This design comes from an exercise in tuning for small area and a short achievable clock period on the open sky130 flow, not from production work.
RTL that was checked went through simulation tests only; none was proved equivalent to the original.
The series may have gaps, and a smaller design here may also do less where the tests do not look.
Function not checked in runs 2 to 6: the RTL went through the layout flow alone.

==> flow/run.sh <==
#!/bin/bash
# synth_recipe.tcl (not shown) runs the flow's synth.tcl, then flattens the netlist and writes it again
# the make line also repeats each setting of config.mk as NAME=value (left out here)
make -C /OpenROAD-flow-scripts/flow DESIGN_CONFIG=/design/flow/config.mk WORK_HOME=/design/flow/orfs CLKGATE_MAP_FILE= SYNTH_SCRIPT=/design/flow/synth_recipe.tcl finish
==> flow/config.mk <==
export PLATFORM = sky130hd
export DESIGN_NAME = decode
export DESIGN_NICKNAME = decode
export VERILOG_FILES = /design/flow/design.v
export SDC_FILE = /design/flow/constraint.sdc
export NUM_CORES = 4
export LEC_CHECK = 0
export CAP_MARGIN = 20
export CORE_MARGIN = 2
export CORE_UTILIZATION = 40
export PLACE_DENSITY = 0.6
export SLEW_MARGIN = 20
==> flow/constraint.sdc <==
create_clock -name core_clock -period 6.0 [get_ports {clk}]
set_input_delay 1.2000 -clock core_clock [delete_from_list [all_inputs] [get_ports {clk}]]
set_output_delay 1.2000 -clock core_clock [all_outputs]
set_load 0.01 [all_outputs]
==> flow/design.v <==
module decode(
	clk		,
	rst_n		,
	data_in	,
	data_out	
	);
	input clk;
	input rst_n;
	input [1:0] data_in;	 
	output reg data_out;
	wire [1:0] dis_00,dis_01,dis_10,dis_11;
	wire [31:0] add_1,add_2,add_3,add_4,add_5,add_6,add_7,add_8;
	reg [9:0]	path_s0,path_s1,path_s2,path_s3;   
	reg [31:0]	dis_s0,dis_s1,dis_s2,dis_s3;
	reg [19:0]count_clear;
	assign dis_00=data_in[1]+data_in[0];
	assign dis_01=data_in[1]+(data_in[0]^1'b1);
	assign dis_10=(data_in[1]^1'b1)+data_in[0];
	assign dis_11=(data_in[1]^1'b1)+(data_in[0]^1'b1);
	always @(posedge clk or negedge rst_n)
		if (rst_n==1'b0)
			count_clear<=20'b0;
		else if (count_clear>=20'd50000)
			count_clear<=20'b0;
		else
			count_clear<=count_clear+1'b1;
	assign add_1=dis_00+dis_s0;  
	assign add_2=dis_11+dis_s2;
	always @(posedge clk or negedge rst_n)
	begin
		if (rst_n==1'b0) 
			begin
				path_s0=10'b0;
				dis_s0=32'b0;
			end
		else if (count_clear==20'd50000)
			begin
				path_s0=10'b0;
				dis_s0=32'b0;
			end
		else if (add_1<=add_2)
			begin
				path_s0<={path_s0[8:0],1'b0};
				dis_s0<=add_1;
			end
		else 
			begin
				path_s0<={path_s2[8:0],1'b0};
				dis_s0<=add_2;
			end
	end
	assign add_3=dis_11+dis_s0;
	assign add_4=dis_00+dis_s2;
	always @(posedge clk or negedge rst_n)
	begin
		if (rst_n==1'b0) 
			begin
				path_s1=10'b0;
				dis_s1=32'b0;
			end
		else if (count_clear==20'd50000)
			begin
				path_s1=10'b0;
				dis_s1=32'b0;
			end
		else if (add_3<=add_4)
			begin
				path_s1<={path_s0[8:0],1'b1};
				dis_s1<=add_3;
			end
		else 
			begin
				path_s1<={path_s2[8:0],1'b1};
				dis_s1<=add_4;
			end
	end
	assign add_5=dis_01+dis_s1;
	assign add_6=dis_10+dis_s3;
	always @(posedge clk or negedge rst_n)
	begin
		if (rst_n==1'b0)
			begin
				path_s2=10'b0;
				dis_s2=32'b0;
			end
		else if (count_clear==20'd50000)
			begin
				path_s2=10'b0;
				dis_s2=32'b0;
			end
		else if (add_5<=add_6)
			begin
				path_s2<={path_s1[8:0],1'b0};
				dis_s2<=add_5;
			end
		else 
			begin
				path_s2<={path_s3[8:0],1'b0};
				dis_s2<=add_6;
			end
	end
	assign add_7=dis_10+dis_s1;
	assign add_8=dis_01+dis_s3;
	always @(posedge clk or negedge rst_n)
	begin
		if (rst_n==1'b0)
			begin
				path_s3=10'b0;
				dis_s3=32'b0;
			end
		else if (count_clear==20'd50000)
			begin
				path_s3=10'b0;
				dis_s3=32'b0;
			end
		else if (add_7<add_8)
			begin
				path_s3<={path_s1[8:0],1'b1};
				dis_s3<=add_7;
			end
		else 
			begin
				path_s3<={path_s3[8:0],1'b1};
				dis_s3<=add_8;
			end
	end
	always @(*)
	begin
		if ((dis_s0<=dis_s1)&&(dis_s0<=dis_s2)&&(dis_s0<=dis_s3))
			data_out<=path_s0[9];
		else if ((dis_s1<=dis_s0)&&(dis_s1<=dis_s2)&&(dis_s1<=dis_s3))
			data_out<=path_s1[9];
		else if ((dis_s2<=dis_s0)&&(dis_s2<=dis_s1)&&(dis_s2<=dis_s3))
			data_out<=path_s2[9];
		else  data_out<=path_s3[9];
	end
endmodule
==> flow_summary.yaml, run 1 <==
flow_run:
  maxCapViolations: 0
final_layout:
  utilization_pct: 46.5
  insertedDiodeCount: 0
  nets: 2770
  layout_common_cells: "ha_1, xnor2_1, nand2_1"
  final_common_cell: "ha_1"
  stdcell_area_um2: 22300
  final_layout_size_suffix_gt1_share_pct: 10.9
  synthToLayoutAreaGrowth_pct: 14.7
clock_tree:
  cts.root.buffer_cell: "clkbuf_16"
  holdBufCountCts: 0
  cts_tree: "done"
  cts_resized: 0
  cts.htree.levels: 4
  clock-sinks: 182
  numCtsBuffers: 17
  clkLatencyLatePin_ns: 0.52
  postCtsSetupBuffers: 0
critical_path:
  cp_cell_sequence: "clkdlybuf4s50_1 > inv_1 > ha_1 > inv_1 > ha_1 > buf_4 > ha_1 > a21oi_1 > nor3_1 > nand3_1 > xnor2_2 > ha_1 > nand4_1 > nor4_2 > buf_4 > nand3_2 > nand2_1 > o21a_1 > nand2_1 > buf_12 > buf_12 > a211oi_1"
  ff2ff_setup_slack_ns: 0.89
  reg2reg_depth: 17
  required_ns: 6.41
  cp.arrival_ns: 6.16
  r2r_start: "dis_s1[20]$_DFF_PN0_"
  critPathMaxFanout: 27
  critPathSlowestCell: "nor3_1"
  critPathTopFamily: "simple AND/OR/NAND/NOR gates"
  end_kind: "register"
  crit_top_cell: "ha_1"
  critPathMaxStageDelay_ns: 0.66
  critical_path_cell_count: 22
  start_kind: "input pin"
  cp_num_buf_inv: 7
  worstReg2RegEnd: "dis_s2[6]$_DFF_PN0_"
global_route:
  grt_pass1_wl_mm: 105
  antenna_found_initial: 0
  grt_start_max_net_pins: 97
  grt_usage_pct: 27.2
  grt_pass1_vias: 18000
timing:
  hold_viol: 0
  max-slew-margin-rel_pct: 27.5
  max_freq_mhz: 174
  worst_pin_slew_ns: 1.08
  skew_ns: 0.0203
  finalMaxSlewViolations: 0
  setup_ws_ns: 0.253
  fin_crit_sh_pct: 95.8
  final.setup.tns_ns: 0
  finalCriticalPeriod_ns: 5.75
  hold_slack_ns: 0.464
  setup_viol: 0
floorplanning:
  start_util_pct: 40.5
  dieArea_um2: 50300
  io_pins: 5
  fp.dieH_um: 224
  die_x_um: 224
  std_cell_rows: 80
placed_design:
  place_area_um2: 21600
  dp_worst_setup_slack_ns: -0.379
  place.gp.congestion: 0.960
  dp.cells: 3023
  dpl.hpwl_mm: 54.0
  port_buffers: 4
drt:
  dr.pass1.iters: 7
  postRouteAntennaNets: 0
  drt-total-wl_mm: 66.3
  route.vias.total: 18100
  vias_per_cell: 5.92
  wl_per_cell_um: 21.7
  drc: 0
synthesis:
  synth_edf_count: 0
  synth_top_cell_area_share_pct: 23.5
  syn_inst: 2293
  ys.flop_type: "dfrtp_1"
  async_flop_share_pct: 100
  synth_top_area_cell: "dfrtp_1"
  seq_area_frac_synth_pct: 23.5
  yosysWarnings: 1
  synth_cell_types: 73
  synth_area_per_cell_um2: 8.46
  syn-cell-area_um2: 19400
worst_hold_path:
  hold_start: "path_s3[0]$_DFF_PN0_"
  hold-path-cell-count: 1
  min_path_type: "reg -> reg"
  min_to: "path_s3[1]$_DFF_PN0_"
status:
  outcome: "timing/DRC/antenna clean"
==> run 1: cell type report <==
class                           count  area [µm²]
Tap cell                          615         769
Inverter                          124         465
Multi-Input combinational cell   1903       14100
Sequential cell                   182        4550
Clock inverter                     15         228
Timing Repair Buffer              200        1720
Fill cell                        4735       25600
Clock buffer                       17         425
==> run 1: worst max-delay path by stage <==
stage / from / end / slack (ns)
3_5_place_dp: data_in[0] / dis_s2[4]$_DFF_PN0_ / -0.38
3_3_place_gp: data_in[0] / dis_s2[4]$_DFF_PN0_ / -0.27
6_report: data_in[0] / dis_s2[6]$_DFF_PN0_ / 0.25
2_1_floorplan: data_in[0] / dis_s2[22]$_DFF_PN0_ / 0.47
5_1_grt: data_in[0] / dis_s2[5]$_DFF_PN0_ / -0.05
4_1_cts: data_in[0] / dis_s2[4]$_DFF_PN0_ / 0.15
==> run 1: cell families after synthesis <==
group / count (synthesis) / synth area share, %
adder cells (fa/ha/maj): 338 / 21.8
AO/OA/AOI/OAI: 431 / 15.0
XOR/XNOR: 259 / 11.8
AND/OR/NAND/NOR: 836 / 21.9
flip-flops: 182 / 23.5
multiplexers: 35 / 1.81
other: 1 / 0.0193
buffers and inverters: 211 / 4.26
==> run 1: per-layer routing <==
metal	vias up	wire length (µm)	GRT usage (%)
met5	-	0	0
met4	0	1980	9.27
met3	103	4150	4.92
met2	560	30400	44.2
met1	8705	29800	36.4
li1	8710	-	-
==> run 1: registers in the layout, indices dropped and copies added, names as in the netlist <==
| signal | cells |
|---|---|
| path_s0 | 8 |
| dis_s2 | 32 |
| path_s2 | 8 |
| path_s1 | 8 |
| path_s3 | 10 |
| dis_s0 | 32 |
| count_clear | 20 |
| dis_s3 | 32 |
| dis_s1 | 32 |
==> run 1: cell usage after synthesis (3+ instances only) <==
cell type,instances
o211ai_1,13
nor2b_1,20
o211a_1,3
nand3_1,87
xnor2_1,212
a21o_1,58
nor4_1,56
clkbuf_1,64
o31ai_1,3
o21a_1,8
inv_1,121
a21boi_0,3
o21ai_0,49
and3_1,14
a221oi_1,11
a2111oi_2,3
ha_1,338
a211oi_1,119
and2_1,9
or4_1,5
mux2i_1,35
or2_2,3
or3_1,14
dfrtp_1,182
xor2_1,45
nor3b_1,5
nand2_1,203
and4_1,19
nand4_1,102
nor2_1,138
a31oi_1,10
a21oi_1,124
a211oi_2,4
a221o_1,5
nor3_1,136
buf_2,16
nand2b_1,8
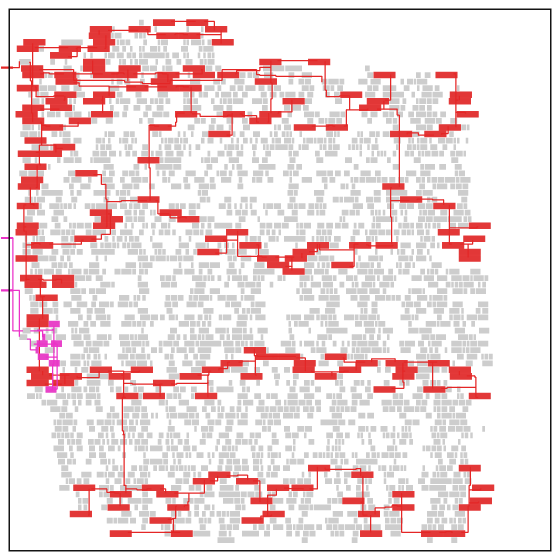
Figure 1: run 1, wires at chosen ports, followed through buffers.
- magenta: data_in (direction input; end cells 8; buffers 4; wire 153 µm)
- red: rst_n (direction input; end cells 182; buffers 3; wire 1,870 µm)

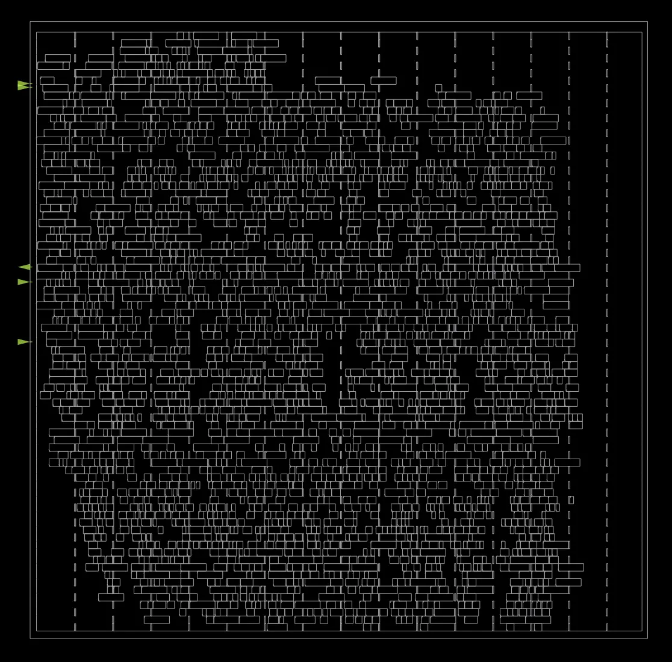
Figure 2: run 1, placement view.
Core Footprint: 47,800 µm²
non-filler cells, final: 3,056

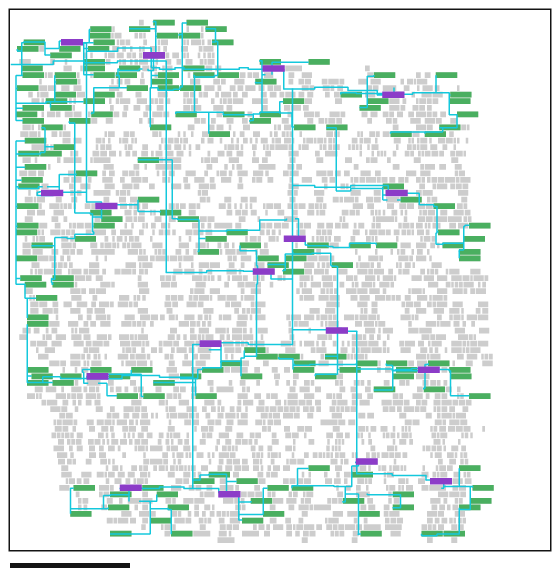
Figure 3: run 1, routed clock nets over the placement.
Bar = 50 µm.
- green: flip-flops (count 182)
- cyan: clock wires (length 3,000 µm)
- purple: clock drivers (count 17)
- routed clock nets: 18
- flops lie: widely spread

==> run 2: a larger rewrite; changed files in full <==
==> flow/design.v <==
module decode(
	clk,
	rst_n,
	data_in,
	data_out
	);
	input clk;
	input rst_n;
	input [1:0] data_in;	 
	output reg data_out;
	reg [4:0] m;
	reg [6:0] p0, p1, p2, p3;
	reg [15:0] lf;
	reg old;	 
	wire clr = (lf == 16'h1a00);
	wire [15:0] lf_nx = {lf[14:0], lf[15]^lf[13]^lf[12]^lf[10]^clr};
	reg [4:0] mn;
	reg [3:0] dec;
	reg [1:0] sel;
	always @(*) begin
		case ({m, data_in})
			7'b00000_00: begin mn = 5'd1; dec = 4'b1010; sel = 2'd0; end
			7'b00000_01: begin mn = 5'd2; dec = 4'b1000; sel = 2'd1; end
			7'b00000_10: begin mn = 5'd2; dec = 4'b0100; sel = 2'd3; end
			7'b00000_11: begin mn = 5'd1; dec = 4'b1001; sel = 2'd2; end
			7'b00001_00: begin mn = 5'd3; dec = 4'b0010; sel = 2'd0; end
			7'b00001_01: begin mn = 5'd4; dec = 4'b1000; sel = 2'd1; end
			7'b00001_10: begin mn = 5'd5; dec = 4'b0100; sel = 2'd1; end
			7'b00001_11: begin mn = 5'd6; dec = 4'b0001; sel = 2'd0; end
			7'b00010_00: begin mn = 5'd6; dec = 4'b1110; sel = 2'd2; end
			7'b00010_01: begin mn = 5'd5; dec = 4'b1011; sel = 2'd3; end
			7'b00010_10: begin mn = 5'd4; dec = 4'b0111; sel = 2'd3; end
			7'b00010_11: begin mn = 5'd3; dec = 4'b1101; sel = 2'd2; end
			7'b00011_00: begin mn = 5'd7; dec = 4'b1010; sel = 2'd0; end
			7'b00011_01: begin mn = 5'd0; dec = 4'b1000; sel = 2'd0; end
			7'b00011_10: begin mn = 5'd0; dec = 4'b0100; sel = 2'd0; end
			7'b00011_11: begin mn = 5'd8; dec = 4'b1001; sel = 2'd0; end
			7'b00100_00: begin mn = 5'd8; dec = 4'b1010; sel = 2'd2; end
			7'b00100_01: begin mn = 5'd0; dec = 4'b1011; sel = 2'd2; end
			7'b00100_10: begin mn = 5'd0; dec = 4'b0111; sel = 2'd2; end
			7'b00100_11: begin mn = 5'd7; dec = 4'b1001; sel = 2'd2; end
			7'b00101_00: begin mn = 5'd0; dec = 4'b1110; sel = 2'd0; end
			7'b00101_01: begin mn = 5'd9; dec = 4'b1000; sel = 2'd3; end
			7'b00101_10: begin mn = 5'd10; dec = 4'b0100; sel = 2'd3; end
			7'b00101_11: begin mn = 5'd0; dec = 4'b1101; sel = 2'd2; end
			7'b00110_00: begin mn = 5'd0; dec = 4'b0010; sel = 2'd0; end
			7'b00110_01: begin mn = 5'd10; dec = 4'b1000; sel = 2'd1; end
			7'b00110_10: begin mn = 5'd9; dec = 4'b0100; sel = 2'd1; end
			7'b00110_11: begin mn = 5'd0; dec = 4'b0001; sel = 2'd2; end
			7'b00111_00: begin mn = 5'd11; dec = 4'b0000; sel = 2'd0; end
			7'b00111_01: begin mn = 5'd12; dec = 4'b1000; sel = 2'd0; end
			7'b00111_10: begin mn = 5'd13; dec = 4'b0100; sel = 2'd0; end
			7'b00111_11: begin mn = 5'd14; dec = 4'b0000; sel = 2'd0; end
			7'b01000_00: begin mn = 5'd15; dec = 4'b0010; sel = 2'd0; end
			7'b01000_01: begin mn = 5'd16; dec = 4'b1000; sel = 2'd1; end
			7'b01000_10: begin mn = 5'd17; dec = 4'b0000; sel = 2'd1; end
			7'b01000_11: begin mn = 5'd18; dec = 4'b0001; sel = 2'd0; end
			7'b01001_00: begin mn = 5'd18; dec = 4'b1110; sel = 2'd2; end
			7'b01001_01: begin mn = 5'd17; dec = 4'b1011; sel = 2'd3; end
			7'b01001_10: begin mn = 5'd16; dec = 4'b1111; sel = 2'd3; end
			7'b01001_11: begin mn = 5'd15; dec = 4'b1101; sel = 2'd2; end
			7'b01010_00: begin mn = 5'd14; dec = 4'b1110; sel = 2'd2; end
			7'b01010_01: begin mn = 5'd13; dec = 4'b1011; sel = 2'd2; end
			7'b01010_10: begin mn = 5'd12; dec = 4'b0111; sel = 2'd2; end
			7'b01010_11: begin mn = 5'd11; dec = 4'b1101; sel = 2'd2; end
			7'b01011_00: begin mn = 5'd19; dec = 4'b1000; sel = 2'd0; end
			7'b01011_01: begin mn = 5'd1; dec = 4'b1000; sel = 2'd0; end
			7'b01011_10: begin mn = 5'd1; dec = 4'b0100; sel = 2'd0; end
			7'b01011_11: begin mn = 5'd20; dec = 4'b1000; sel = 2'd0; end
			7'b01100_00: begin mn = 5'd1; dec = 4'b0010; sel = 2'd0; end
			7'b01100_01: begin mn = 5'd4; dec = 4'b1000; sel = 2'd1; end
			7'b01100_10: begin mn = 5'd5; dec = 4'b0100; sel = 2'd1; end
			7'b01100_11: begin mn = 5'd1; dec = 4'b0001; sel = 2'd2; end
			7'b01101_00: begin mn = 5'd3; dec = 4'b1010; sel = 2'd0; end
			7'b01101_01: begin mn = 5'd2; dec = 4'b1000; sel = 2'd1; end
			7'b01101_10: begin mn = 5'd2; dec = 4'b0100; sel = 2'd3; end
			7'b01101_11: begin mn = 5'd6; dec = 4'b1001; sel = 2'd0; end
			7'b01110_00: begin mn = 5'd2; dec = 4'b0010; sel = 2'd1; end
			7'b01110_01: begin mn = 5'd21; dec = 4'b1000; sel = 2'd1; end
			7'b01110_10: begin mn = 5'd22; dec = 4'b0000; sel = 2'd1; end
			7'b01110_11: begin mn = 5'd2; dec = 4'b0001; sel = 2'd1; end
			7'b01111_00: begin mn = 5'd1; dec = 4'b1110; sel = 2'd0; end
			7'b01111_01: begin mn = 5'd5; dec = 4'b1000; sel = 2'd3; end
			7'b01111_10: begin mn = 5'd4; dec = 4'b0100; sel = 2'd3; end
			7'b01111_11: begin mn = 5'd1; dec = 4'b1101; sel = 2'd2; end
			7'b10000_00: begin mn = 5'd20; dec = 4'b1010; sel = 2'd2; end
			7'b10000_01: begin mn = 5'd1; dec = 4'b1011; sel = 2'd2; end
			7'b10000_10: begin mn = 5'd1; dec = 4'b0111; sel = 2'd2; end
			7'b10000_11: begin mn = 5'd19; dec = 4'b1001; sel = 2'd2; end
			7'b10001_00: begin mn = 5'd2; dec = 4'b1110; sel = 2'd3; end
			7'b10001_01: begin mn = 5'd22; dec = 4'b1000; sel = 2'd3; end
			7'b10001_10: begin mn = 5'd21; dec = 4'b1100; sel = 2'd3; end
			7'b10001_11: begin mn = 5'd2; dec = 4'b1101; sel = 2'd3; end
			7'b10010_00: begin mn = 5'd6; dec = 4'b1010; sel = 2'd2; end
			7'b10010_01: begin mn = 5'd2; dec = 4'b1011; sel = 2'd1; end
			7'b10010_10: begin mn = 5'd2; dec = 4'b0111; sel = 2'd3; end
			7'b10010_11: begin mn = 5'd3; dec = 4'b1001; sel = 2'd2; end
			7'b10011_00: begin mn = 5'd19; dec = 4'b0000; sel = 2'd0; end
			7'b10011_01: begin mn = 5'd23; dec = 4'b1000; sel = 2'd0; end
			7'b10011_10: begin mn = 5'd24; dec = 4'b0100; sel = 2'd0; end
			7'b10011_11: begin mn = 5'd20; dec = 4'b0000; sel = 2'd0; end
			7'b10100_00: begin mn = 5'd25; dec = 4'b0010; sel = 2'd1; end
			7'b10100_01: begin mn = 5'd21; dec = 4'b0000; sel = 2'd1; end
			7'b10100_10: begin mn = 5'd22; dec = 4'b0000; sel = 2'd1; end
			7'b10100_11: begin mn = 5'd26; dec = 4'b0001; sel = 2'd1; end
			7'b10101_00: begin mn = 5'd20; dec = 4'b1111; sel = 2'd2; end
			7'b10101_01: begin mn = 5'd24; dec = 4'b1011; sel = 2'd2; end
			7'b10101_10: begin mn = 5'd23; dec = 4'b0111; sel = 2'd2; end
			7'b10101_11: begin mn = 5'd19; dec = 4'b1111; sel = 2'd2; end
			7'b10110_00: begin mn = 5'd26; dec = 4'b1110; sel = 2'd3; end
			7'b10110_01: begin mn = 5'd22; dec = 4'b1111; sel = 2'd3; end
			7'b10110_10: begin mn = 5'd21; dec = 4'b1111; sel = 2'd3; end
			7'b10110_11: begin mn = 5'd25; dec = 4'b1101; sel = 2'd3; end
			7'b10111_00: begin mn = 5'd3; dec = 4'b0010; sel = 2'd0; end
			7'b10111_01: begin mn = 5'd27; dec = 4'b1000; sel = 2'd1; end
			7'b10111_10: begin mn = 5'd28; dec = 4'b0000; sel = 2'd1; end
			7'b10111_11: begin mn = 5'd6; dec = 4'b0001; sel = 2'd0; end
			7'b11000_00: begin mn = 5'd29; dec = 4'b0000; sel = 2'd0; end
			7'b11000_01: begin mn = 5'd4; dec = 4'b1000; sel = 2'd1; end
			7'b11000_10: begin mn = 5'd5; dec = 4'b0100; sel = 2'd1; end
			7'b11000_11: begin mn = 5'd30; dec = 4'b0000; sel = 2'd0; end
			7'b11001_00: begin mn = 5'd6; dec = 4'b1110; sel = 2'd2; end
			7'b11001_01: begin mn = 5'd28; dec = 4'b1011; sel = 2'd3; end
			7'b11001_10: begin mn = 5'd27; dec = 4'b1111; sel = 2'd3; end
			7'b11001_11: begin mn = 5'd3; dec = 4'b1101; sel = 2'd2; end
			7'b11010_00: begin mn = 5'd30; dec = 4'b1110; sel = 2'd2; end
			7'b11010_01: begin mn = 5'd5; dec = 4'b1011; sel = 2'd3; end
			7'b11010_10: begin mn = 5'd4; dec = 4'b0111; sel = 2'd3; end
			7'b11010_11: begin mn = 5'd29; dec = 4'b1101; sel = 2'd2; end
			7'b11011_00: begin mn = 5'd8; dec = 4'b0010; sel = 2'd2; end
			7'b11011_01: begin mn = 5'd12; dec = 4'b1011; sel = 2'd2; end
			7'b11011_10: begin mn = 5'd13; dec = 4'b0111; sel = 2'd2; end
			7'b11011_11: begin mn = 5'd7; dec = 4'b0001; sel = 2'd2; end
			7'b11100_00: begin mn = 5'd15; dec = 4'b1110; sel = 2'd0; end
			7'b11100_01: begin mn = 5'd9; dec = 4'b1000; sel = 2'd3; end
			7'b11100_10: begin mn = 5'd10; dec = 4'b0100; sel = 2'd3; end
			7'b11100_11: begin mn = 5'd18; dec = 4'b1101; sel = 2'd0; end
			7'b11101_00: begin mn = 5'd7; dec = 4'b1110; sel = 2'd0; end
			7'b11101_01: begin mn = 5'd13; dec = 4'b1000; sel = 2'd0; end
			7'b11101_10: begin mn = 5'd12; dec = 4'b0100; sel = 2'd0; end
			7'b11101_11: begin mn = 5'd8; dec = 4'b1101; sel = 2'd0; end
			7'b11110_00: begin mn = 5'd18; dec = 4'b0010; sel = 2'd2; end
			7'b11110_01: begin mn = 5'd10; dec = 4'b1011; sel = 2'd1; end
			7'b11110_10: begin mn = 5'd9; dec = 4'b0111; sel = 2'd1; end
			7'b11110_11: begin mn = 5'd15; dec = 4'b0001; sel = 2'd2; end
			default: begin mn = 5'd0; dec = 4'b0000; sel = 2'd0; end
		endcase
	end
	reg pick;
	always @(*)
		case (sel)
			2'd0: pick = p0[6];
			2'd1: pick = p1[6];
			2'd2: pick = p2[6];
			default: pick = p3[6];
		endcase
	always @(posedge clk or negedge rst_n)
		if (!rst_n) begin
			lf <= 16'h3400;
			old <= 1'b0;
			m <= 5'd0;
			data_out <= 1'b0;
		end else begin
			lf <= lf_nx;
			old <= ~clr & (old | lf[7]);
			m <= clr ? 5'd0 : mn;
			data_out <= ~clr & old & pick;
		end
	always @(posedge clk) begin
		p0 <= {dec[0] ? p2[5:0] : p0[5:0], dec[0]};
		p1 <= {dec[1] ? p2[5:0] : p0[5:0], dec[1]};
		p2 <= {dec[2] ? p3[5:0] : p1[5:0], dec[2]};
		p3 <= {dec[3] ? p3[5:0] : p1[5:0], dec[3]};
	end
endmodule
==> flow_summary.yaml, run 2 <==
status:
  outcome: "timing/DRC/antenna clean"
worst_hold_path:
  hold-path-cell-count: 0
drt:
  drt-total-wl_mm: 7.79
  drc: 0
  route.vias.total: 2780
  dr.pass1.iters: 5
clock_tree:
  postCtsSetupBuffers: 0
  cts.root.buffer_cell: "clkbuf_8"
  clkLatencyLatePin_ns: 0.29
  cts_tree: "done"
  clock-sinks: 51
synthesis:
  async_flop_share_pct: 45.1
  synthSimpleGateAreaFrac_pct: 16.8
  synth_edf_count: 0
  synthMuxAreaShare_pct: 11.5
  seq_area_frac_synth_pct: 33.3
  synth-compound-area-share_pct: 24.7
  synth_area_per_cell_um2: 9.02
  syn_inst: 380
  synth_top_area_cell: "dfxtp_1"
  yosysWarnings: 1
  synth_commonest_cells: "nor2_1, nand2_1, dfxtp_1"
  syn-cell-area_um2: 3430
  synthAdderAreaFrac_pct: 4.67
final_layout:
  utilization_pct: 42.9
  nets: 377
  largest-register: "lf"
timing:
  finalCriticalPeriod_ns: 3.99
  fin_crit_sh_pct: 66.5
  worst_pin_slew_ns: 0.826
global_route:
  grt_pass1_vias: 2513
  antenna_found_initial: 0
  grt_usage_pct: 17.6
  grt_start_max_net_pins: 60
placed_design:
  place.gp.congestion: 0.902
floorplanning:
  die_x_um: 96.5
  start_util_pct: 41.5
critical_path:
  critPathMaxFanout: 15
  required_ns: 6.19
flow_run:
  maxCapViolations: 0
run 2: worst paths after layout:
| path | start | end | slack (ns) |
|---|---|---|---|
| setup / recovery | data_in[1] | p3[2]$_DFF_P_ | 2.01 |
| setup reg to reg | m[0]$_DFF_PN0_ | data_out$_DFF_PN0_ | 3.06 |
| hold / removal | lf[3]$_DFF_PN0_ | lf[4]$_DFF_PN0_ | 0.38 |
| min in group asynchronous | rst_n | lf[9]$_DFF_PN0_ | 0.85 |
| max in group asynchronous | rst_n | lf[13]$_DFF_PN1_ | 4.80 |
| hold reg to reg | lf[3]$_DFF_PN0_ | lf[4]$_DFF_PN0_ | 0.38 |
run 2: critical path, stage by stage:
cell and delay (ns):
clkdlybuf4s50_1 0.67, inv_1 0.32, ha_1 0.57, a21oi_1 0.13, a2111oi_0 0.43, o21ai_1 0.17, a21oi_4 0.30, mux2_2 0.38
run 2: through the flow:
step,instances,instance area (µm²),setup slack [ns],hold slack (ns)
after detailed placement,459,3430,1.72,0.357
after global placement,459,3430,1.90,0.355
after CTS,467,3550,2.02,0.379
after global routing,467,3540,1.72,0.387
after floorplan,380,3430,2.85,0.346
final,467,3540,2.01,0.376
run 2: logic make-up (layout without fill, tap and decap cells):
group,count (synthesis),after routing
AOI/OAI and AO/OA,115,115
and+or+nand+nor,114,114
DFF,51,51
buffers and inverters,43,25
muxes,35,35
adders and majority gates,13,13
xor gates and xnor gates,9,9
run 2: layer usage:
metal	global-route usage [%]	vias to the layer above
li1	-	1351
met1	25.6	1342
met2	27.3	79
met3	1.94	8
met4	5.63	0
met5	0	-
run 2: final cells by class:
cell class,count,area (µm²)
fill,818,4710
multi-input combinational,286,2060
sequential,51,1140
tap,105,131
clock buffer,6,82.6
timing repair buffer,8,65.1
clock inverter,2,35.0
inverter,9,33.8
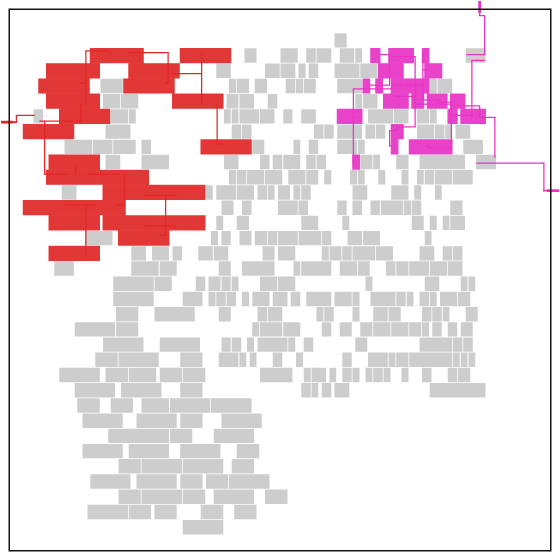
Figure 4: run 2, wires at chosen ports, followed through buffers.
- red: rst_n (direction input; end cells 23; buffers 1; wire 128 µm)
- magenta: data_in (direction input; end cells 21; buffers 2; wire 165 µm)

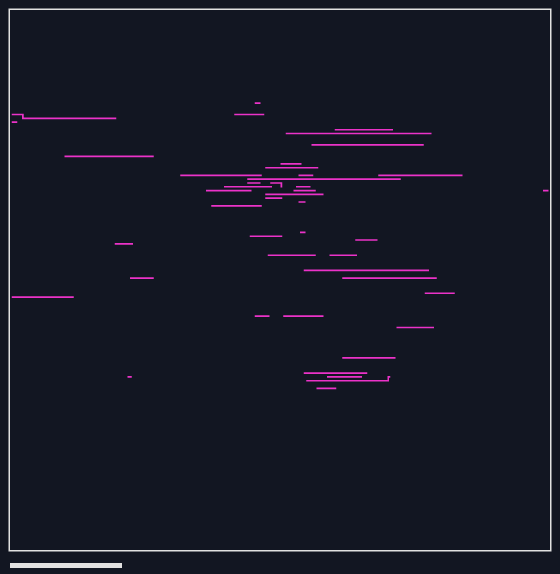
Figure 5: run 2, the metal 3 layer.
Bar = 20 µm.
- share of all routed wire: 4.7%
- wire length on this layer: 363 µm
- nets with wire on the layer: 31

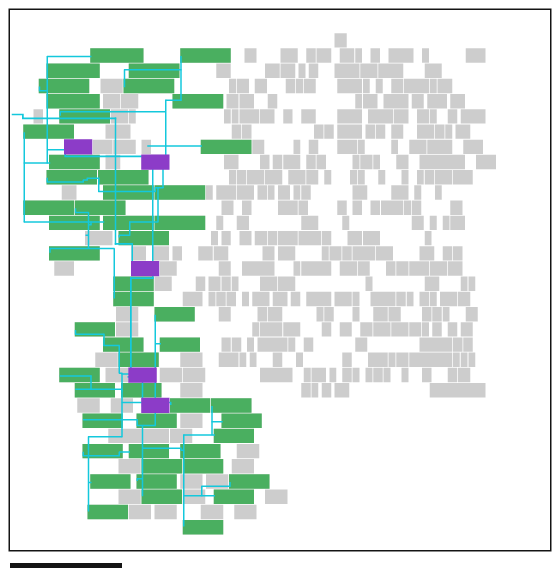
Figure 6: run 2, routed clock nets over the placement.
Bar = 20 µm.
- green: flip-flops (count 51)
- purple: clock drivers (count 5)
- cyan: clock wires (length 518 µm)
- routed clock nets: 6

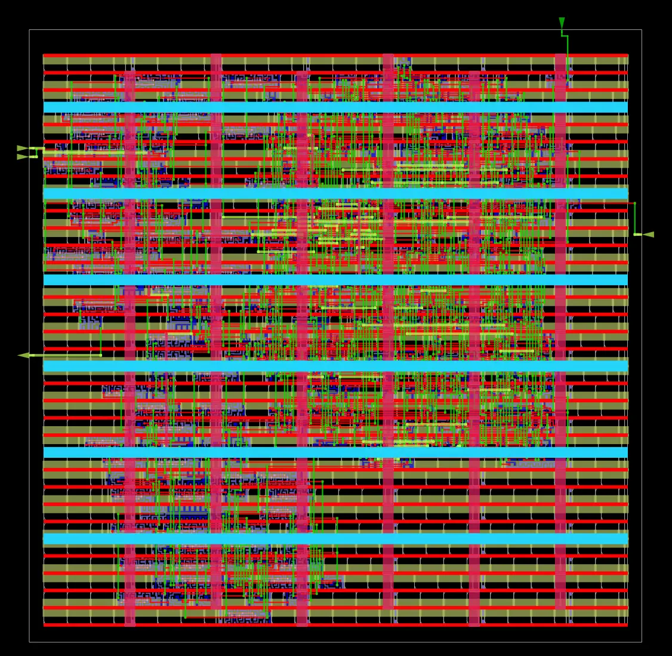
Figure 7: run 2, top view of the die.
Die Ht: 96.5 µm
Rows: 33
die area: 9320 µm²

==> inputs of run 3 (changes only) <==
--- a/flow/config.mk
+++ b/flow/config.mk
@@ -5,8 +5,10 @@
 export SDC_FILE = /design/flow/constraint.sdc
 export NUM_CORES = 4
 export LEC_CHECK = 0
+export ABC_CLOCK_PERIOD_IN_PS = 2000
 export CAP_MARGIN = 20
 export CORE_MARGIN = 2
 export CORE_UTILIZATION = 40
 export PLACE_DENSITY = 0.6
+export SETUP_SLACK_MARGIN = 3.5
 export SLEW_MARGIN = 20
==> flow_summary.yaml, run 3 <==
placed_design:
  dpl.hpwl_mm: 5.25
  dp_worst_setup_slack_ns: 1.90
  place.gp.congestion: 0.818
  port_buffers: 4
floorplanning:
  std_cell_rows: 33
  die_x_um: 96.5
  core_area_um2: 8260
  dieArea_um2: 9320
  fp.dieH_um: 96.5
  start_util_pct: 41.5
  io_pins: 5
critical_path:
  ff2ff_setup_slack_ns: 3.52
  critPathTopFamily: "compound AO/OA/AOI/OAI gates"
  critPathLaunch: "data_in[1]"
  cp_cell_sequence: "buf_16 > clkinv_8 > buf_6 > ha_4 > or2_4 > a221o_1 > a32oi_1 > o21ai_1 > nor2_1 > a311oi_2"
  critPathSlowestCell: "a221o_1"
  r2r_start: "m[1]$_DFF_PN0_"
  end_kind: "register"
  critPathMaxFanout: 7
  reg2reg_depth: 7
  crit_type: "in -> reg"
  critical_path_cell_count: 10
  cp.arrival_ns: 2.83
  critPathMaxStageDelay_ns: 0.32
  cp_num_buf_inv: 3
  start_kind: "input pin"
  required_ns: 6.15
  endpoint: "m[3]$_DFF_PN0_"
  worstReg2RegEnd: "p2[3]$_DFF_P_"
synthesis:
  yosys_register_bits: 51
  synth_area_per_cell_um2: 9.02
  syn-cell-area_um2: 3430
  syn_inst: 380
  yosysWarnings: 1
  synth_top_cell_area_share_pct: 16.4
  synth_top_area_cell: "dfxtp_1"
  ys.flop_type: "dfxtp_1"
  async_flop_share_pct: 45.1
  synth_commonest_cells: "nor2_1, nand2_1, dfxtp_1"
  synth_edf_count: 0
  seq_area_frac_synth_pct: 33.3
  yosys-top-cells-area: "dfxtp_1, dfrtp_1, mux2_2"
  synth_cell_types: 73
  synth.most_common_cell: "nor2_1"
clock_tree:
  clock-sinks: 51
  clkLatencyLatePin_ns: 0.30
  clock_path_buffers: 2
  cts.htree.levels: 2
  cts.root.buffer_cell: "clkbuf_8"
  cts_tree: "done"
  clk_pin_slew_ns: 0.09
  numCtsBuffers: 5
  holdBufCountCts: 0
global_route:
  grt_pass1_vias: 2722
  grt_overflow: 0
  antenna_found_initial: 0
  grt_start_max_net_pins: 60
  grt_usage_pct: 19.8
  grt_pass1_wl_mm: 14.1
timing:
  setup_ws_ns: 3.32
  hold_slack_ns: 0.375
  skew_ns: 0.00776
  finalCriticalPeriod_ns: 2.68
  finalMaxSlewViolations: 0
  fin_crit_sh_pct: 44.6
  hold_viol: 0
  max-slew-margin-rel_pct: 61.1
  max_freq_mhz: 373
  worst_pin_slew_ns: 0.579
  rsz0062_at_grt: "true"
  final.setup.tns_ns: 0
  setup_viol: 0
status:
  outcome: "timing/DRC/antenna clean"
final_layout:
  final_layout_size_suffix_gt1_share_pct: 30.6
  synthToLayoutAreaGrowth_pct: 17.4
  final_common_cell: "nor2_1"
  layout_common_cells: "nor2_1, nand2_1, dfxtp_1"
  largest_reg_flops: 16
  nets: 407
  largest-register: "lf"
  insertedDiodeCount: 0
flow_run:
  maxCapViolations: 0
drt:
  drc: 0
  drtIter0Drc: 263
  dr.pass1.iters: 5
  wl_per_cell_um: 18.1
  drt-total-wl_mm: 8.97
  vias_per_cell: 6.12
  route.vias.total: 3041
  postRouteAntennaNets: 0
worst_hold_path:
  min_path_type: "reg -> reg"
run 3: cell types whose count changed in the layout (fill, tap and decap cells not counted), sizes merged:
cell and delta:
bufinv -1, buf +32, clkinvlp +1, clkdlybuf4s50 -2, clkbuf +1, inv -1
run 3: logic make-up (layout without fill, tap and decap cells):
group	Yosys count	after routing	synth area share, %
xor+xnor	9	9	2.30
fa+ha+maj	13	13	4.67
compound gates	115	115	24.7
buf+inv	43	55	6.72
flops	51	51	33.3
mux	35	35	11.5
simple gates	114	114	16.8
run 3: routing by layer:
layer  vias to the layer above  wire (µm)  global-route usage, %  share of wire [%]
met5                         -          0                      0                  0
li1                       1413          -                      -                  -
met3                        20        633                   3.49                7.1
met4                         0        223                   6.46                2.5
met1                      1478       3950                   27.8                 44
met2                       130       4160                   31.0                 46
run 3: area by class of cell:
class,instances,area (µm²)
inverters,9,52.6
clock inverters,1,6.26
well taps,105,131
fillers,788,4240
clock buffers,7,96.3
multi-input cells,286,2230
flip-flops and latches,51,1140
repair buffers,38,360
run 3: worst min path at each step:
stage	startpoint	endpoint	slack (ns)	cells after the start
final	lf[4]$_DFF_PN0_	lf[5]$_DFF_PN0_	0.38	0
after global routing	lf[4]$_DFF_PN0_	lf[5]$_DFF_PN0_	0.39	0
after CTS	lf[4]$_DFF_PN0_	lf[5]$_DFF_PN0_	0.38	0
after detailed placement	lf[11]$_DFF_PN0_	lf[12]$_DFF_PN1_	0.35	0
after global placement	lf[5]$_DFF_PN0_	lf[6]$_DFF_PN0_	0.35	0
after floorplan	lf[6]$_DFF_PN0_	lf[7]$_DFF_PN0_	0.35	0
run 3: metrics by stage:
stage          utilization, %  cell area, µm²  cells
2_1_floorplan               -            3530    380
3_3_place_gp             42.2            3490    460
3_5_place_dp             42.2            3490    460
4_1_cts                  46.6            3850    486
5_1_grt                  48.7            4020    497
6_report                 48.7            4020    497
run 3: repair_timing:
item / 4_1_cts / 5_1_grt
resized for setup: 39 / 28
endpoints found under the setup margin: 34 / 31
pin swaps: 16 / 21
setup buffers: 18 / 11
cloned: 0 / 0
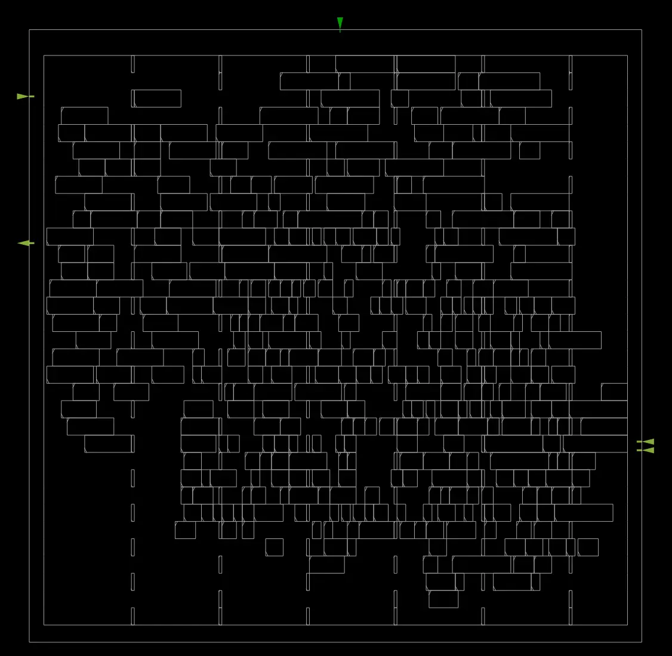
Figure 8: run 3, placement view.
non-filler cells, final: 497
sequential cell area share: 28.4%

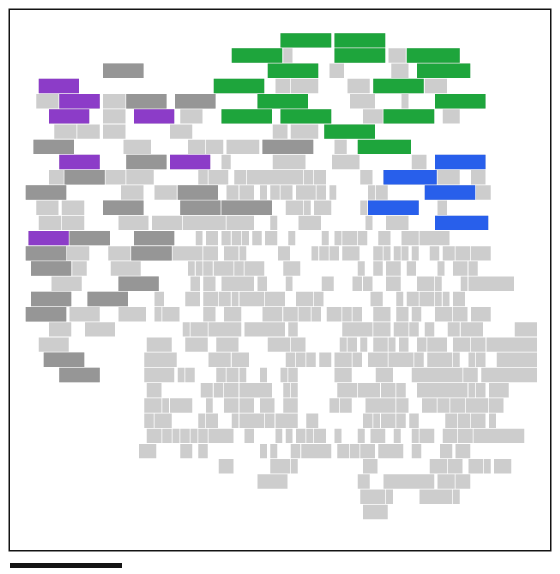
Figure 9: run 3, where the registers sit.
Bar = 20 µm.
- green: lf (sequential cells 16)
- purple: p0 (sequential cells 7; where north-west)
- blue: m (sequential cells 5)

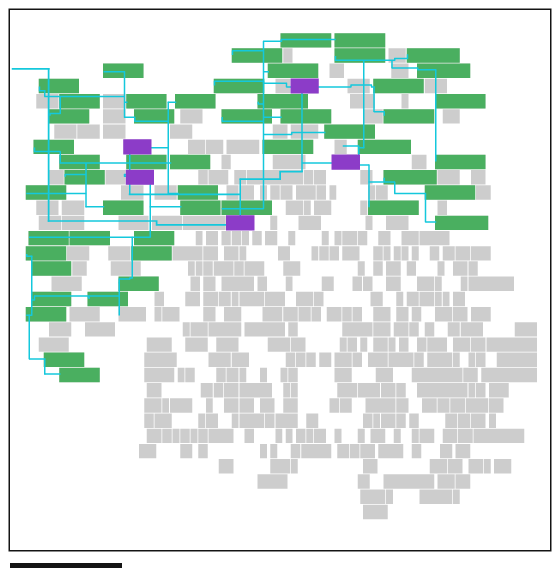
Figure 10: run 3, routed clock nets over the placement.
Bar = 20 µm.
- cyan: clock wires (length 573 µm)
- green: flip-flops (count 51)
- purple: clock drivers (count 5)
- routed clock nets: 6

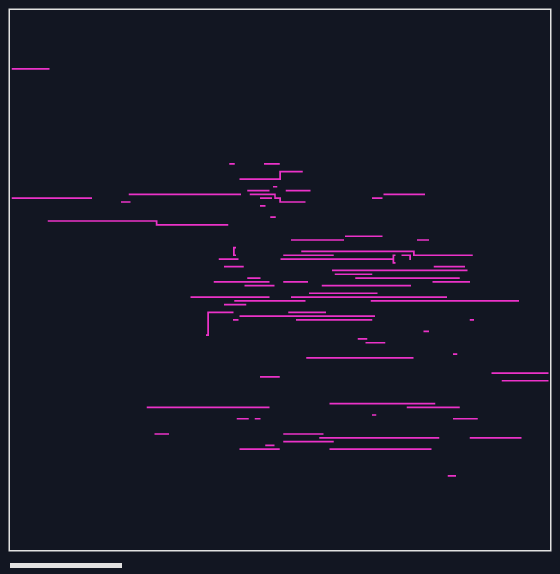
Figure 11: run 3, the metal 3 layer.
Bar = 20 µm.
- longest straight run: 27.6 µm
- wire length on this layer: 634 µm
- share of all routed wire: 7.1%
- main direction: horizontal
- nets with wire on the layer: 43

==> inputs of run 4 (changes only) <==
--- a/flow/config.mk
+++ b/flow/config.mk
@@ -10,5 +10,5 @@
 export CORE_MARGIN = 2
 export CORE_UTILIZATION = 40
 export PLACE_DENSITY = 0.6
-export SETUP_SLACK_MARGIN = 3.5
+export SETUP_SLACK_MARGIN = 4.0
 export SLEW_MARGIN = 20
==> flow_summary.yaml, run 4 <==
status:
  outcome: "timing/DRC/antenna clean"
final_layout:
  final_layout_size_suffix_gt1_share_pct: 38.9
  nets: 429
  layout_common_cells: "buf_4, nor2_1, dfxtp_1"
  synthToLayoutAreaGrowth_pct: 29.0
  final_common_cell: "buf_4"
  fill_cells: 742
  insertedDiodeCount: 0
  multiInputGateArea_um2: 2390
  largest_reg_flops: 16
  largest-register: "lf"
floorplanning:
  dieArea_um2: 9320
  die_x_um: 96.5
  start_util_pct: 41.5
  core_area_um2: 8260
  io_pins: 5
  fp.dieH_um: 96.5
  std_cell_rows: 33
critical_path:
  crit_top_cell: "buf_6"
  critPathLaunch: "data_in[1]"
  r2r_start: "m[0]$_DFF_PN0_"
  endpoint: "data_out$_DFF_PN0_"
  reg2reg_depth: 10
  critPathTopFamily: "compound AO/OA/AOI/OAI gates"
  worstReg2RegEnd: "data_out$_DFF_PN0_"
  cp.arrival_ns: 2.88
  cp_cell_sequence: "buf_12 > clkinv_8 > buf_6 > ha_4 > buf_6 > xnor2_2 > nor4_2 > nor3_2 > o311ai_2 > o311ai_1 > a21oi_1"
  crit_type: "in -> reg"
  end_kind: "register"
  critPathMaxStageDelay_ns: 0.30
  critPathMaxFanout: 6
  critical_path_cell_count: 11
  critPathSlowestCell: "o311ai_1"
clock_tree:
  clock_path_buffers: 2
  cts.htree.levels: 2
  clk_pin_slew_ns: 0.10
  clkLatencyLatePin_ns: 0.31
  clock-sinks: 51
synthesis:
  yosys_register_bits: 51
  synth_commonest_cells: "nor2_1, nand2_1, dfxtp_1"
  synth_top_area_cell: "dfxtp_1"
  yosys-top-cells-area: "dfxtp_1, dfrtp_1, mux2_2"
  synth.most_common_cell: "nor2_1"
  ys.flop_type: "dfxtp_1"
  syn-cell-area_um2: 3430
  synth_edf_count: 0
  syn_inst: 380
  yosysWarnings: 1
  synth_top_cell_area_share_pct: 16.4
  seq_area_frac_synth_pct: 33.3
  async_flop_share_pct: 45.1
drt:
  postRouteAntennaNets: 0
  drt-total-wl_mm: 9.59
  drtIter0Drc: 330
  vias_per_cell: 6.04
  route.vias.total: 3137
  wl_per_cell_um: 18.5
global_route:
  grt_start_max_net_pins: 64
  grt_pass1_vias: 2851
  grt_pass1_wl_mm: 14.6
timing:
  rsz0062_at_grt: "true"
  max_freq_mhz: 373
  finalMaxSlewViolations: 0
  fin_crit_sh_pct: 44.7
  hold_viol: 0
  max-slew-margin-rel_pct: 62.6
  setup_viol: 0
  worst_pin_slew_ns: 0.562
worst_hold_path:
  min_path_type: "reg -> reg"
placed_design:
  port_buffers: 4
  place.gp.congestion: 0.819
flow_run:
  maxCapViolations: 0
## run 4: worst min path at each step
| stage | startpoint | endpoint | slack (ns) | depth (start not counted) |
|---|---|---|---|---|
| 6_report | lf[4]$_DFF_PN0_ | lf[5]$_DFF_PN0_ | 0.38 | 0 |
| 5_1_grt | lf[6]$_DFF_PN0_ | lf[7]$_DFF_PN0_ | 0.39 | 0 |
| 4_1_cts | lf[9]$_DFF_PN0_ | lf[10]$_DFF_PN1_ | 0.38 | 0 |
| 3_5_place_dp | lf[9]$_DFF_PN0_ | lf[10]$_DFF_PN1_ | 0.36 | 0 |
| 3_3_place_gp | lf[1]$_DFF_PN0_ | lf[2]$_DFF_PN0_ | 0.35 | 0 |
| 2_1_floorplan | lf[6]$_DFF_PN0_ | lf[7]$_DFF_PN0_ | 0.35 | 0 |
## run 4: area by class of cell
cell class | instances | share of cell area [%]
multi-input combinational | 286 | 54.2
timing repair buffer | 60 | 13.6
clock buffer | 6 | 1.64
sequential | 51 | 25.9
inverter | 9 | 1.33
tap | 105 | 2.97
clock inverter | 2 | 0.340
## run 4: logic make-up after synthesis
| group | after synthesis | share of synthesized area, % |
|---|---|---|
| adder cells (fa/ha/maj) | 13 | 4.67 |
| AO/OA/AOI/OAI | 115 | 24.7 |
| XOR/XNOR | 9 | 2.30 |
| multiplexers | 35 | 11.5 |
| AND/OR/NAND/NOR | 114 | 16.8 |
| flip-flops | 51 | 33.3 |
| buffers and inverters | 43 | 6.72 |
## run 4: timing repair
action | CTS | global route
buffers inserted | 35 | 15
gates cloned | 1 | 0
endpoints found under the setup margin | 56 | 37
pin swaps | 17 | 33
gates resized for setup | 71 | 48
hold buffers | 0 | 0
## run 4: stage by stage
| step | utilization [%] | worst slack [ns] | hold WS [ns] | instance area, µm² | instances |
|---|---|---|---|---|---|
| after floorplan | - | 3.08 | 0.346 | 3530 | 380 |
| final | 53.5 | 3.32 | 0.378 | 4420 | 519 |
| after global routing | 53.5 | 3.33 | 0.393 | 4420 | 519 |
| after detailed placement | 42.3 | 1.99 | 0.356 | 3490 | 460 |
| after CTS | 49.9 | 3.32 | 0.380 | 4120 | 504 |
| after global placement | 42.3 | 2.05 | 0.351 | 3490 | 460 |
## run 4: routing by layer
layer	share of wire (%)	track usage [%]
met2	46	32.1
met1	45	29.2
met4	2.5	6.81
met5	0	0
met3	6.3	2.95
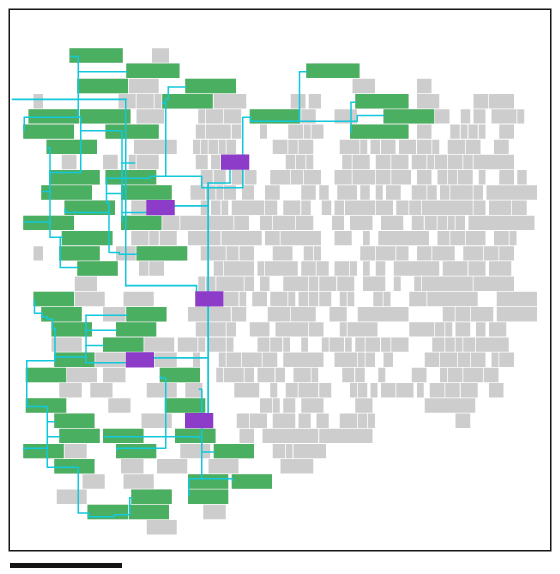
Figure 12: run 4, routed clock nets over the placement.
Bar = 20 µm.
- cyan: clock wires (length 593 µm)
- purple: clock drivers (count 5)
- green: flip-flops (count 51)
- routed clock nets: 6

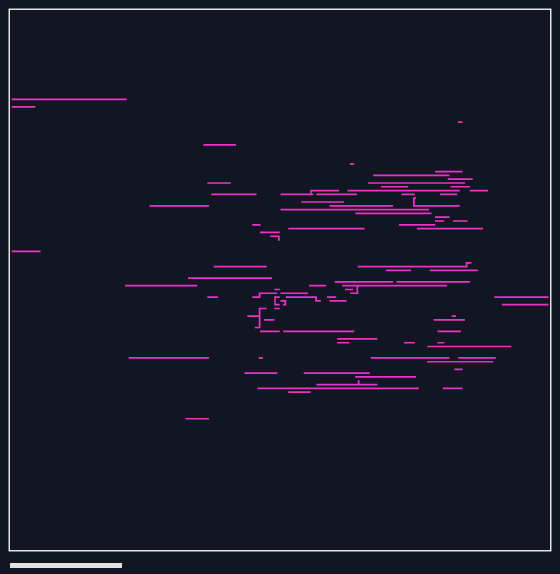
Figure 13: run 4, the metal 3 layer.
Bar = 20 µm.
- share of all routed wire: 6.3%
- main direction: horizontal
- wire length on this layer: 608 µm
- longest straight run: 28.5 µm

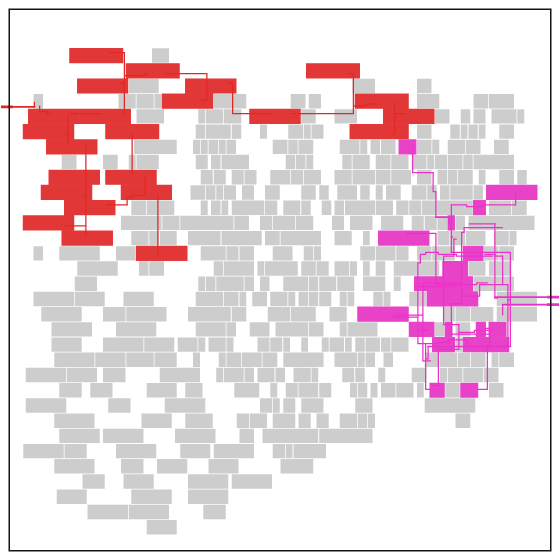
Figure 14: run 4, wires at chosen ports, followed through buffers.
- magenta: data_in (direction input; end cells 21; buffers 7; wire 365 µm)
- red: rst_n (direction input; end cells 23; buffers 1; wire 147 µm)

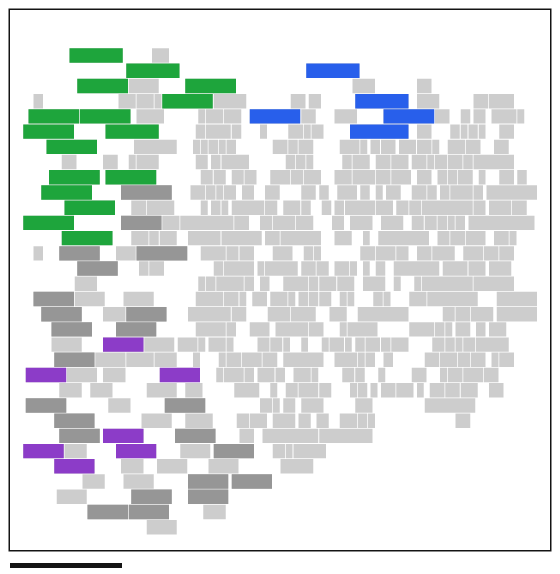
Figure 15: run 4, where the registers sit.
Bar = 20 µm.
- green: lf (sequential cells 16; where north-west)
- blue: m (sequential cells 5)
- purple: p0 (sequential cells 7; where south-west)
- not coloured: 23

## Run 5: files that changed since run 4, shown whole
==> flow/design.v <==
module decode(
	clk,
	rst_n,
	data_in,
	data_out
	);
	input clk;
	input rst_n;
	input [1:0] data_in;	 
	output reg data_out;
	reg [4:0] m;
	reg [6:0] p0, p1, p2, p3;
	reg [15:0] lf;
	reg old;	 
	wire clr = (lf == 16'h1a00);
	wire [15:0] lf_nx = {lf[14:0], lf[15]^lf[13]^lf[12]^lf[10]^clr};
	wire [10:0] t0, t1, t2, t3;
	decode_step #(2'd0) u0 (.m(m), .t(t0));
	decode_step #(2'd1) u1 (.m(m), .t(t1));
	decode_step #(2'd2) u2 (.m(m), .t(t2));
	decode_step #(2'd3) u3 (.m(m), .t(t3));
	reg [10:0] t;
	always @(*)
		case (data_in)
			2'd0: t = t0;
			2'd1: t = t1;
			2'd2: t = t2;
			default: t = t3;
		endcase
	wire [4:0] mn = t[10:6];
	wire [3:0] dec = t[5:2];
	wire [1:0] sel = t[1:0];
	reg pick;
	always @(*)
		case (sel)
			2'd0: pick = p0[6];
			2'd1: pick = p1[6];
			2'd2: pick = p2[6];
			default: pick = p3[6];
		endcase
	always @(posedge clk or negedge rst_n)
		if (!rst_n) begin
			lf <= 16'h3400;
			old <= 1'b0;
			m <= 5'd0;
			data_out <= 1'b0;
		end else begin
			lf <= lf_nx;
			old <= ~clr & (old | lf[7]);
			m <= clr ? 5'd0 : mn;
			data_out <= ~clr & old & pick;
		end
	always @(posedge clk) begin
		p0 <= {dec[0] ? p2[5:0] : p0[5:0], dec[0]};
		p1 <= {dec[1] ? p2[5:0] : p0[5:0], dec[1]};
		p2 <= {dec[2] ? p3[5:0] : p1[5:0], dec[2]};
		p3 <= {dec[3] ? p3[5:0] : p1[5:0], dec[3]};
	end
endmodule
module decode_step #(parameter [1:0] D = 2'd0) (
	input [4:0] m,
	output reg [10:0] t
	);
	always @(*) begin
		t = {5'd0, 4'b0000, 2'd0};
		case (D)
			2'd0:
				case (m)
					5'd0: t = {5'd6, 4'b1010, 2'd0};
					5'd6: t = {5'd2, 4'b0010, 2'd0};
					5'd16: t = {5'd22, 4'b1110, 2'd2};
					5'd2: t = {5'd18, 4'b1010, 2'd0};
					5'd1: t = {5'd30, 4'b1010, 2'd2};
					5'd17: t = {5'd0, 4'b1110, 2'd0};
					5'd22: t = {5'd0, 4'b0010, 2'd0};
					5'd18: t = {5'd10, 4'b0000, 2'd0};
					5'd30: t = {5'd31, 4'b0010, 2'd0};
					5'd24: t = {5'd15, 4'b1110, 2'd2};
					5'd27: t = {5'd11, 4'b1110, 2'd2};
					5'd10: t = {5'd26, 4'b1000, 2'd0};
					5'd4: t = {5'd6, 4'b0010, 2'd0};
					5'd7: t = {5'd2, 4'b1010, 2'd0};
					5'd11: t = {5'd16, 4'b0010, 2'd1};
					5'd31: t = {5'd6, 4'b1110, 2'd0};
					5'd29: t = {5'd23, 4'b1010, 2'd2};
					5'd19: t = {5'd16, 4'b1110, 2'd3};
					5'd15: t = {5'd22, 4'b1010, 2'd2};
					5'd26: t = {5'd26, 4'b0000, 2'd0};
					5'd23: t = {5'd12, 4'b0010, 2'd1};
					5'd25: t = {5'd23, 4'b1111, 2'd2};
					5'd9: t = {5'd13, 4'b1110, 2'd3};
					5'd20: t = {5'd2, 4'b0010, 2'd0};
					5'd21: t = {5'd8, 4'b0000, 2'd0};
					5'd12: t = {5'd22, 4'b1110, 2'd2};
					5'd13: t = {5'd5, 4'b1110, 2'd2};
					5'd14: t = {5'd30, 4'b0010, 2'd2};
					5'd28: t = {5'd31, 4'b1110, 2'd0};
					5'd8: t = {5'd18, 4'b1110, 2'd0};
					5'd5: t = {5'd15, 4'b0010, 2'd2};
					default: ;
				endcase
			2'd1:
				case (m)
					5'd0: t = {5'd16, 4'b1000, 2'd1};
					5'd6: t = {5'd1, 4'b1000, 2'd1};
					5'd16: t = {5'd17, 4'b1011, 2'd3};
					5'd2: t = {5'd0, 4'b1000, 2'd0};
					5'd1: t = {5'd0, 4'b1011, 2'd2};
					5'd17: t = {5'd24, 4'b1000, 2'd3};
					5'd22: t = {5'd27, 4'b1000, 2'd1};
					5'd18: t = {5'd4, 4'b1000, 2'd0};
					5'd30: t = {5'd29, 4'b1000, 2'd1};
					5'd24: t = {5'd19, 4'b1011, 2'd3};
					5'd27: t = {5'd7, 4'b1011, 2'd2};
					5'd10: t = {5'd6, 4'b1000, 2'd0};
					5'd4: t = {5'd1, 4'b1000, 2'd1};
					5'd7: t = {5'd16, 4'b1000, 2'd1};
					5'd11: t = {5'd25, 4'b1000, 2'd1};
					5'd31: t = {5'd17, 4'b1000, 2'd3};
					5'd29: t = {5'd6, 4'b1011, 2'd2};
					5'd19: t = {5'd9, 4'b1000, 2'd3};
					5'd15: t = {5'd16, 4'b1011, 2'd1};
					5'd26: t = {5'd20, 4'b1000, 2'd0};
					5'd23: t = {5'd25, 4'b0000, 2'd1};
					5'd25: t = {5'd21, 4'b1011, 2'd2};
					5'd9: t = {5'd9, 4'b1111, 2'd3};
					5'd20: t = {5'd14, 4'b1000, 2'd1};
					5'd21: t = {5'd1, 4'b1000, 2'd1};
					5'd12: t = {5'd28, 4'b1011, 2'd3};
					5'd13: t = {5'd17, 4'b1011, 2'd3};
					5'd14: t = {5'd4, 4'b1011, 2'd2};
					5'd28: t = {5'd24, 4'b1000, 2'd3};
					5'd8: t = {5'd7, 4'b1000, 2'd0};
					5'd5: t = {5'd27, 4'b1011, 2'd1};
					default: ;
				endcase
			2'd2:
				case (m)
					5'd0: t = {5'd16, 4'b0100, 2'd3};
					5'd6: t = {5'd17, 4'b0100, 2'd1};
					5'd16: t = {5'd1, 4'b0111, 2'd3};
					5'd2: t = {5'd0, 4'b0100, 2'd0};
					5'd1: t = {5'd0, 4'b0111, 2'd2};
					5'd17: t = {5'd27, 4'b0100, 2'd3};
					5'd22: t = {5'd24, 4'b0100, 2'd1};
					5'd18: t = {5'd7, 4'b0100, 2'd0};
					5'd30: t = {5'd19, 4'b0000, 2'd1};
					5'd24: t = {5'd29, 4'b1111, 2'd3};
					5'd27: t = {5'd4, 4'b0111, 2'd2};
					5'd10: t = {5'd6, 4'b0100, 2'd0};
					5'd4: t = {5'd17, 4'b0100, 2'd1};
					5'd7: t = {5'd16, 4'b0100, 2'd3};
					5'd11: t = {5'd9, 4'b0000, 2'd1};
					5'd31: t = {5'd1, 4'b0100, 2'd3};
					5'd29: t = {5'd6, 4'b0111, 2'd2};
					5'd19: t = {5'd25, 4'b1100, 2'd3};
					5'd15: t = {5'd16, 4'b0111, 2'd3};
					5'd26: t = {5'd21, 4'b0100, 2'd0};
					5'd23: t = {5'd9, 4'b0000, 2'd1};
					5'd25: t = {5'd20, 4'b0111, 2'd2};
					5'd9: t = {5'd25, 4'b1111, 2'd3};
					5'd20: t = {5'd28, 4'b0000, 2'd1};
					5'd21: t = {5'd17, 4'b0100, 2'd1};
					5'd12: t = {5'd14, 4'b1111, 2'd3};
					5'd13: t = {5'd1, 4'b0111, 2'd3};
					5'd14: t = {5'd7, 4'b0111, 2'd2};
					5'd28: t = {5'd27, 4'b0100, 2'd3};
					5'd8: t = {5'd4, 4'b0100, 2'd0};
					5'd5: t = {5'd24, 4'b0111, 2'd1};
					default: ;
				endcase
			2'd3:
				case (m)
					5'd0: t = {5'd6, 4'b1001, 2'd2};
					5'd6: t = {5'd22, 4'b0001, 2'd0};
					5'd16: t = {5'd2, 4'b1101, 2'd2};
					5'd2: t = {5'd30, 4'b1001, 2'd0};
					5'd1: t = {5'd18, 4'b1001, 2'd2};
					5'd17: t = {5'd0, 4'b1101, 2'd2};
					5'd22: t = {5'd0, 4'b0001, 2'd2};
					5'd18: t = {5'd11, 4'b0000, 2'd0};
					5'd30: t = {5'd15, 4'b0001, 2'd0};
					5'd24: t = {5'd31, 4'b1101, 2'd2};
					5'd27: t = {5'd10, 4'b1101, 2'd2};
					5'd10: t = {5'd23, 4'b1000, 2'd0};
					5'd4: t = {5'd6, 4'b0001, 2'd2};
					5'd7: t = {5'd22, 4'b1001, 2'd0};
					5'd11: t = {5'd16, 4'b0001, 2'd1};
					5'd31: t = {5'd6, 4'b1101, 2'd2};
					5'd29: t = {5'd26, 4'b1001, 2'd2};
					5'd19: t = {5'd16, 4'b1101, 2'd3};
					5'd15: t = {5'd2, 4'b1001, 2'd2};
					5'd26: t = {5'd23, 4'b0000, 2'd0};
					5'd23: t = {5'd13, 4'b0001, 2'd1};
					5'd25: t = {5'd26, 4'b1111, 2'd2};
					5'd9: t = {5'd12, 4'b1101, 2'd3};
					5'd20: t = {5'd22, 4'b0001, 2'd0};
					5'd21: t = {5'd5, 4'b0000, 2'd0};
					5'd12: t = {5'd2, 4'b1101, 2'd2};
					5'd13: t = {5'd8, 4'b1101, 2'd2};
					5'd14: t = {5'd18, 4'b0001, 2'd2};
					5'd28: t = {5'd15, 4'b1101, 2'd0};
					5'd8: t = {5'd30, 4'b1101, 2'd0};
					5'd5: t = {5'd31, 4'b0001, 2'd2};
					default: ;
				endcase
		endcase
	end
endmodule
==> flow/config.mk <==
export PLATFORM = sky130hd
export DESIGN_NAME = decode
export DESIGN_NICKNAME = decode
export VERILOG_FILES = /design/flow/design.v
export SDC_FILE = /design/flow/constraint.sdc
export NUM_CORES = 4
export LEC_CHECK = 0
export ABC_CLOCK_PERIOD_IN_PS = 2000
export CAP_MARGIN = 20
export CORE_MARGIN = 2
export CORE_UTILIZATION = 40
export PLACE_DENSITY = 0.6
export SETUP_SLACK_MARGIN = 3.5
export SLEW_MARGIN = 20
export SYNTH_HIERARCHICAL = 1
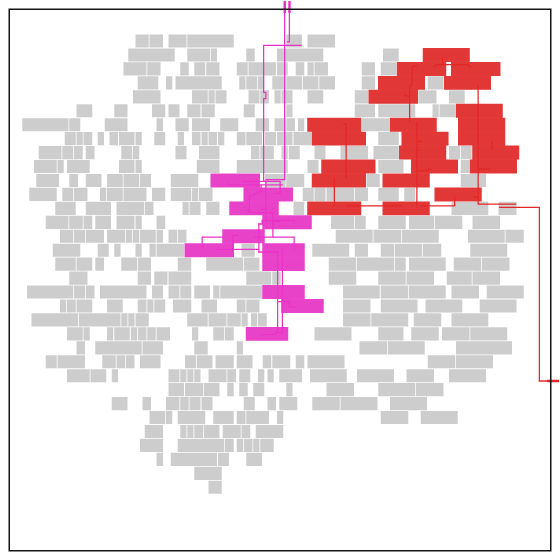
Figure 16: run 5, wires at chosen ports, followed through buffers.
- magenta: data_in (direction input; end cells 11; buffers 2; wire 214 µm)
- red: rst_n (direction input; end cells 23; buffers 1; wire 158 µm)

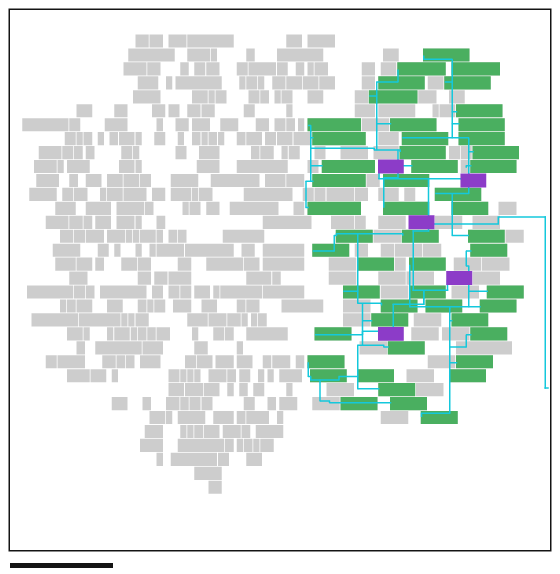
Figure 17: run 5, routed clock nets over the placement.
Bar = 20 µm.
- purple: clock drivers (count 5)
- cyan: clock wires (length 476 µm)
- green: flip-flops (count 51)
- routed clock nets: 6

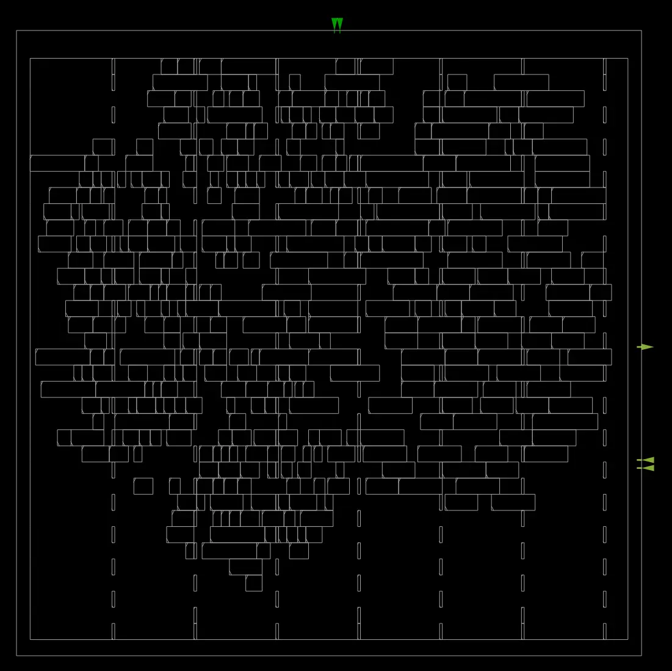
Figure 18: run 5, placement view.
post-layout util: 47.6%
n_taps: 133
sequential cell area share: 24.7%
Rows: 36
non-filler cells, final: 543

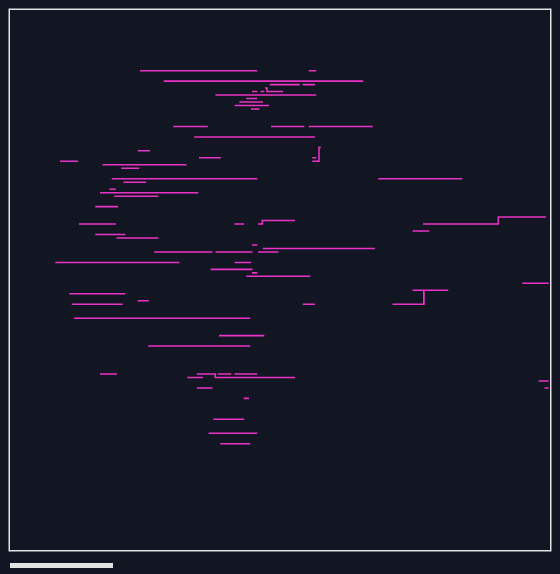
Figure 19: run 5, the metal 3 layer.
Bar = 20 µm.
- nets with wire on the layer: 46
- main direction: horizontal

==> flow_summary.yaml, run 5 <==
clock_tree:
  clk_pin_slew_ns: 0.08
  cts_tree: "done"
  clkLatencyLatePin_ns: 0.29
  clock-sinks: 51
  clock_path_buffers: 2
  cts.root.buffer_cell: "clkbuf_8"
floorplanning:
  fp.dieH_um: 105
  io_pins: 5
  start_util_pct: 41.6
placed_design:
  port_buffers: 4
  place_area_um2: 4110
  dpl.hpwl_mm: 5.99
  dp_worst_setup_slack_ns: 2.70
  place.gp.congestion: 0.871
critical_path:
  end_kind: "register"
  crit_type: "reg -> reg"
  critPathMaxFanout: 7
  required_ns: 6.18
  critPathLaunch: "m[0]$_DFF_PN0_"
  r2r_start: "m[0]$_DFF_PN0_"
timing:
  finalCriticalPeriod_ns: 2.58
  hold_viol: 0
  hold_slack_ns: 0.378
  setup_ws_ns: 3.42
  worst_pin_slew_ns: 0.937
  max_freq_mhz: 387
  setup_viol: 0
  rsz0062_at_grt: "true"
  fin_crit_sh_pct: 43.1
  skew_ns: 0.00982
final_layout:
  fill_cells: 899
  final_common_cell: "dfxtp_1"
  largest_reg_flops: 16
  largest-register: "lf"
  synthToLayoutAreaGrowth_pct: 14.3
  layout_common_cells: "dfxtp_1, mux2_4, nand2_1"
synthesis:
  syn_inst: 403
  synth_top_cell_area_share_pct: 13.6
  synth_edf_count: 0
  synth_top_area_cell: "dfxtp_1"
  async_flop_share_pct: 45.1
  synth_cell_types: 71
  synth_commonest_cells: "ha_1, dfxtp_1, mux2_4"
  synth_area_per_cell_um2: 10.2
  seq_area_frac_synth_pct: 27.7
  ys.flop_type: "dfxtp_1"
  syn-cell-area_um2: 4110
global_route:
  grt_pass1_vias: 3000
  grt_start_max_net_pins: 55
  antenna_found_initial: 0
  grt_pass1_wl_mm: 16.5
  grt_usage_pct: 18.6
  grt_overflow: 0
drt:
  drc: 0
  route.vias.total: 3223
  vias_per_cell: 5.94
  postRouteAntennaNets: 0
  drt-total-wl_mm: 10.2
  wl_per_cell_um: 18.8
  drtIter0Drc: 366
flow_run:
  maxCapViolations: 0
status:
  outcome: "timing/DRC/antenna clean"
worst_hold_path:
  hold_start: "lf[11]$_DFF_PN0_"
  min_path_type: "reg -> reg"
[run 5: timing repair]
action,in CTS,in global routing
hold buffers,0,0
pin swaps,2,5
setup buffers,24,1
endpoints found under the setup margin,34,29
resized for setup,43,17
hold endpoints to repair,0,0
[run 5: logic make-up (layout without fill, tap and decap cells)]
kind of cell               after synthesis  after routing  share of synthesized area [%]
muxes                                   52             52                           20.6
AOI/OAI and AO/OA                      101            101                           17.8
and+or+nand+nor                        103            103                           13.7
xor gates and xnor gates                 9              9                           1.92
adders and majority gates               32             32                           9.69
DFF                                     51             51                           27.7
buffers and inverters                   55             62                           8.59
[run 5: stage by stage]
stage          std cells  util (%)
2_1_floorplan        403         -
3_3_place_gp         510      41.7
3_5_place_dp         510      41.7
4_1_cts              542      46.5
5_1_grt              543      47.6
6_report             543      47.6
[run 5: path summary, 6_finish.rpt]
kind,endpoint,slack [ns],cells after the start
worst max-delay path,p1[3]$_DFF_P_,3.42,6
min in group asynchronous,m[3]$_DFF_PN0_,1.43,1
max in group asynchronous,m[2]$_DFF_PN0_,3.90,1
worst max register to register,p1[3]$_DFF_P_,3.42,6
worst min register to register,lf[12]$_DFF_PN1_,0.38,0
worst min-delay path,lf[12]$_DFF_PN1_,0.38,0
[run 5: cell type report]
class	count	area, µm²	share of cell area [%]
clock inverters	2	35.0	0.746
inverters	22	98.8	2.10
clock buffers	6	82.6	1.76
flip-flops and latches	51	1160	24.7
multi-input cells	297	2810	59.8
repair buffers	32	344	7.33
well taps	133	166	3.54
[run 5: critical path, stage by stage (launching register included)]
cell and delay, ns:
dfrtp_4 0.58, buf_6 0.17, ha_4 0.15, maj3_2 0.29
a221o_1 0.33, mux4_2 0.60, mux2_4 0.34
[run 5: metal layers]
metal | vias up | GRT usage [%] | wire (µm)
met5 | - | 0 | 0
met4 | 0 | 6.67 | 323
met3 | 29 | 2.78 | 582
met2 | 119 | 28.7 | 4740
met1 | 1585 | 26.3 | 4590
li1 | 1490 | - | -
==> run 6: a larger rewrite; changed files in full <==
==> flow/design.v <==
module decode(
	clk,
	rst_n,
	data_in,
	data_out
	);
	input clk;
	input rst_n;
	input [1:0] data_in;	 
	output reg data_out;
	reg [4:0] m;
	reg [3:0] dec;
	reg [5:0] p0, p1, p2, p3;
	reg [15:0] lf;
	reg old;	 
	wire clr = (lf == 16'h1a00);
	wire [15:0] lf_nx = {lf[14:0], lf[15]^lf[13]^lf[12]^lf[10]^clr};
	wire [6:0] q0 = {dec[0] ? p2 : p0, dec[0]};
	wire [6:0] q1 = {dec[1] ? p2 : p0, dec[1]};
	wire [6:0] q2 = {dec[2] ? p3 : p1, dec[2]};
	wire [6:0] q3 = {dec[3] ? p3 : p1, dec[3]};
	wire [8:0] tn0, tn1, tn2, tn3;
	wire [7:0] sl;
	decode_step u_step (.m(m), .tn0(tn0), .tn1(tn1), .tn2(tn2), .tn3(tn3), .sl(sl));
	reg [8:0] tn;
	always @(*)
		case (data_in)
			2'd0: tn = tn0;
			2'd1: tn = tn1;
			2'd2: tn = tn2;
			default: tn = tn3;
		endcase
	wire [4:0] mn = tn[8:4];
	wire [3:0] dn = tn[3:0];
	wire [3:0] b8 = {q3[6], q2[6], q1[6], q0[6]};
	wire [3:0] cand = {b8[sl[7:6]], b8[sl[5:4]], b8[sl[3:2]], b8[sl[1:0]]};
	always @(posedge clk or negedge rst_n)
		if (!rst_n) begin
			lf <= 16'h3400;
			old <= 1'b0;
			m <= 5'd0;
			data_out <= 1'b0;
		end else begin
			lf <= lf_nx;
			old <= ~clr & (old | lf[7]);
			m <= clr ? 5'd0 : mn;
			data_out <= ~clr & old & cand[data_in];
		end
	always @(posedge clk) begin
		dec <= dn;
		p0 <= q0[5:0];
		p1 <= q1[5:0];
		p2 <= q2[5:0];
		p3 <= q3[5:0];
	end
endmodule
module decode_step (
	input [4:0] m,
	output reg [8:0] tn0,
	output reg [8:0] tn1,
	output reg [8:0] tn2,
	output reg [8:0] tn3,
	output reg [7:0] sl
	);
	always @(*) begin
		case (m)
			5'd0: begin tn0 = {5'd6, 4'b1010}; tn1 = {5'd7, 4'b1000}; tn2 = {5'd7, 4'b0100}; tn3 = {5'd6, 4'b1001}; sl = {2'd2, 2'd3, 2'd1, 2'd0}; end
			5'd6: begin tn0 = {5'd3, 4'b0010}; tn1 = {5'd9, 4'b1000}; tn2 = {5'd11, 4'b0100}; tn3 = {5'd5, 4'b0001}; sl = {2'd0, 2'd1, 2'd1, 2'd0}; end
			5'd7: begin tn0 = {5'd5, 4'b1110}; tn1 = {5'd11, 4'b1011}; tn2 = {5'd9, 4'b0111}; tn3 = {5'd3, 4'b1101}; sl = {2'd2, 2'd3, 2'd3, 2'd2}; end
			5'd3: begin tn0 = {5'd24, 4'b1010}; tn1 = {5'd0, 4'b1000}; tn2 = {5'd0, 4'b0100}; tn3 = {5'd16, 4'b1001}; sl = {2'd0, 2'd0, 2'd0, 2'd0}; end
			5'd9: begin tn0 = {5'd16, 4'b1010}; tn1 = {5'd0, 4'b1011}; tn2 = {5'd0, 4'b0111}; tn3 = {5'd24, 4'b1001}; sl = {2'd2, 2'd2, 2'd2, 2'd2}; end
			5'd11: begin tn0 = {5'd0, 4'b1110}; tn1 = {5'd17, 4'b1000}; tn2 = {5'd25, 4'b0100}; tn3 = {5'd0, 4'b1101}; sl = {2'd2, 2'd3, 2'd3, 2'd0}; end
			5'd5: begin tn0 = {5'd0, 4'b0010}; tn1 = {5'd25, 4'b1000}; tn2 = {5'd17, 4'b0100}; tn3 = {5'd0, 4'b0001}; sl = {2'd2, 2'd1, 2'd1, 2'd0}; end
			5'd24: begin tn0 = {5'd28, 4'b0000}; tn1 = {5'd4, 4'b1000}; tn2 = {5'd8, 4'b0100}; tn3 = {5'd20, 4'b0000}; sl = {2'd0, 2'd0, 2'd0, 2'd0}; end
			5'd16: begin tn0 = {5'd12, 4'b0010}; tn1 = {5'd27, 4'b1000}; tn2 = {5'd21, 4'b0000}; tn3 = {5'd30, 4'b0001}; sl = {2'd0, 2'd1, 2'd1, 2'd0}; end
			5'd17: begin tn0 = {5'd30, 4'b1110}; tn1 = {5'd21, 4'b1011}; tn2 = {5'd27, 4'b1111}; tn3 = {5'd12, 4'b1101}; sl = {2'd2, 2'd3, 2'd3, 2'd2}; end
			5'd25: begin tn0 = {5'd20, 4'b1110}; tn1 = {5'd8, 4'b1011}; tn2 = {5'd4, 4'b0111}; tn3 = {5'd28, 4'b1101}; sl = {2'd2, 2'd2, 2'd2, 2'd2}; end
			5'd28: begin tn0 = {5'd2, 4'b1000}; tn1 = {5'd6, 4'b1000}; tn2 = {5'd6, 4'b0100}; tn3 = {5'd14, 4'b1000}; sl = {2'd0, 2'd0, 2'd0, 2'd0}; end
			5'd4: begin tn0 = {5'd6, 4'b0010}; tn1 = {5'd9, 4'b1000}; tn2 = {5'd11, 4'b0100}; tn3 = {5'd6, 4'b0001}; sl = {2'd2, 2'd1, 2'd1, 2'd0}; end
			5'd8: begin tn0 = {5'd3, 4'b1010}; tn1 = {5'd7, 4'b1000}; tn2 = {5'd7, 4'b0100}; tn3 = {5'd5, 4'b1001}; sl = {2'd0, 2'd3, 2'd1, 2'd0}; end
			5'd20: begin tn0 = {5'd7, 4'b0010}; tn1 = {5'd31, 4'b1000}; tn2 = {5'd15, 4'b0000}; tn3 = {5'd7, 4'b0001}; sl = {2'd1, 2'd1, 2'd1, 2'd1}; end
			5'd12: begin tn0 = {5'd6, 4'b1110}; tn1 = {5'd11, 4'b1000}; tn2 = {5'd9, 4'b0100}; tn3 = {5'd6, 4'b1101}; sl = {2'd2, 2'd3, 2'd3, 2'd0}; end
			5'd27: begin tn0 = {5'd14, 4'b1010}; tn1 = {5'd6, 4'b1011}; tn2 = {5'd6, 4'b0111}; tn3 = {5'd2, 4'b1001}; sl = {2'd2, 2'd2, 2'd2, 2'd2}; end
			5'd21: begin tn0 = {5'd7, 4'b1110}; tn1 = {5'd15, 4'b1000}; tn2 = {5'd31, 4'b1100}; tn3 = {5'd7, 4'b1101}; sl = {2'd3, 2'd3, 2'd3, 2'd3}; end
			5'd30: begin tn0 = {5'd5, 4'b1010}; tn1 = {5'd7, 4'b1011}; tn2 = {5'd7, 4'b0111}; tn3 = {5'd3, 4'b1001}; sl = {2'd2, 2'd3, 2'd1, 2'd2}; end
			5'd2: begin tn0 = {5'd2, 4'b0000}; tn1 = {5'd10, 4'b1000}; tn2 = {5'd26, 4'b0100}; tn3 = {5'd14, 4'b0000}; sl = {2'd0, 2'd0, 2'd0, 2'd0}; end
			5'd14: begin tn0 = {5'd1, 4'b0010}; tn1 = {5'd31, 4'b0000}; tn2 = {5'd15, 4'b0000}; tn3 = {5'd13, 4'b0001}; sl = {2'd1, 2'd1, 2'd1, 2'd1}; end
			5'd31: begin tn0 = {5'd14, 4'b1111}; tn1 = {5'd26, 4'b1011}; tn2 = {5'd10, 4'b0111}; tn3 = {5'd2, 4'b1111}; sl = {2'd2, 2'd2, 2'd2, 2'd2}; end
			5'd15: begin tn0 = {5'd13, 4'b1110}; tn1 = {5'd15, 4'b1111}; tn2 = {5'd31, 4'b1111}; tn3 = {5'd1, 4'b1101}; sl = {2'd3, 2'd3, 2'd3, 2'd3}; end
			5'd10: begin tn0 = {5'd3, 4'b0010}; tn1 = {5'd19, 4'b1000}; tn2 = {5'd23, 4'b0000}; tn3 = {5'd5, 4'b0001}; sl = {2'd0, 2'd1, 2'd1, 2'd0}; end
			5'd26: begin tn0 = {5'd29, 4'b0000}; tn1 = {5'd9, 4'b1000}; tn2 = {5'd11, 4'b0100}; tn3 = {5'd22, 4'b0000}; sl = {2'd0, 2'd1, 2'd1, 2'd0}; end
			5'd1: begin tn0 = {5'd5, 4'b1110}; tn1 = {5'd23, 4'b1011}; tn2 = {5'd19, 4'b1111}; tn3 = {5'd3, 4'b1101}; sl = {2'd2, 2'd3, 2'd3, 2'd2}; end
			5'd13: begin tn0 = {5'd22, 4'b1110}; tn1 = {5'd11, 4'b1011}; tn2 = {5'd9, 4'b0111}; tn3 = {5'd29, 4'b1101}; sl = {2'd2, 2'd3, 2'd3, 2'd2}; end
			5'd19: begin tn0 = {5'd16, 4'b0010}; tn1 = {5'd4, 4'b1011}; tn2 = {5'd8, 4'b0111}; tn3 = {5'd24, 4'b0001}; sl = {2'd2, 2'd2, 2'd2, 2'd2}; end
			5'd23: begin tn0 = {5'd12, 4'b1110}; tn1 = {5'd17, 4'b1000}; tn2 = {5'd25, 4'b0100}; tn3 = {5'd30, 4'b1101}; sl = {2'd0, 2'd3, 2'd3, 2'd0}; end
			5'd29: begin tn0 = {5'd24, 4'b1110}; tn1 = {5'd8, 4'b1000}; tn2 = {5'd4, 4'b0100}; tn3 = {5'd16, 4'b1101}; sl = {2'd0, 2'd0, 2'd0, 2'd0}; end
			5'd22: begin tn0 = {5'd30, 4'b0010}; tn1 = {5'd25, 4'b1011}; tn2 = {5'd17, 4'b0111}; tn3 = {5'd12, 4'b0001}; sl = {2'd2, 2'd1, 2'd1, 2'd2}; end
			default: begin tn0 = {5'd0, 4'b0000}; tn1 = tn0; tn2 = tn0; tn3 = tn0; sl = 8'd0; end
		endcase
	end
endmodule
==> flow/config.mk <==
export PLATFORM = sky130hd
export DESIGN_NAME = decode
export DESIGN_NICKNAME = decode
export VERILOG_FILES = /design/flow/design.v
export SDC_FILE = /design/flow/constraint.sdc
export NUM_CORES = 4
export LEC_CHECK = 0
export ABC_CLOCK_PERIOD_IN_PS = 2500
export CAP_MARGIN = 20
export CORE_MARGIN = 2
export CORE_UTILIZATION = 65
export PLACE_DENSITY = 0.75
export SETUP_SLACK_MARGIN = 3.6
export SLEW_MARGIN = 20
export SYNTH_HIERARCHICAL = 1
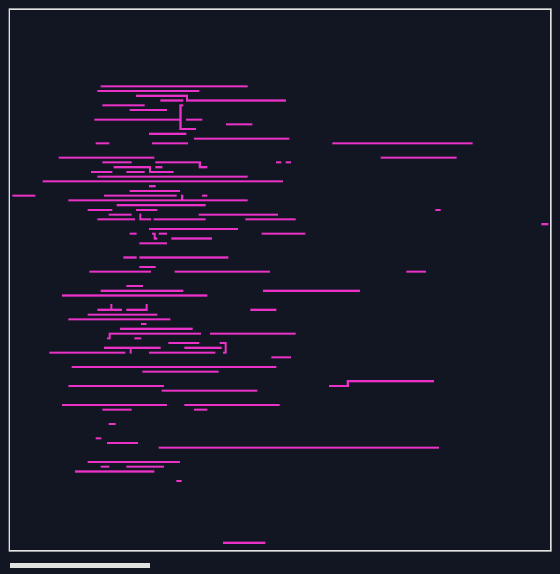
Figure 20: run 6, the metal 3 layer.
Bar = 20 µm.
- share of all routed wire: 9.4%
- wire length on this layer: 774 µm

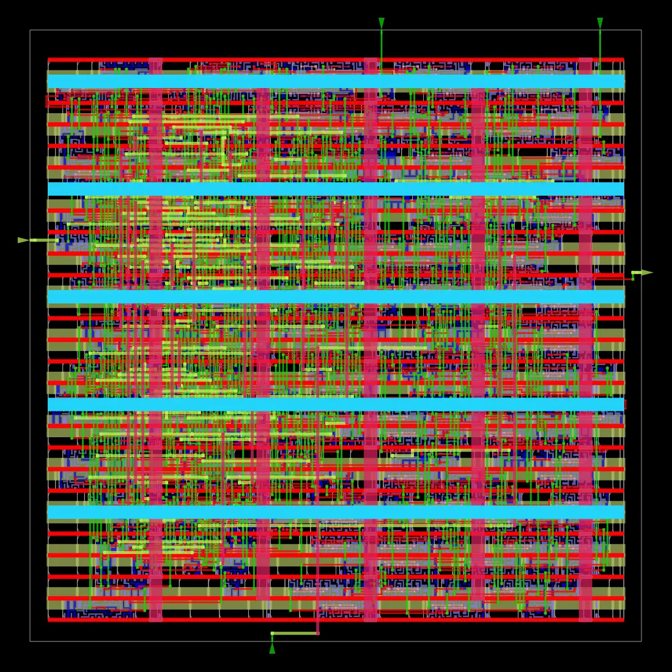
Figure 21: run 6, top view of the die.
post-layout util: 72.9%
num ports: 5

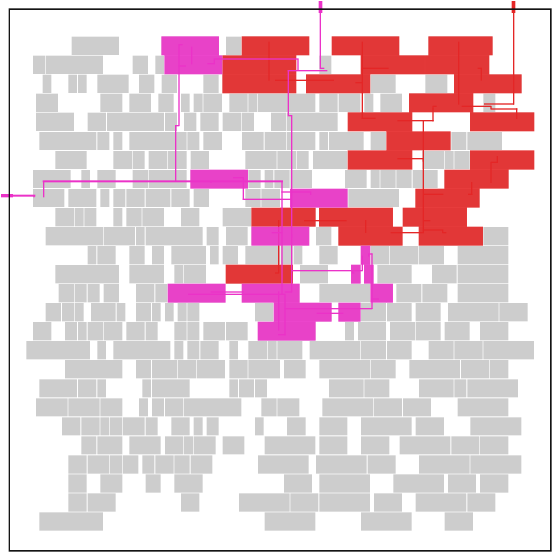
Figure 22: run 6, wires at chosen ports, followed through buffers.
- magenta: data_in (direction input; end cells 14; buffers 2; wire 228 µm)
- red: rst_n (direction input; end cells 23; buffers 1; wire 131 µm)

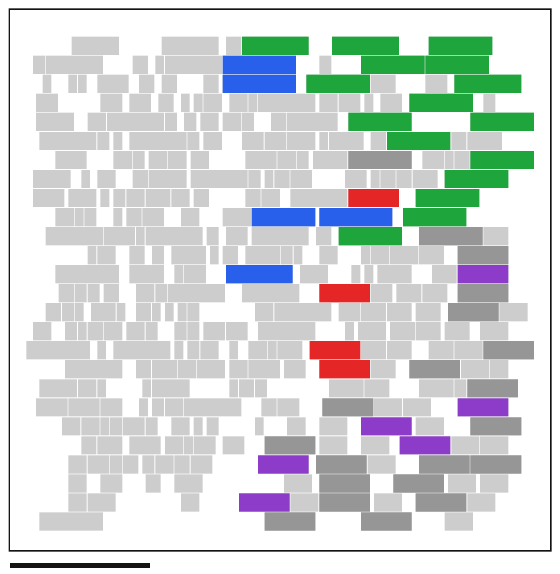
Figure 23: run 6, where the registers sit.
Bar = 20 µm.
- blue: m (sequential cells 5)
- green: lf (sequential cells 16; where north-east)
- purple: p0 (sequential cells 6)
- red: dec (sequential cells 4)
- not coloured: 20

==> flow_summary.yaml, run 6 <==
floorplanning:
  die_x_um: 77.2
  core_area_um2: 5140
  dieArea_um2: 5960
  fp.dieH_um: 77.2
  start_util_pct: 67.8
status:
  outcome: "timing/DRC/antenna clean"
final_layout:
  final_layout_size_suffix_gt1_share_pct: 33.9
  fill_cells: 394
  finalNonFillerCells: 400
  nets: 346
  final_common_cell: "dfxtp_1"
  largest_reg_flops: 16
synthesis:
  synth.most_common_cell: "dfxtp_1"
  async_flop_share_pct: 45.1
  synth-xor-area-share_pct: 1.01
  synth_top_area_cell: "dfxtp_1"
  synth_area_per_cell_um2: 10.5
  synthAdderAreaFrac_pct: 4.67
  seq_area_frac_synth_pct: 32.7
  synthSimpleGateAreaFrac_pct: 13.4
  synth_commonest_cells: "dfxtp_1, mux2_2, dfrtp_1"
  ys.flop_type: "dfxtp_1"
  syn_inst: 331
  synth_edf_count: 0
  yosys_register_bits: 51
  yosys-top-cells-area: "dfxtp_1, dfrtp_1, mux4_2"
  yosysWarnings: 8
  synth_top_family_by_area: "multiplexers"
placed_design:
  dp.cells: 371
  port_buffers: 4
  place.gp.congestion: 0.951
  dpl.hpwl_mm: 5.14
drt:
  top_layer_used: "met4"
  drtIter0Drc: 206
  wl_per_cell_um: 20.6
  drt-total-wl_mm: 8.25
  vias_per_cell: 6.69
  drc: 0
  wl_met3_um: 774
  m1WireLength_mm: 3.27
critical_path:
  end_kind: "register"
  crit_type: "reg -> reg"
  critPathMaxFanout: 7
  required_ns: 6.18
clock_tree:
  postCtsSetupBuffers: 14
  clock_path_buffers: 2
  numCtsBuffers: 5
  cts_tree: "done"
  cts.htree.levels: 2
  clkLatencyLatePin_ns: 0.30
global_route:
  grt_pass1_vias: 2512
  met1_usage_pct: 38.7
  antenna_found_initial: 0
  grt_start_max_net_pins: 39
  grt_usage_pct: 29.0
  grt_pass1_wl_mm: 13.4
timing:
  hold_viol: 0
  setup_viol: 0
  max-slew-margin-rel_pct: 59.9
  rsz0062_at_grt: "true"
  fin_crit_sh_pct: 42.1
  finalMaxSlewViolations: 0
  skew_ns: 0.00772
  worst_pin_slew_ns: 0.600
worst_hold_path:
  min_path_type: "reg -> reg"
flow_run:
  maxCapViolations: 0
==> run 6: cell count changes in the layout (fill, tap and decap cells not counted), sizes merged, moves of 6 or more <==
cell / previous run / this run
nor2b: 17 / 11
mux4: 13 / 19
o21ai: 22 / 13
mux2: 30 / 23
inv: 21 / 9
ha: 30 / 13
mux2i: 9 / 16
==> run 6: critical path, cell delays in order (launching register included) <==
cell and delay, ns:
dfrtp_4 0.49, clkinvlp_4 0.22, buf_6 0.18, ha_4 0.20, nor2_4 0.18, a21oi_2 0.07
mux4_2 0.47, mux4_2 0.46, nor2b_1 0.14
==> run 6: layout make-up <==
class / count / area [µm²] / share of cell area (%)
Clock buffer: 7 / 86.3 / 2.31
Sequential cell: 51 / 1150 / 30.8
Timing Repair Buffer: 27 / 233 / 6.21
Tap cell: 70 / 87.6 / 2.34
Multi-Input combinational cell: 232 / 2120 / 56.7
Timing Repair inverter: 1 / 5.00 / 0.134
Clock inverter: 1 / 5.00 / 0.134
Inverter: 11 / 51.3 / 1.37
==> run 6: worst paths after layout <==
path                                  from          endpoint  slack (ns)  cells after the start
setup reg to reg            m[1]$_DFF_PN0_    m[1]$_DFF_PN0_        3.48                      8
hold / removal             lf[9]$_DFF_PN0_  lf[10]$_DFF_PN1_        0.38                      0
max in group asynchronous            rst_n    m[1]$_DFF_PN0_        4.79                      1
setup / recovery            m[1]$_DFF_PN0_    m[1]$_DFF_PN0_        3.48                      8
min in group asynchronous            rst_n   lf[9]$_DFF_PN0_        0.85                      1
hold reg to reg            lf[9]$_DFF_PN0_  lf[10]$_DFF_PN1_        0.38                      0
==> run 6: through the flow <==
step           hold WS, ns  util [%]  worst slack, ns  cell area, µm²
6_report             0.375      72.9             3.48            3740
5_1_grt              0.388      72.9             3.42            3740
4_1_cts              0.378      70.7             3.57            3630
3_5_place_dp         0.366      65.4             2.97            3360
3_3_place_gp         0.356      65.4             2.99            3360
2_1_floorplan        0.347         -             3.63            3490
==> run 6: modules after synthesis, one instance, submodules excluded <==
| module | area (µm²) | copies in the design |
|---|---|---|
| decode | 1980 | 1 |
| decode_step | 1510 | 1 |
==> run 6: kinds of logic after synthesis <==
group           count (synthesis)
simple gates                   83
xor+xnor                        4
fa+ha+maj                      13
compound gates                 74
mux                            58
flops                          51
buf+inv                        48
## Run 7: files that changed since run 6, shown whole
==> flow/design.v <==
module decode(
	clk,
	rst_n,
	data_in,
	data_out
	);
	input clk;
	input rst_n;
	input [1:0] data_in;	 
	output reg data_out;
	reg [4:0] m;
	reg [6:0] p0, p1, p2, p3;
	reg [15:0] lf;
	reg old;	 
	wire clr = (lf == 16'h1a00);
	wire [15:0] lf_nx = {lf[14:0], lf[15]^lf[13]^lf[12]^lf[10]^clr};
	reg [4:0] mn;
	reg [3:0] dec;
	reg [1:0] sel;
	always @(*) begin
		case ({m, data_in})
			7'b00000_00: begin mn = 5'd6; dec = 4'b1010; sel = 2'd0; end
			7'b00000_01: begin mn = 5'd16; dec = 4'b1000; sel = 2'd1; end
			7'b00000_10: begin mn = 5'd16; dec = 4'b0100; sel = 2'd3; end
			7'b00000_11: begin mn = 5'd6; dec = 4'b1001; sel = 2'd2; end
			7'b00110_00: begin mn = 5'd2; dec = 4'b0010; sel = 2'd0; end
			7'b00110_01: begin mn = 5'd1; dec = 4'b1000; sel = 2'd1; end
			7'b00110_10: begin mn = 5'd17; dec = 4'b0100; sel = 2'd1; end
			7'b00110_11: begin mn = 5'd22; dec = 4'b0001; sel = 2'd0; end
			7'b10000_00: begin mn = 5'd22; dec = 4'b1110; sel = 2'd2; end
			7'b10000_01: begin mn = 5'd17; dec = 4'b1011; sel = 2'd3; end
			7'b10000_10: begin mn = 5'd1; dec = 4'b0111; sel = 2'd3; end
			7'b10000_11: begin mn = 5'd2; dec = 4'b1101; sel = 2'd2; end
			7'b00010_00: begin mn = 5'd18; dec = 4'b1010; sel = 2'd0; end
			7'b00010_01: begin mn = 5'd0; dec = 4'b1000; sel = 2'd0; end
			7'b00010_10: begin mn = 5'd0; dec = 4'b0100; sel = 2'd0; end
			7'b00010_11: begin mn = 5'd30; dec = 4'b1001; sel = 2'd0; end
			7'b00001_00: begin mn = 5'd30; dec = 4'b1010; sel = 2'd2; end
			7'b00001_01: begin mn = 5'd0; dec = 4'b1011; sel = 2'd2; end
			7'b00001_10: begin mn = 5'd0; dec = 4'b0111; sel = 2'd2; end
			7'b00001_11: begin mn = 5'd18; dec = 4'b1001; sel = 2'd2; end
			7'b10001_00: begin mn = 5'd0; dec = 4'b1110; sel = 2'd0; end
			7'b10001_01: begin mn = 5'd24; dec = 4'b1000; sel = 2'd3; end
			7'b10001_10: begin mn = 5'd27; dec = 4'b0100; sel = 2'd3; end
			7'b10001_11: begin mn = 5'd0; dec = 4'b1101; sel = 2'd2; end
			7'b10110_00: begin mn = 5'd0; dec = 4'b0010; sel = 2'd0; end
			7'b10110_01: begin mn = 5'd27; dec = 4'b1000; sel = 2'd1; end
			7'b10110_10: begin mn = 5'd24; dec = 4'b0100; sel = 2'd1; end
			7'b10110_11: begin mn = 5'd0; dec = 4'b0001; sel = 2'd2; end
			7'b10010_00: begin mn = 5'd10; dec = 4'b0000; sel = 2'd0; end
			7'b10010_01: begin mn = 5'd4; dec = 4'b1000; sel = 2'd0; end
			7'b10010_10: begin mn = 5'd7; dec = 4'b0100; sel = 2'd0; end
			7'b10010_11: begin mn = 5'd11; dec = 4'b0000; sel = 2'd0; end
			7'b11110_00: begin mn = 5'd31; dec = 4'b0010; sel = 2'd0; end
			7'b11110_01: begin mn = 5'd29; dec = 4'b1000; sel = 2'd1; end
			7'b11110_10: begin mn = 5'd19; dec = 4'b0000; sel = 2'd1; end
			7'b11110_11: begin mn = 5'd15; dec = 4'b0001; sel = 2'd0; end
			7'b11000_00: begin mn = 5'd15; dec = 4'b1110; sel = 2'd2; end
			7'b11000_01: begin mn = 5'd19; dec = 4'b1011; sel = 2'd3; end
			7'b11000_10: begin mn = 5'd29; dec = 4'b1111; sel = 2'd3; end
			7'b11000_11: begin mn = 5'd31; dec = 4'b1101; sel = 2'd2; end
			7'b11011_00: begin mn = 5'd11; dec = 4'b1110; sel = 2'd2; end
			7'b11011_01: begin mn = 5'd7; dec = 4'b1011; sel = 2'd2; end
			7'b11011_10: begin mn = 5'd4; dec = 4'b0111; sel = 2'd2; end
			7'b11011_11: begin mn = 5'd10; dec = 4'b1101; sel = 2'd2; end
			7'b01010_00: begin mn = 5'd26; dec = 4'b1000; sel = 2'd0; end
			7'b01010_01: begin mn = 5'd6; dec = 4'b1000; sel = 2'd0; end
			7'b01010_10: begin mn = 5'd6; dec = 4'b0100; sel = 2'd0; end
			7'b01010_11: begin mn = 5'd23; dec = 4'b1000; sel = 2'd0; end
			7'b00100_00: begin mn = 5'd6; dec = 4'b0010; sel = 2'd0; end
			7'b00100_01: begin mn = 5'd1; dec = 4'b1000; sel = 2'd1; end
			7'b00100_10: begin mn = 5'd17; dec = 4'b0100; sel = 2'd1; end
			7'b00100_11: begin mn = 5'd6; dec = 4'b0001; sel = 2'd2; end
			7'b00111_00: begin mn = 5'd2; dec = 4'b1010; sel = 2'd0; end
			7'b00111_01: begin mn = 5'd16; dec = 4'b1000; sel = 2'd1; end
			7'b00111_10: begin mn = 5'd16; dec = 4'b0100; sel = 2'd3; end
			7'b00111_11: begin mn = 5'd22; dec = 4'b1001; sel = 2'd0; end
			7'b01011_00: begin mn = 5'd16; dec = 4'b0010; sel = 2'd1; end
			7'b01011_01: begin mn = 5'd25; dec = 4'b1000; sel = 2'd1; end
			7'b01011_10: begin mn = 5'd9; dec = 4'b0000; sel = 2'd1; end
			7'b01011_11: begin mn = 5'd16; dec = 4'b0001; sel = 2'd1; end
			7'b11111_00: begin mn = 5'd6; dec = 4'b1110; sel = 2'd0; end
			7'b11111_01: begin mn = 5'd17; dec = 4'b1000; sel = 2'd3; end
			7'b11111_10: begin mn = 5'd1; dec = 4'b0100; sel = 2'd3; end
			7'b11111_11: begin mn = 5'd6; dec = 4'b1101; sel = 2'd2; end
			7'b11101_00: begin mn = 5'd23; dec = 4'b1010; sel = 2'd2; end
			7'b11101_01: begin mn = 5'd6; dec = 4'b1011; sel = 2'd2; end
			7'b11101_10: begin mn = 5'd6; dec = 4'b0111; sel = 2'd2; end
			7'b11101_11: begin mn = 5'd26; dec = 4'b1001; sel = 2'd2; end
			7'b10011_00: begin mn = 5'd16; dec = 4'b1110; sel = 2'd3; end
			7'b10011_01: begin mn = 5'd9; dec = 4'b1000; sel = 2'd3; end
			7'b10011_10: begin mn = 5'd25; dec = 4'b1100; sel = 2'd3; end
			7'b10011_11: begin mn = 5'd16; dec = 4'b1101; sel = 2'd3; end
			7'b01111_00: begin mn = 5'd22; dec = 4'b1010; sel = 2'd2; end
			7'b01111_01: begin mn = 5'd16; dec = 4'b1011; sel = 2'd1; end
			7'b01111_10: begin mn = 5'd16; dec = 4'b0111; sel = 2'd3; end
			7'b01111_11: begin mn = 5'd2; dec = 4'b1001; sel = 2'd2; end
			7'b11010_00: begin mn = 5'd26; dec = 4'b0000; sel = 2'd0; end
			7'b11010_01: begin mn = 5'd20; dec = 4'b1000; sel = 2'd0; end
			7'b11010_10: begin mn = 5'd21; dec = 4'b0100; sel = 2'd0; end
			7'b11010_11: begin mn = 5'd23; dec = 4'b0000; sel = 2'd0; end
			7'b10111_00: begin mn = 5'd12; dec = 4'b0010; sel = 2'd1; end
			7'b10111_01: begin mn = 5'd25; dec = 4'b0000; sel = 2'd1; end
			7'b10111_10: begin mn = 5'd9; dec = 4'b0000; sel = 2'd1; end
			7'b10111_11: begin mn = 5'd13; dec = 4'b0001; sel = 2'd1; end
			7'b11001_00: begin mn = 5'd23; dec = 4'b1111; sel = 2'd2; end
			7'b11001_01: begin mn = 5'd21; dec = 4'b1011; sel = 2'd2; end
			7'b11001_10: begin mn = 5'd20; dec = 4'b0111; sel = 2'd2; end
			7'b11001_11: begin mn = 5'd26; dec = 4'b1111; sel = 2'd2; end
			7'b01001_00: begin mn = 5'd13; dec = 4'b1110; sel = 2'd3; end
			7'b01001_01: begin mn = 5'd9; dec = 4'b1111; sel = 2'd3; end
			7'b01001_10: begin mn = 5'd25; dec = 4'b1111; sel = 2'd3; end
			7'b01001_11: begin mn = 5'd12; dec = 4'b1101; sel = 2'd3; end
			7'b10100_00: begin mn = 5'd2; dec = 4'b0010; sel = 2'd0; end
			7'b10100_01: begin mn = 5'd14; dec = 4'b1000; sel = 2'd1; end
			7'b10100_10: begin mn = 5'd28; dec = 4'b0000; sel = 2'd1; end
			7'b10100_11: begin mn = 5'd22; dec = 4'b0001; sel = 2'd0; end
			7'b10101_00: begin mn = 5'd8; dec = 4'b0000; sel = 2'd0; end
			7'b10101_01: begin mn = 5'd1; dec = 4'b1000; sel = 2'd1; end
			7'b10101_10: begin mn = 5'd17; dec = 4'b0100; sel = 2'd1; end
			7'b10101_11: begin mn = 5'd5; dec = 4'b0000; sel = 2'd0; end
			7'b01100_00: begin mn = 5'd22; dec = 4'b1110; sel = 2'd2; end
			7'b01100_01: begin mn = 5'd28; dec = 4'b1011; sel = 2'd3; end
			7'b01100_10: begin mn = 5'd14; dec = 4'b1111; sel = 2'd3; end
			7'b01100_11: begin mn = 5'd2; dec = 4'b1101; sel = 2'd2; end
			7'b01101_00: begin mn = 5'd5; dec = 4'b1110; sel = 2'd2; end
			7'b01101_01: begin mn = 5'd17; dec = 4'b1011; sel = 2'd3; end
			7'b01101_10: begin mn = 5'd1; dec = 4'b0111; sel = 2'd3; end
			7'b01101_11: begin mn = 5'd8; dec = 4'b1101; sel = 2'd2; end
			7'b01110_00: begin mn = 5'd30; dec = 4'b0010; sel = 2'd2; end
			7'b01110_01: begin mn = 5'd4; dec = 4'b1011; sel = 2'd2; end
			7'b01110_10: begin mn = 5'd7; dec = 4'b0111; sel = 2'd2; end
			7'b01110_11: begin mn = 5'd18; dec = 4'b0001; sel = 2'd2; end
			7'b11100_00: begin mn = 5'd31; dec = 4'b1110; sel = 2'd0; end
			7'b11100_01: begin mn = 5'd24; dec = 4'b1000; sel = 2'd3; end
			7'b11100_10: begin mn = 5'd27; dec = 4'b0100; sel = 2'd3; end
			7'b11100_11: begin mn = 5'd15; dec = 4'b1101; sel = 2'd0; end
			7'b01000_00: begin mn = 5'd18; dec = 4'b1110; sel = 2'd0; end
			7'b01000_01: begin mn = 5'd7; dec = 4'b1000; sel = 2'd0; end
			7'b01000_10: begin mn = 5'd4; dec = 4'b0100; sel = 2'd0; end
			7'b01000_11: begin mn = 5'd30; dec = 4'b1101; sel = 2'd0; end
			7'b00101_00: begin mn = 5'd15; dec = 4'b0010; sel = 2'd2; end
			7'b00101_01: begin mn = 5'd27; dec = 4'b1011; sel = 2'd1; end
			7'b00101_10: begin mn = 5'd24; dec = 4'b0111; sel = 2'd1; end
			7'b00101_11: begin mn = 5'd31; dec = 4'b0001; sel = 2'd2; end
			default: begin mn = 5'd0; dec = 4'b0000; sel = 2'd0; end
		endcase
	end
	reg pick;
	always @(*)
		case (sel)
			2'd0: pick = p0[6];
			2'd1: pick = p1[6];
			2'd2: pick = p2[6];
			default: pick = p3[6];
		endcase
	always @(posedge clk or negedge rst_n)
		if (!rst_n) begin
			lf <= 16'h3400;
			old <= 1'b0;
			m <= 5'd0;
			data_out <= 1'b0;
		end else begin
			lf <= lf_nx;
			old <= ~clr & (old | lf[7]);
			m <= clr ? 5'd0 : mn;
			data_out <= ~clr & old & pick;
		end
	always @(posedge clk) begin
		p0 <= {dec[0] ? p2[5:0] : p0[5:0], dec[0]};
		p1 <= {dec[1] ? p2[5:0] : p0[5:0], dec[1]};
		p2 <= {dec[2] ? p3[5:0] : p1[5:0], dec[2]};
		p3 <= {dec[3] ? p3[5:0] : p1[5:0], dec[3]};
	end
endmodule
==> flow/config.mk <==
export PLATFORM = sky130hd
export DESIGN_NAME = decode
export DESIGN_NICKNAME = decode
export VERILOG_FILES = /design/flow/design.v
export SDC_FILE = /design/flow/constraint.sdc
export NUM_CORES = 4
export LEC_CHECK = 0
export ABC_CLOCK_PERIOD_IN_PS = 2000
export CAP_MARGIN = 20
export CORE_MARGIN = 2
export CORE_UTILIZATION = 40
export PLACE_DENSITY = 0.6
export SETUP_SLACK_MARGIN = 3.5
export SLEW_MARGIN = 20
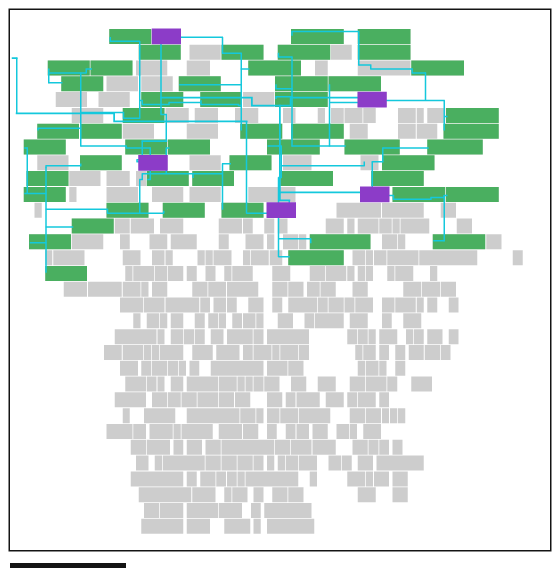
Figure 24: run 7, routed clock nets over the placement.
Bar = 20 µm.
- purple: clock drivers (count 5)
- cyan: clock wires (length 605 µm)
- green: flip-flops (count 51)
- routed clock nets: 6

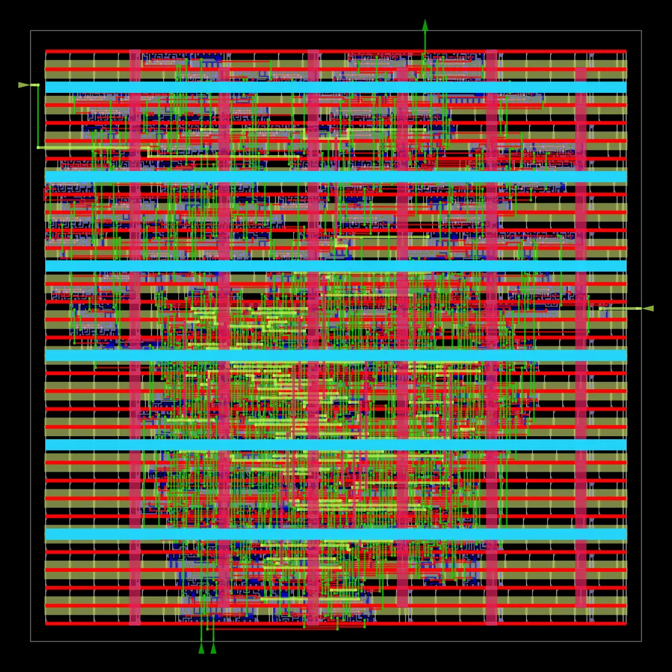
Figure 25: run 7, top view of the die.
Die Ht: 92.9 µm
Chip Width: 92.9 µm
Total Wirelength: 8.76 mm
Rows: 32
die area: 8640 µm²

==> flow_summary.yaml, run 7 <==
status:
  outcome: "timing/DRC/antenna clean"
placed_design:
  port_buffers: 4
  dp.cells: 430
  place.gp.congestion: 0.865
  dp_worst_setup_slack_ns: 1.85
  dpl.hpwl_mm: 5.08
timing:
  max-slew-margin-rel_pct: 58.9
  setup_ws_ns: 3.22
  fin_crit_sh_pct: 46.3
  hold_slack_ns: 0.377
  worst_pin_slew_ns: 0.617
  max_freq_mhz: 360
  final.setup.tns_ns: 0
  finalMaxSlewViolations: 0
  skew_ns: 0.0122
  setup_viol: 0
  finalCriticalPeriod_ns: 2.78
  rsz0062_at_grt: "true"
  hold_viol: 0
drt:
  drtIter0Drc: 384
  drc: 0
  wl_per_cell_um: 18.3
  postRouteAntennaNets: 0
  dr.pass1.iters: 7
  route.vias.total: 2921
  vias_per_cell: 6.11
final_layout:
  synthToLayoutAreaGrowth_pct: 28.2
  largest-register: "lf"
  fill_cells: 673
  final_common_cell: "buf_4"
  finalNonFillerCells: 478
  insertedDiodeCount: 0
  nets: 389
  layout_common_cells: "buf_4, nor2_1, dfxtp_1"
  final_layout_size_suffix_gt1_share_pct: 36.2
  largest_reg_flops: 16
global_route:
  grt_usage_pct: 20.3
  grt_overflow: 0
  antenna_found_initial: 0
  grt_pass1_vias: 2751
  grt_start_max_net_pins: 53
  grt_pass1_wl_mm: 13.9
clock_tree:
  cts.htree.levels: 2
  clk_pin_slew_ns: 0.09
  numCtsBuffers: 5
  clock-sinks: 51
  cts_tree: "done"
  cts.root.buffer_cell: "clkbuf_8"
  clkLatencyLatePin_ns: 0.31
  clock_path_buffers: 2
critical_path:
  start_kind: "input pin"
  cp_cell_sequence: "buf_12 > clkinvlp_4 > ha_4 > nand2b_4 > a21oi_2 > o21ai_2 > o221ai_2 > mux4_2 > nor2b_4"
  critPathMaxStageDelay_ns: 0.52
  critPathTopFamily: "multiplexers"
  required_ns: 6.20
  critPathMaxFanout: 6
  end_kind: "register"
  crit_type: "in -> reg"
  cp.arrival_ns: 2.98
  cp_num_buf_inv: 2
  critPathSlowestCell: "mux4_2"
floorplanning:
  start_util_pct: 41.2
  core_area_um2: 7690
  io_pins: 5
synthesis:
  syn-cell-area_um2: 3160
  synth_area_per_cell_um2: 9.02
  ys.flop_type: "dfxtp_1"
  syn_inst: 351
  async_flop_share_pct: 45.1
  synth.most_common_cell: "nor2_1"
  synth_cell_types: 65
  synth_commonest_cells: "nor2_1, dfxtp_1, o21ai_0"
  yosysWarnings: 1
  seq_area_frac_synth_pct: 36.0
  synth_top_cell_area_share_pct: 17.7
  yosys-top-cells-area: "dfxtp_1, dfrtp_1, mux2_2"
  synth_edf_count: 0
  yosys_register_bits: 51
  synth_top_area_cell: "dfxtp_1"
worst_hold_path:
  min_path_type: "reg -> reg"
flow_run:
  maxCapViolations: 0
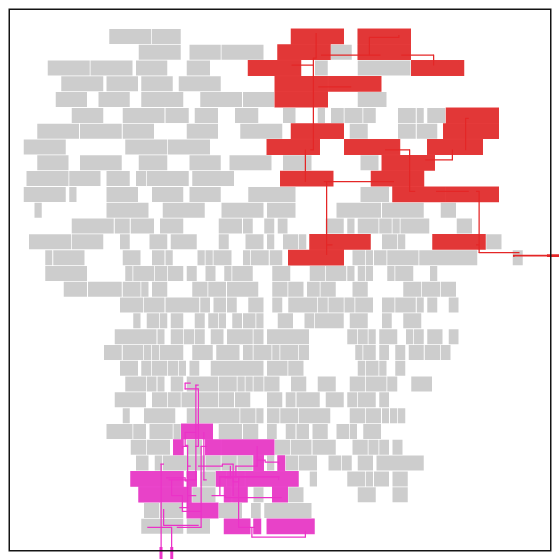
Figure 26: run 7, wires at chosen ports, followed through buffers.
- magenta: data_in (direction input; end cells 20; buffers 9; wire 209 µm)
- red: rst_n (direction input; end cells 23; buffers 1; wire 141 µm)

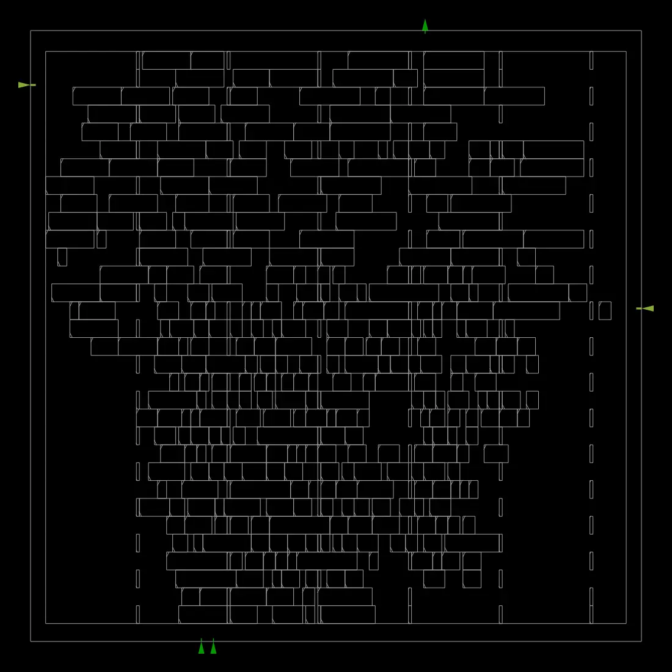
Figure 27: run 7, placement view.
post-layout util: 52.8%
sequential cells: 51
n_taps: 102

## run 7: cell types whose count changed in the layout (fill, tap and decap cells not counted), moves of 5 or more
cell,delta
nor2b_1,-5
mux4_2,-15
nor2_1,+13
nand3_1,+7
mux2_2,-17
mux2i_1,-10
mux2_4,+18
buf_4,+12
o21ai_2,+6
o21ai_0,+8
buf_6,+5
## run 7: stage by stage
| stage | cell area (µm²) |
|---|---|
| after global routing | 4060 |
| after CTS | 3810 |
| after floorplan | 3310 |
| after global placement | 3330 |
| final | 4060 |
| after detailed placement | 3330 |
## run 7: layout make-up
type	count	area (µm²)	share of cell area, %
multi-input cells	256	2140	52.9
flip-flops and latches	51	1140	28.2
repair buffers	48	472	11.6
well taps	102	128	3.15
clock buffers	6	93.8	2.31
inverters	13	60.1	1.48
clock inverters	2	13.8	0.339
## run 7: kinds of logic after synthesis
kind of cell               count (synthesis)  synth area share (%)
xor gates and xnor gates                   3                 0.831
and+or+nand+nor                           96                  15.1
muxes                                     35                  13.6
adders and majority gates                 10                  3.95
buffers and inverters                     44                  5.81
DFF                                       51                  36.0
AOI/OAI and AO/OA                        112                  24.7
## run 7: path summary, 6_finish.rpt
check	to	slack (ns)	from	cells past startpoint
setup reg to reg	data_out$_DFF_PN0_	3.32	m[0]$_DFF_PN0_	8
min in group asynchronous	lf[7]$_DFF_PN0_	0.84	rst_n	1
max in group asynchronous	m[0]$_DFF_PN0_	4.79	rst_n	1
setup / recovery	data_out$_DFF_PN0_	3.22	data_in[1]	9
hold / removal	lf[10]$_DFF_PN1_	0.38	lf[9]$_DFF_PN0_	0
hold reg to reg	lf[10]$_DFF_PN1_	0.38	lf[9]$_DFF_PN0_	0
## run 7: per-layer routing
metal	GRT usage (%)	part of all wire, %
met5	0	0
met4	7.11	2.7
met3	4.07	7.2
met2	32.7	47
met1	27.1	43
## run 7: timing repair
item | CTS | global route
pin swaps | 13 | 23
gates resized for setup | 48 | 34
setup endpoints to repair | 34 | 33
gates cloned | 0 | 0
hold buffers | 0 | 0
setup buffers | 26 | 14
==> inputs of run 8 (changes only) <==
==> flow/config.mk (replaced) <==
export PLATFORM = sky130hd
export DESIGN_NAME = decode
export DESIGN_NICKNAME = decode
export VERILOG_FILES = /design/flow/design.v
export SDC_FILE = /design/flow/constraint.sdc
export NUM_CORES = 4
export LEC_CHECK = 0
export ABC_CLOCK_PERIOD_IN_PS = 1500
export CAP_MARGIN = 20
export CORE_MARGIN = 2
export CORE_UTILIZATION = 65
export PLACE_DENSITY = 0.75
export SETUP_SLACK_MARGIN = 3.5
export SLEW_MARGIN = 20
==> flow_summary.yaml, run 8 <==
status:
  outcome: "timing/DRC/antenna clean"
synthesis:
  synth_top_cell_area_share_pct: 17.7
  syn_inst: 351
  synth.most_common_cell: "nor2_1"
  seq_area_frac_synth_pct: 36.0
  synth_edf_count: 0
  yosysWarnings: 1
  ys.flop_type: "dfxtp_1"
  synth_commonest_cells: "nor2_1, dfxtp_1, o21ai_0"
  yosys-top-cells-area: "dfxtp_1, dfrtp_1, mux2_2"
  yosys_register_bits: 51
  async_flop_share_pct: 45.1
timing:
  max_freq_mhz: 362
  hold_slack_ns: 0.382
  worst_pin_slew_ns: 0.603
  rsz0062_at_grt: "true"
  max-slew-margin-rel_pct: 59.8
  fin_crit_sh_pct: 46.0
  setup_viol: 0
global_route:
  grt_usage_pct: 33.6
  grt_start_max_net_pins: 58
  grt_overflow: 0
  antenna_found_initial: 0
placed_design:
  port_buffers: 4
  dp_worst_setup_slack_ns: 1.76
  place_area_um2: 3290
  dp.cells: 395
  place.gp.congestion: 0.877
clock_tree:
  cts.root.buffer_cell: "clkbuf_8"
  clkLatencyLatePin_ns: 0.31
  cts.htree.levels: 2
  cts_tree: "done"
critical_path:
  cp.arrival_ns: 2.96
  endpoint: "m[0]$_DFF_PN0_"
  critical_path_cell_count: 10
  start_kind: "input pin"
  required_ns: 6.20
  critPathMaxStageDelay_ns: 0.49
final_layout:
  largest_reg_flops: 16
  insertedDiodeCount: 0
  final_common_cell: "nor2_1"
drt:
  drc: 0
  route.vias.total: 2923
  wl_per_cell_um: 19.5
  vias_per_cell: 6.75
worst_hold_path:
  hold-path-cell-count: 0
  min_path_type: "reg -> reg"
  hold_start: "lf[11]$_DFF_PN0_"
floorplanning:
  dieArea_um2: 5440
  io_pins: 5
flow_run:
  maxCapViolations: 0
==> run 8: cell counts after synthesis <==
No cell type changed its count.
==> run 8: worst register-to-register path: cells and delay by family, from the launching register on <==
family	cells	cell delay, ns
fa+ha+maj	1	0.18
mux	1	0.43
compound gates	3	0.44
simple gates	2	0.24
flops	1	0.33
buf+inv	3	0.88
==> run 8: metal layers <==
layer  GRT usage [%]  part of all wire [%]  wire length [µm]
met1            44.0                    41              3430
met2            51.8                    45              3780
met3            5.49                   8.9               748
met4            20.4                   5.9               495
met5               0                     0                 0
==> run 8: area by class of cell <==
type / count / area, µm²
Multi-Input combinational cell: 256 / 2090
Sequential cell: 51 / 1140
Fill cell: 292 / 917
Timing Repair Buffer: 38 / 330
Tap cell: 67 / 83.8
Clock buffer: 5 / 68.8
Inverter: 13 / 60.1
Clock inverter: 3 / 27.5
==> run 8: logic make-up (layout without fill, tap and decap cells) <==
logic type / Yosys count / after routing / share of synthesized area [%]
AO/OA/AOI/OAI: 112 / 112 / 24.7
XOR/XNOR: 3 / 3 / 0.831
adder cells (fa/ha/maj): 10 / 10 / 3.95
buffers and inverters: 44 / 59 / 5.81
flip-flops: 51 / 51 / 36.0
multiplexers: 35 / 35 / 13.6
AND/OR/NAND/NOR: 96 / 96 / 15.1
==> run 8: repair_timing <==
| item | in CTS | in global routing |
|---|---|---|
| endpoints found under the hold margin | 0 | 0 |
| setup endpoints to repair | 34 | 32 |
| pin swaps | 24 | 9 |
| setup buffers | 29 | 1 |
| gates resized for setup | 56 | 4 |
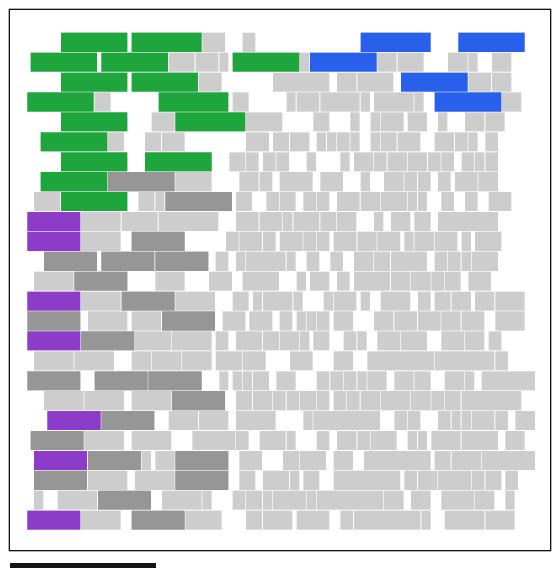
Figure 28: run 8, where the registers sit.
Bar = 20 µm.
- green: lf (sequential cells 16; where north-west)
- blue: m (sequential cells 5; where north-east)
- purple: p0 (sequential cells 7)
- not coloured: 23

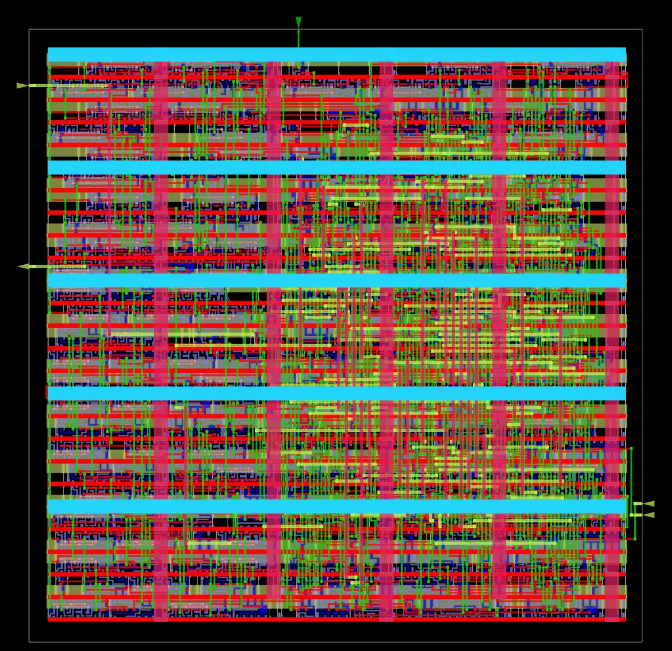
Figure 29: run 8, top view of the die.
post-layout util: 80.6%
Total Wirelength: 8.45 mm
Die Ht: 73.8 µm
non-filler cells, final: 433
Rows: 25

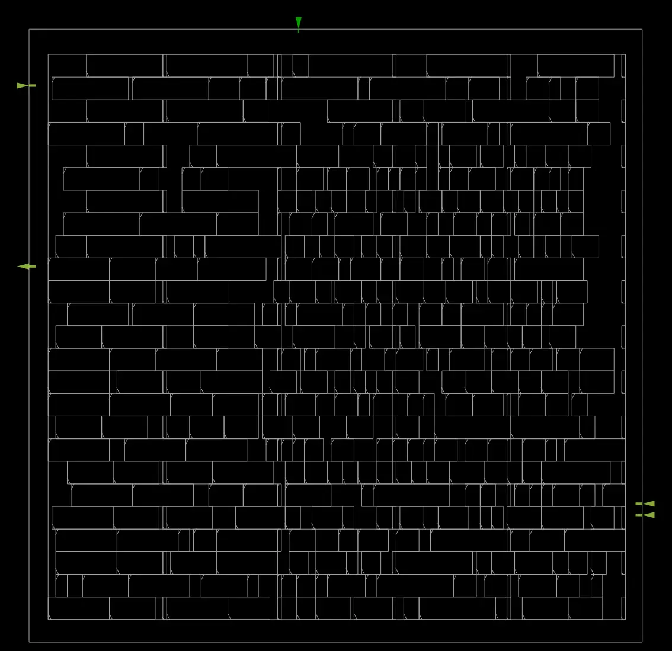
Figure 30: run 8, placement view.
Core Footprint: 4720 µm²
# fillers: 292

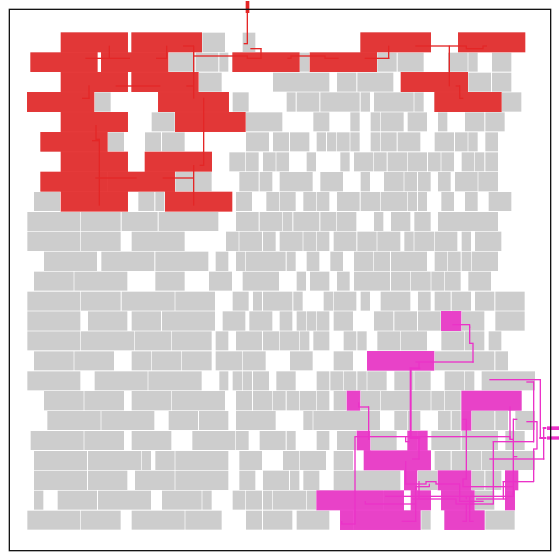
Figure 31: run 8, wires at chosen ports, followed through buffers.
- magenta: data_in (direction input; end cells 20; buffers 6; wire 252 µm)
- red: rst_n (direction input; end cells 23; buffers 1; wire 114 µm)


==> layout pictures side by side <==
The metal 3 layer.
(a)
Bar = 20 µm.
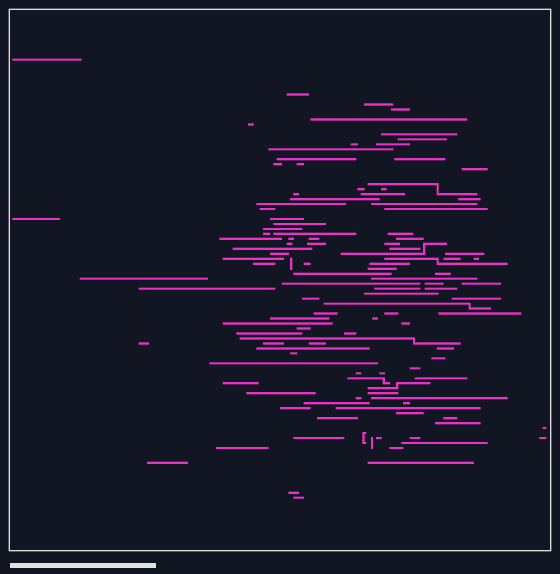
(b)
Bar = 20 µm.
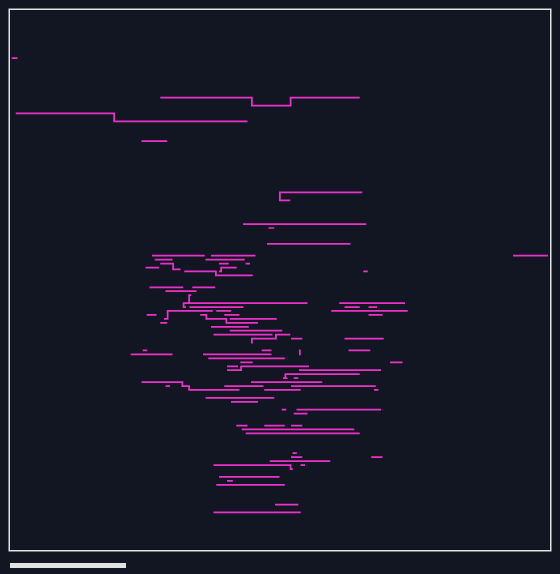
(c)
Bar = 50 µm.
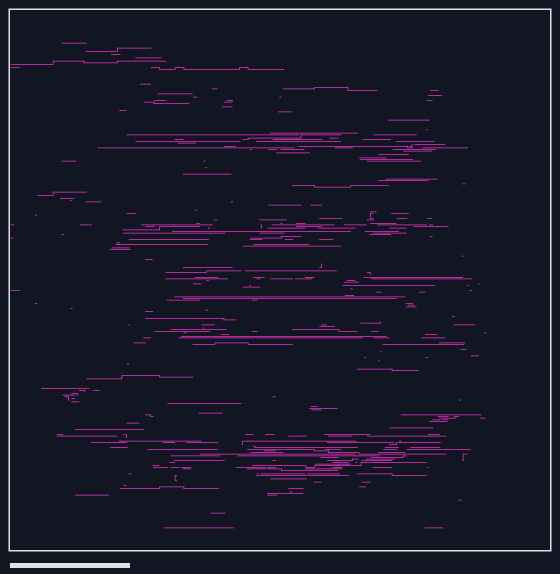
(a) comes from run 8.
(b) comes from run 7.
(c) comes from run 1.

Key to (b):
- main direction: horizontal
- nets with wire on the layer: 48
- longest straight run: 22.8 µm
- share of all routed wire: 7.2%


==> screenshots <==
Top view of the die.
picture 1
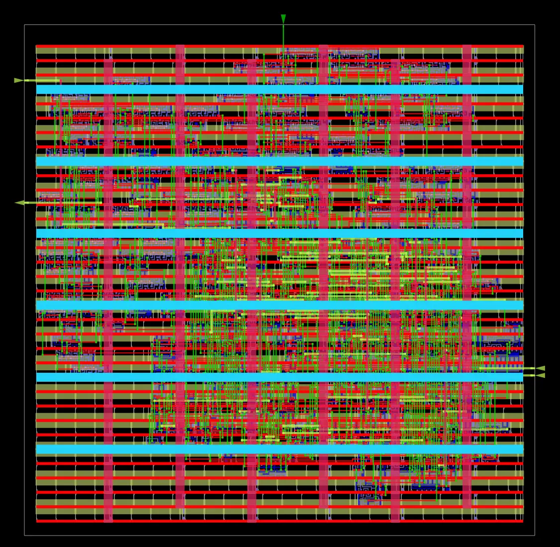
picture 2
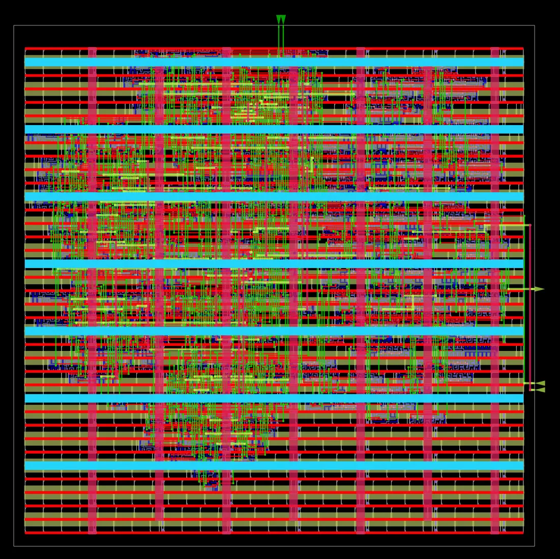
picture 3
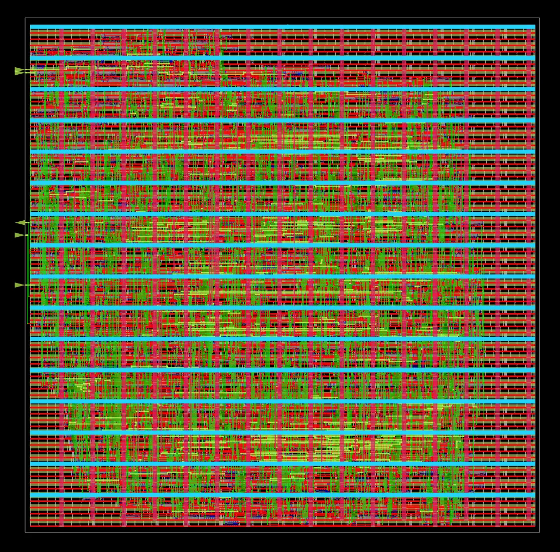
picture 1: run 3
picture 2: run 5
picture 3: run 1

what the ideal ports hide:
No port has a modelled driver above. Below, the same layouts with a new extraction and two added sets of constraints.
Step 1 assumes that a clkbuf_16 drives the clock port and a buf_2 every other input.
Step 2, shift: input delay + t, output delay - t, t = (earliest + latest rising clock arrival at the registers) / 2. This alone moves slack from input paths to output paths.
Slacks: ideal / step 1 / step 2; pairs: ideal / step 1.
| run | shift t [ns] | slack for setup (ns) | hold slack, ns | clock arrival spread, ns | worst data-port slew with drivers (ns) |
|---|---|---|---|---|---|
| run 1 | 0.565 | 0.253 / 0.227 / -0.288 | 0.464 / 0.464 / 0.464 | 0.020 / 0.020 | 0.05 |
| run 2 | 0.315 | 2.009 / 2.010 / 1.695 | 0.376 / 0.376 / 0.376 | 0.003 / 0.003 | 0.03 |
| run 3 | 0.322 | 3.321 / 3.262 / 2.940 | 0.375 / 0.375 / 0.375 | 0.008 / 0.008 | 0.08 |
| run 4 | 0.328 | 3.316 / 3.251 / 2.924 | 0.378 / 0.378 / 0.378 | 0.012 / 0.011 | 0.09 |
| run 5 | 0.316 | 3.415 / 3.415 / 3.130 | 0.378 / 0.378 / 0.378 | 0.011 / 0.010 | 0.05 |
| run 6 | 0.320 | 3.475 / 3.475 / 3.475 | 0.375 / 0.375 / 0.375 | 0.008 / 0.008 | 0.03 |
| run 7 | 0.331 | 3.221 / 3.180 / 2.850 | 0.377 / 0.377 / 0.377 | 0.012 / 0.013 | 0.06 |
| run 8 | 0.334 | 3.237 / 3.194 / 2.861 | 0.382 / 0.382 / 0.382 | 0.004 / 0.003 | 0.07 |
Met with ideal ports but missed after step 2: setup timing in run 1. The setup slack of run 1, which loses most, moves by -0.026 ns with the drivers and by -0.541 ns with both steps.
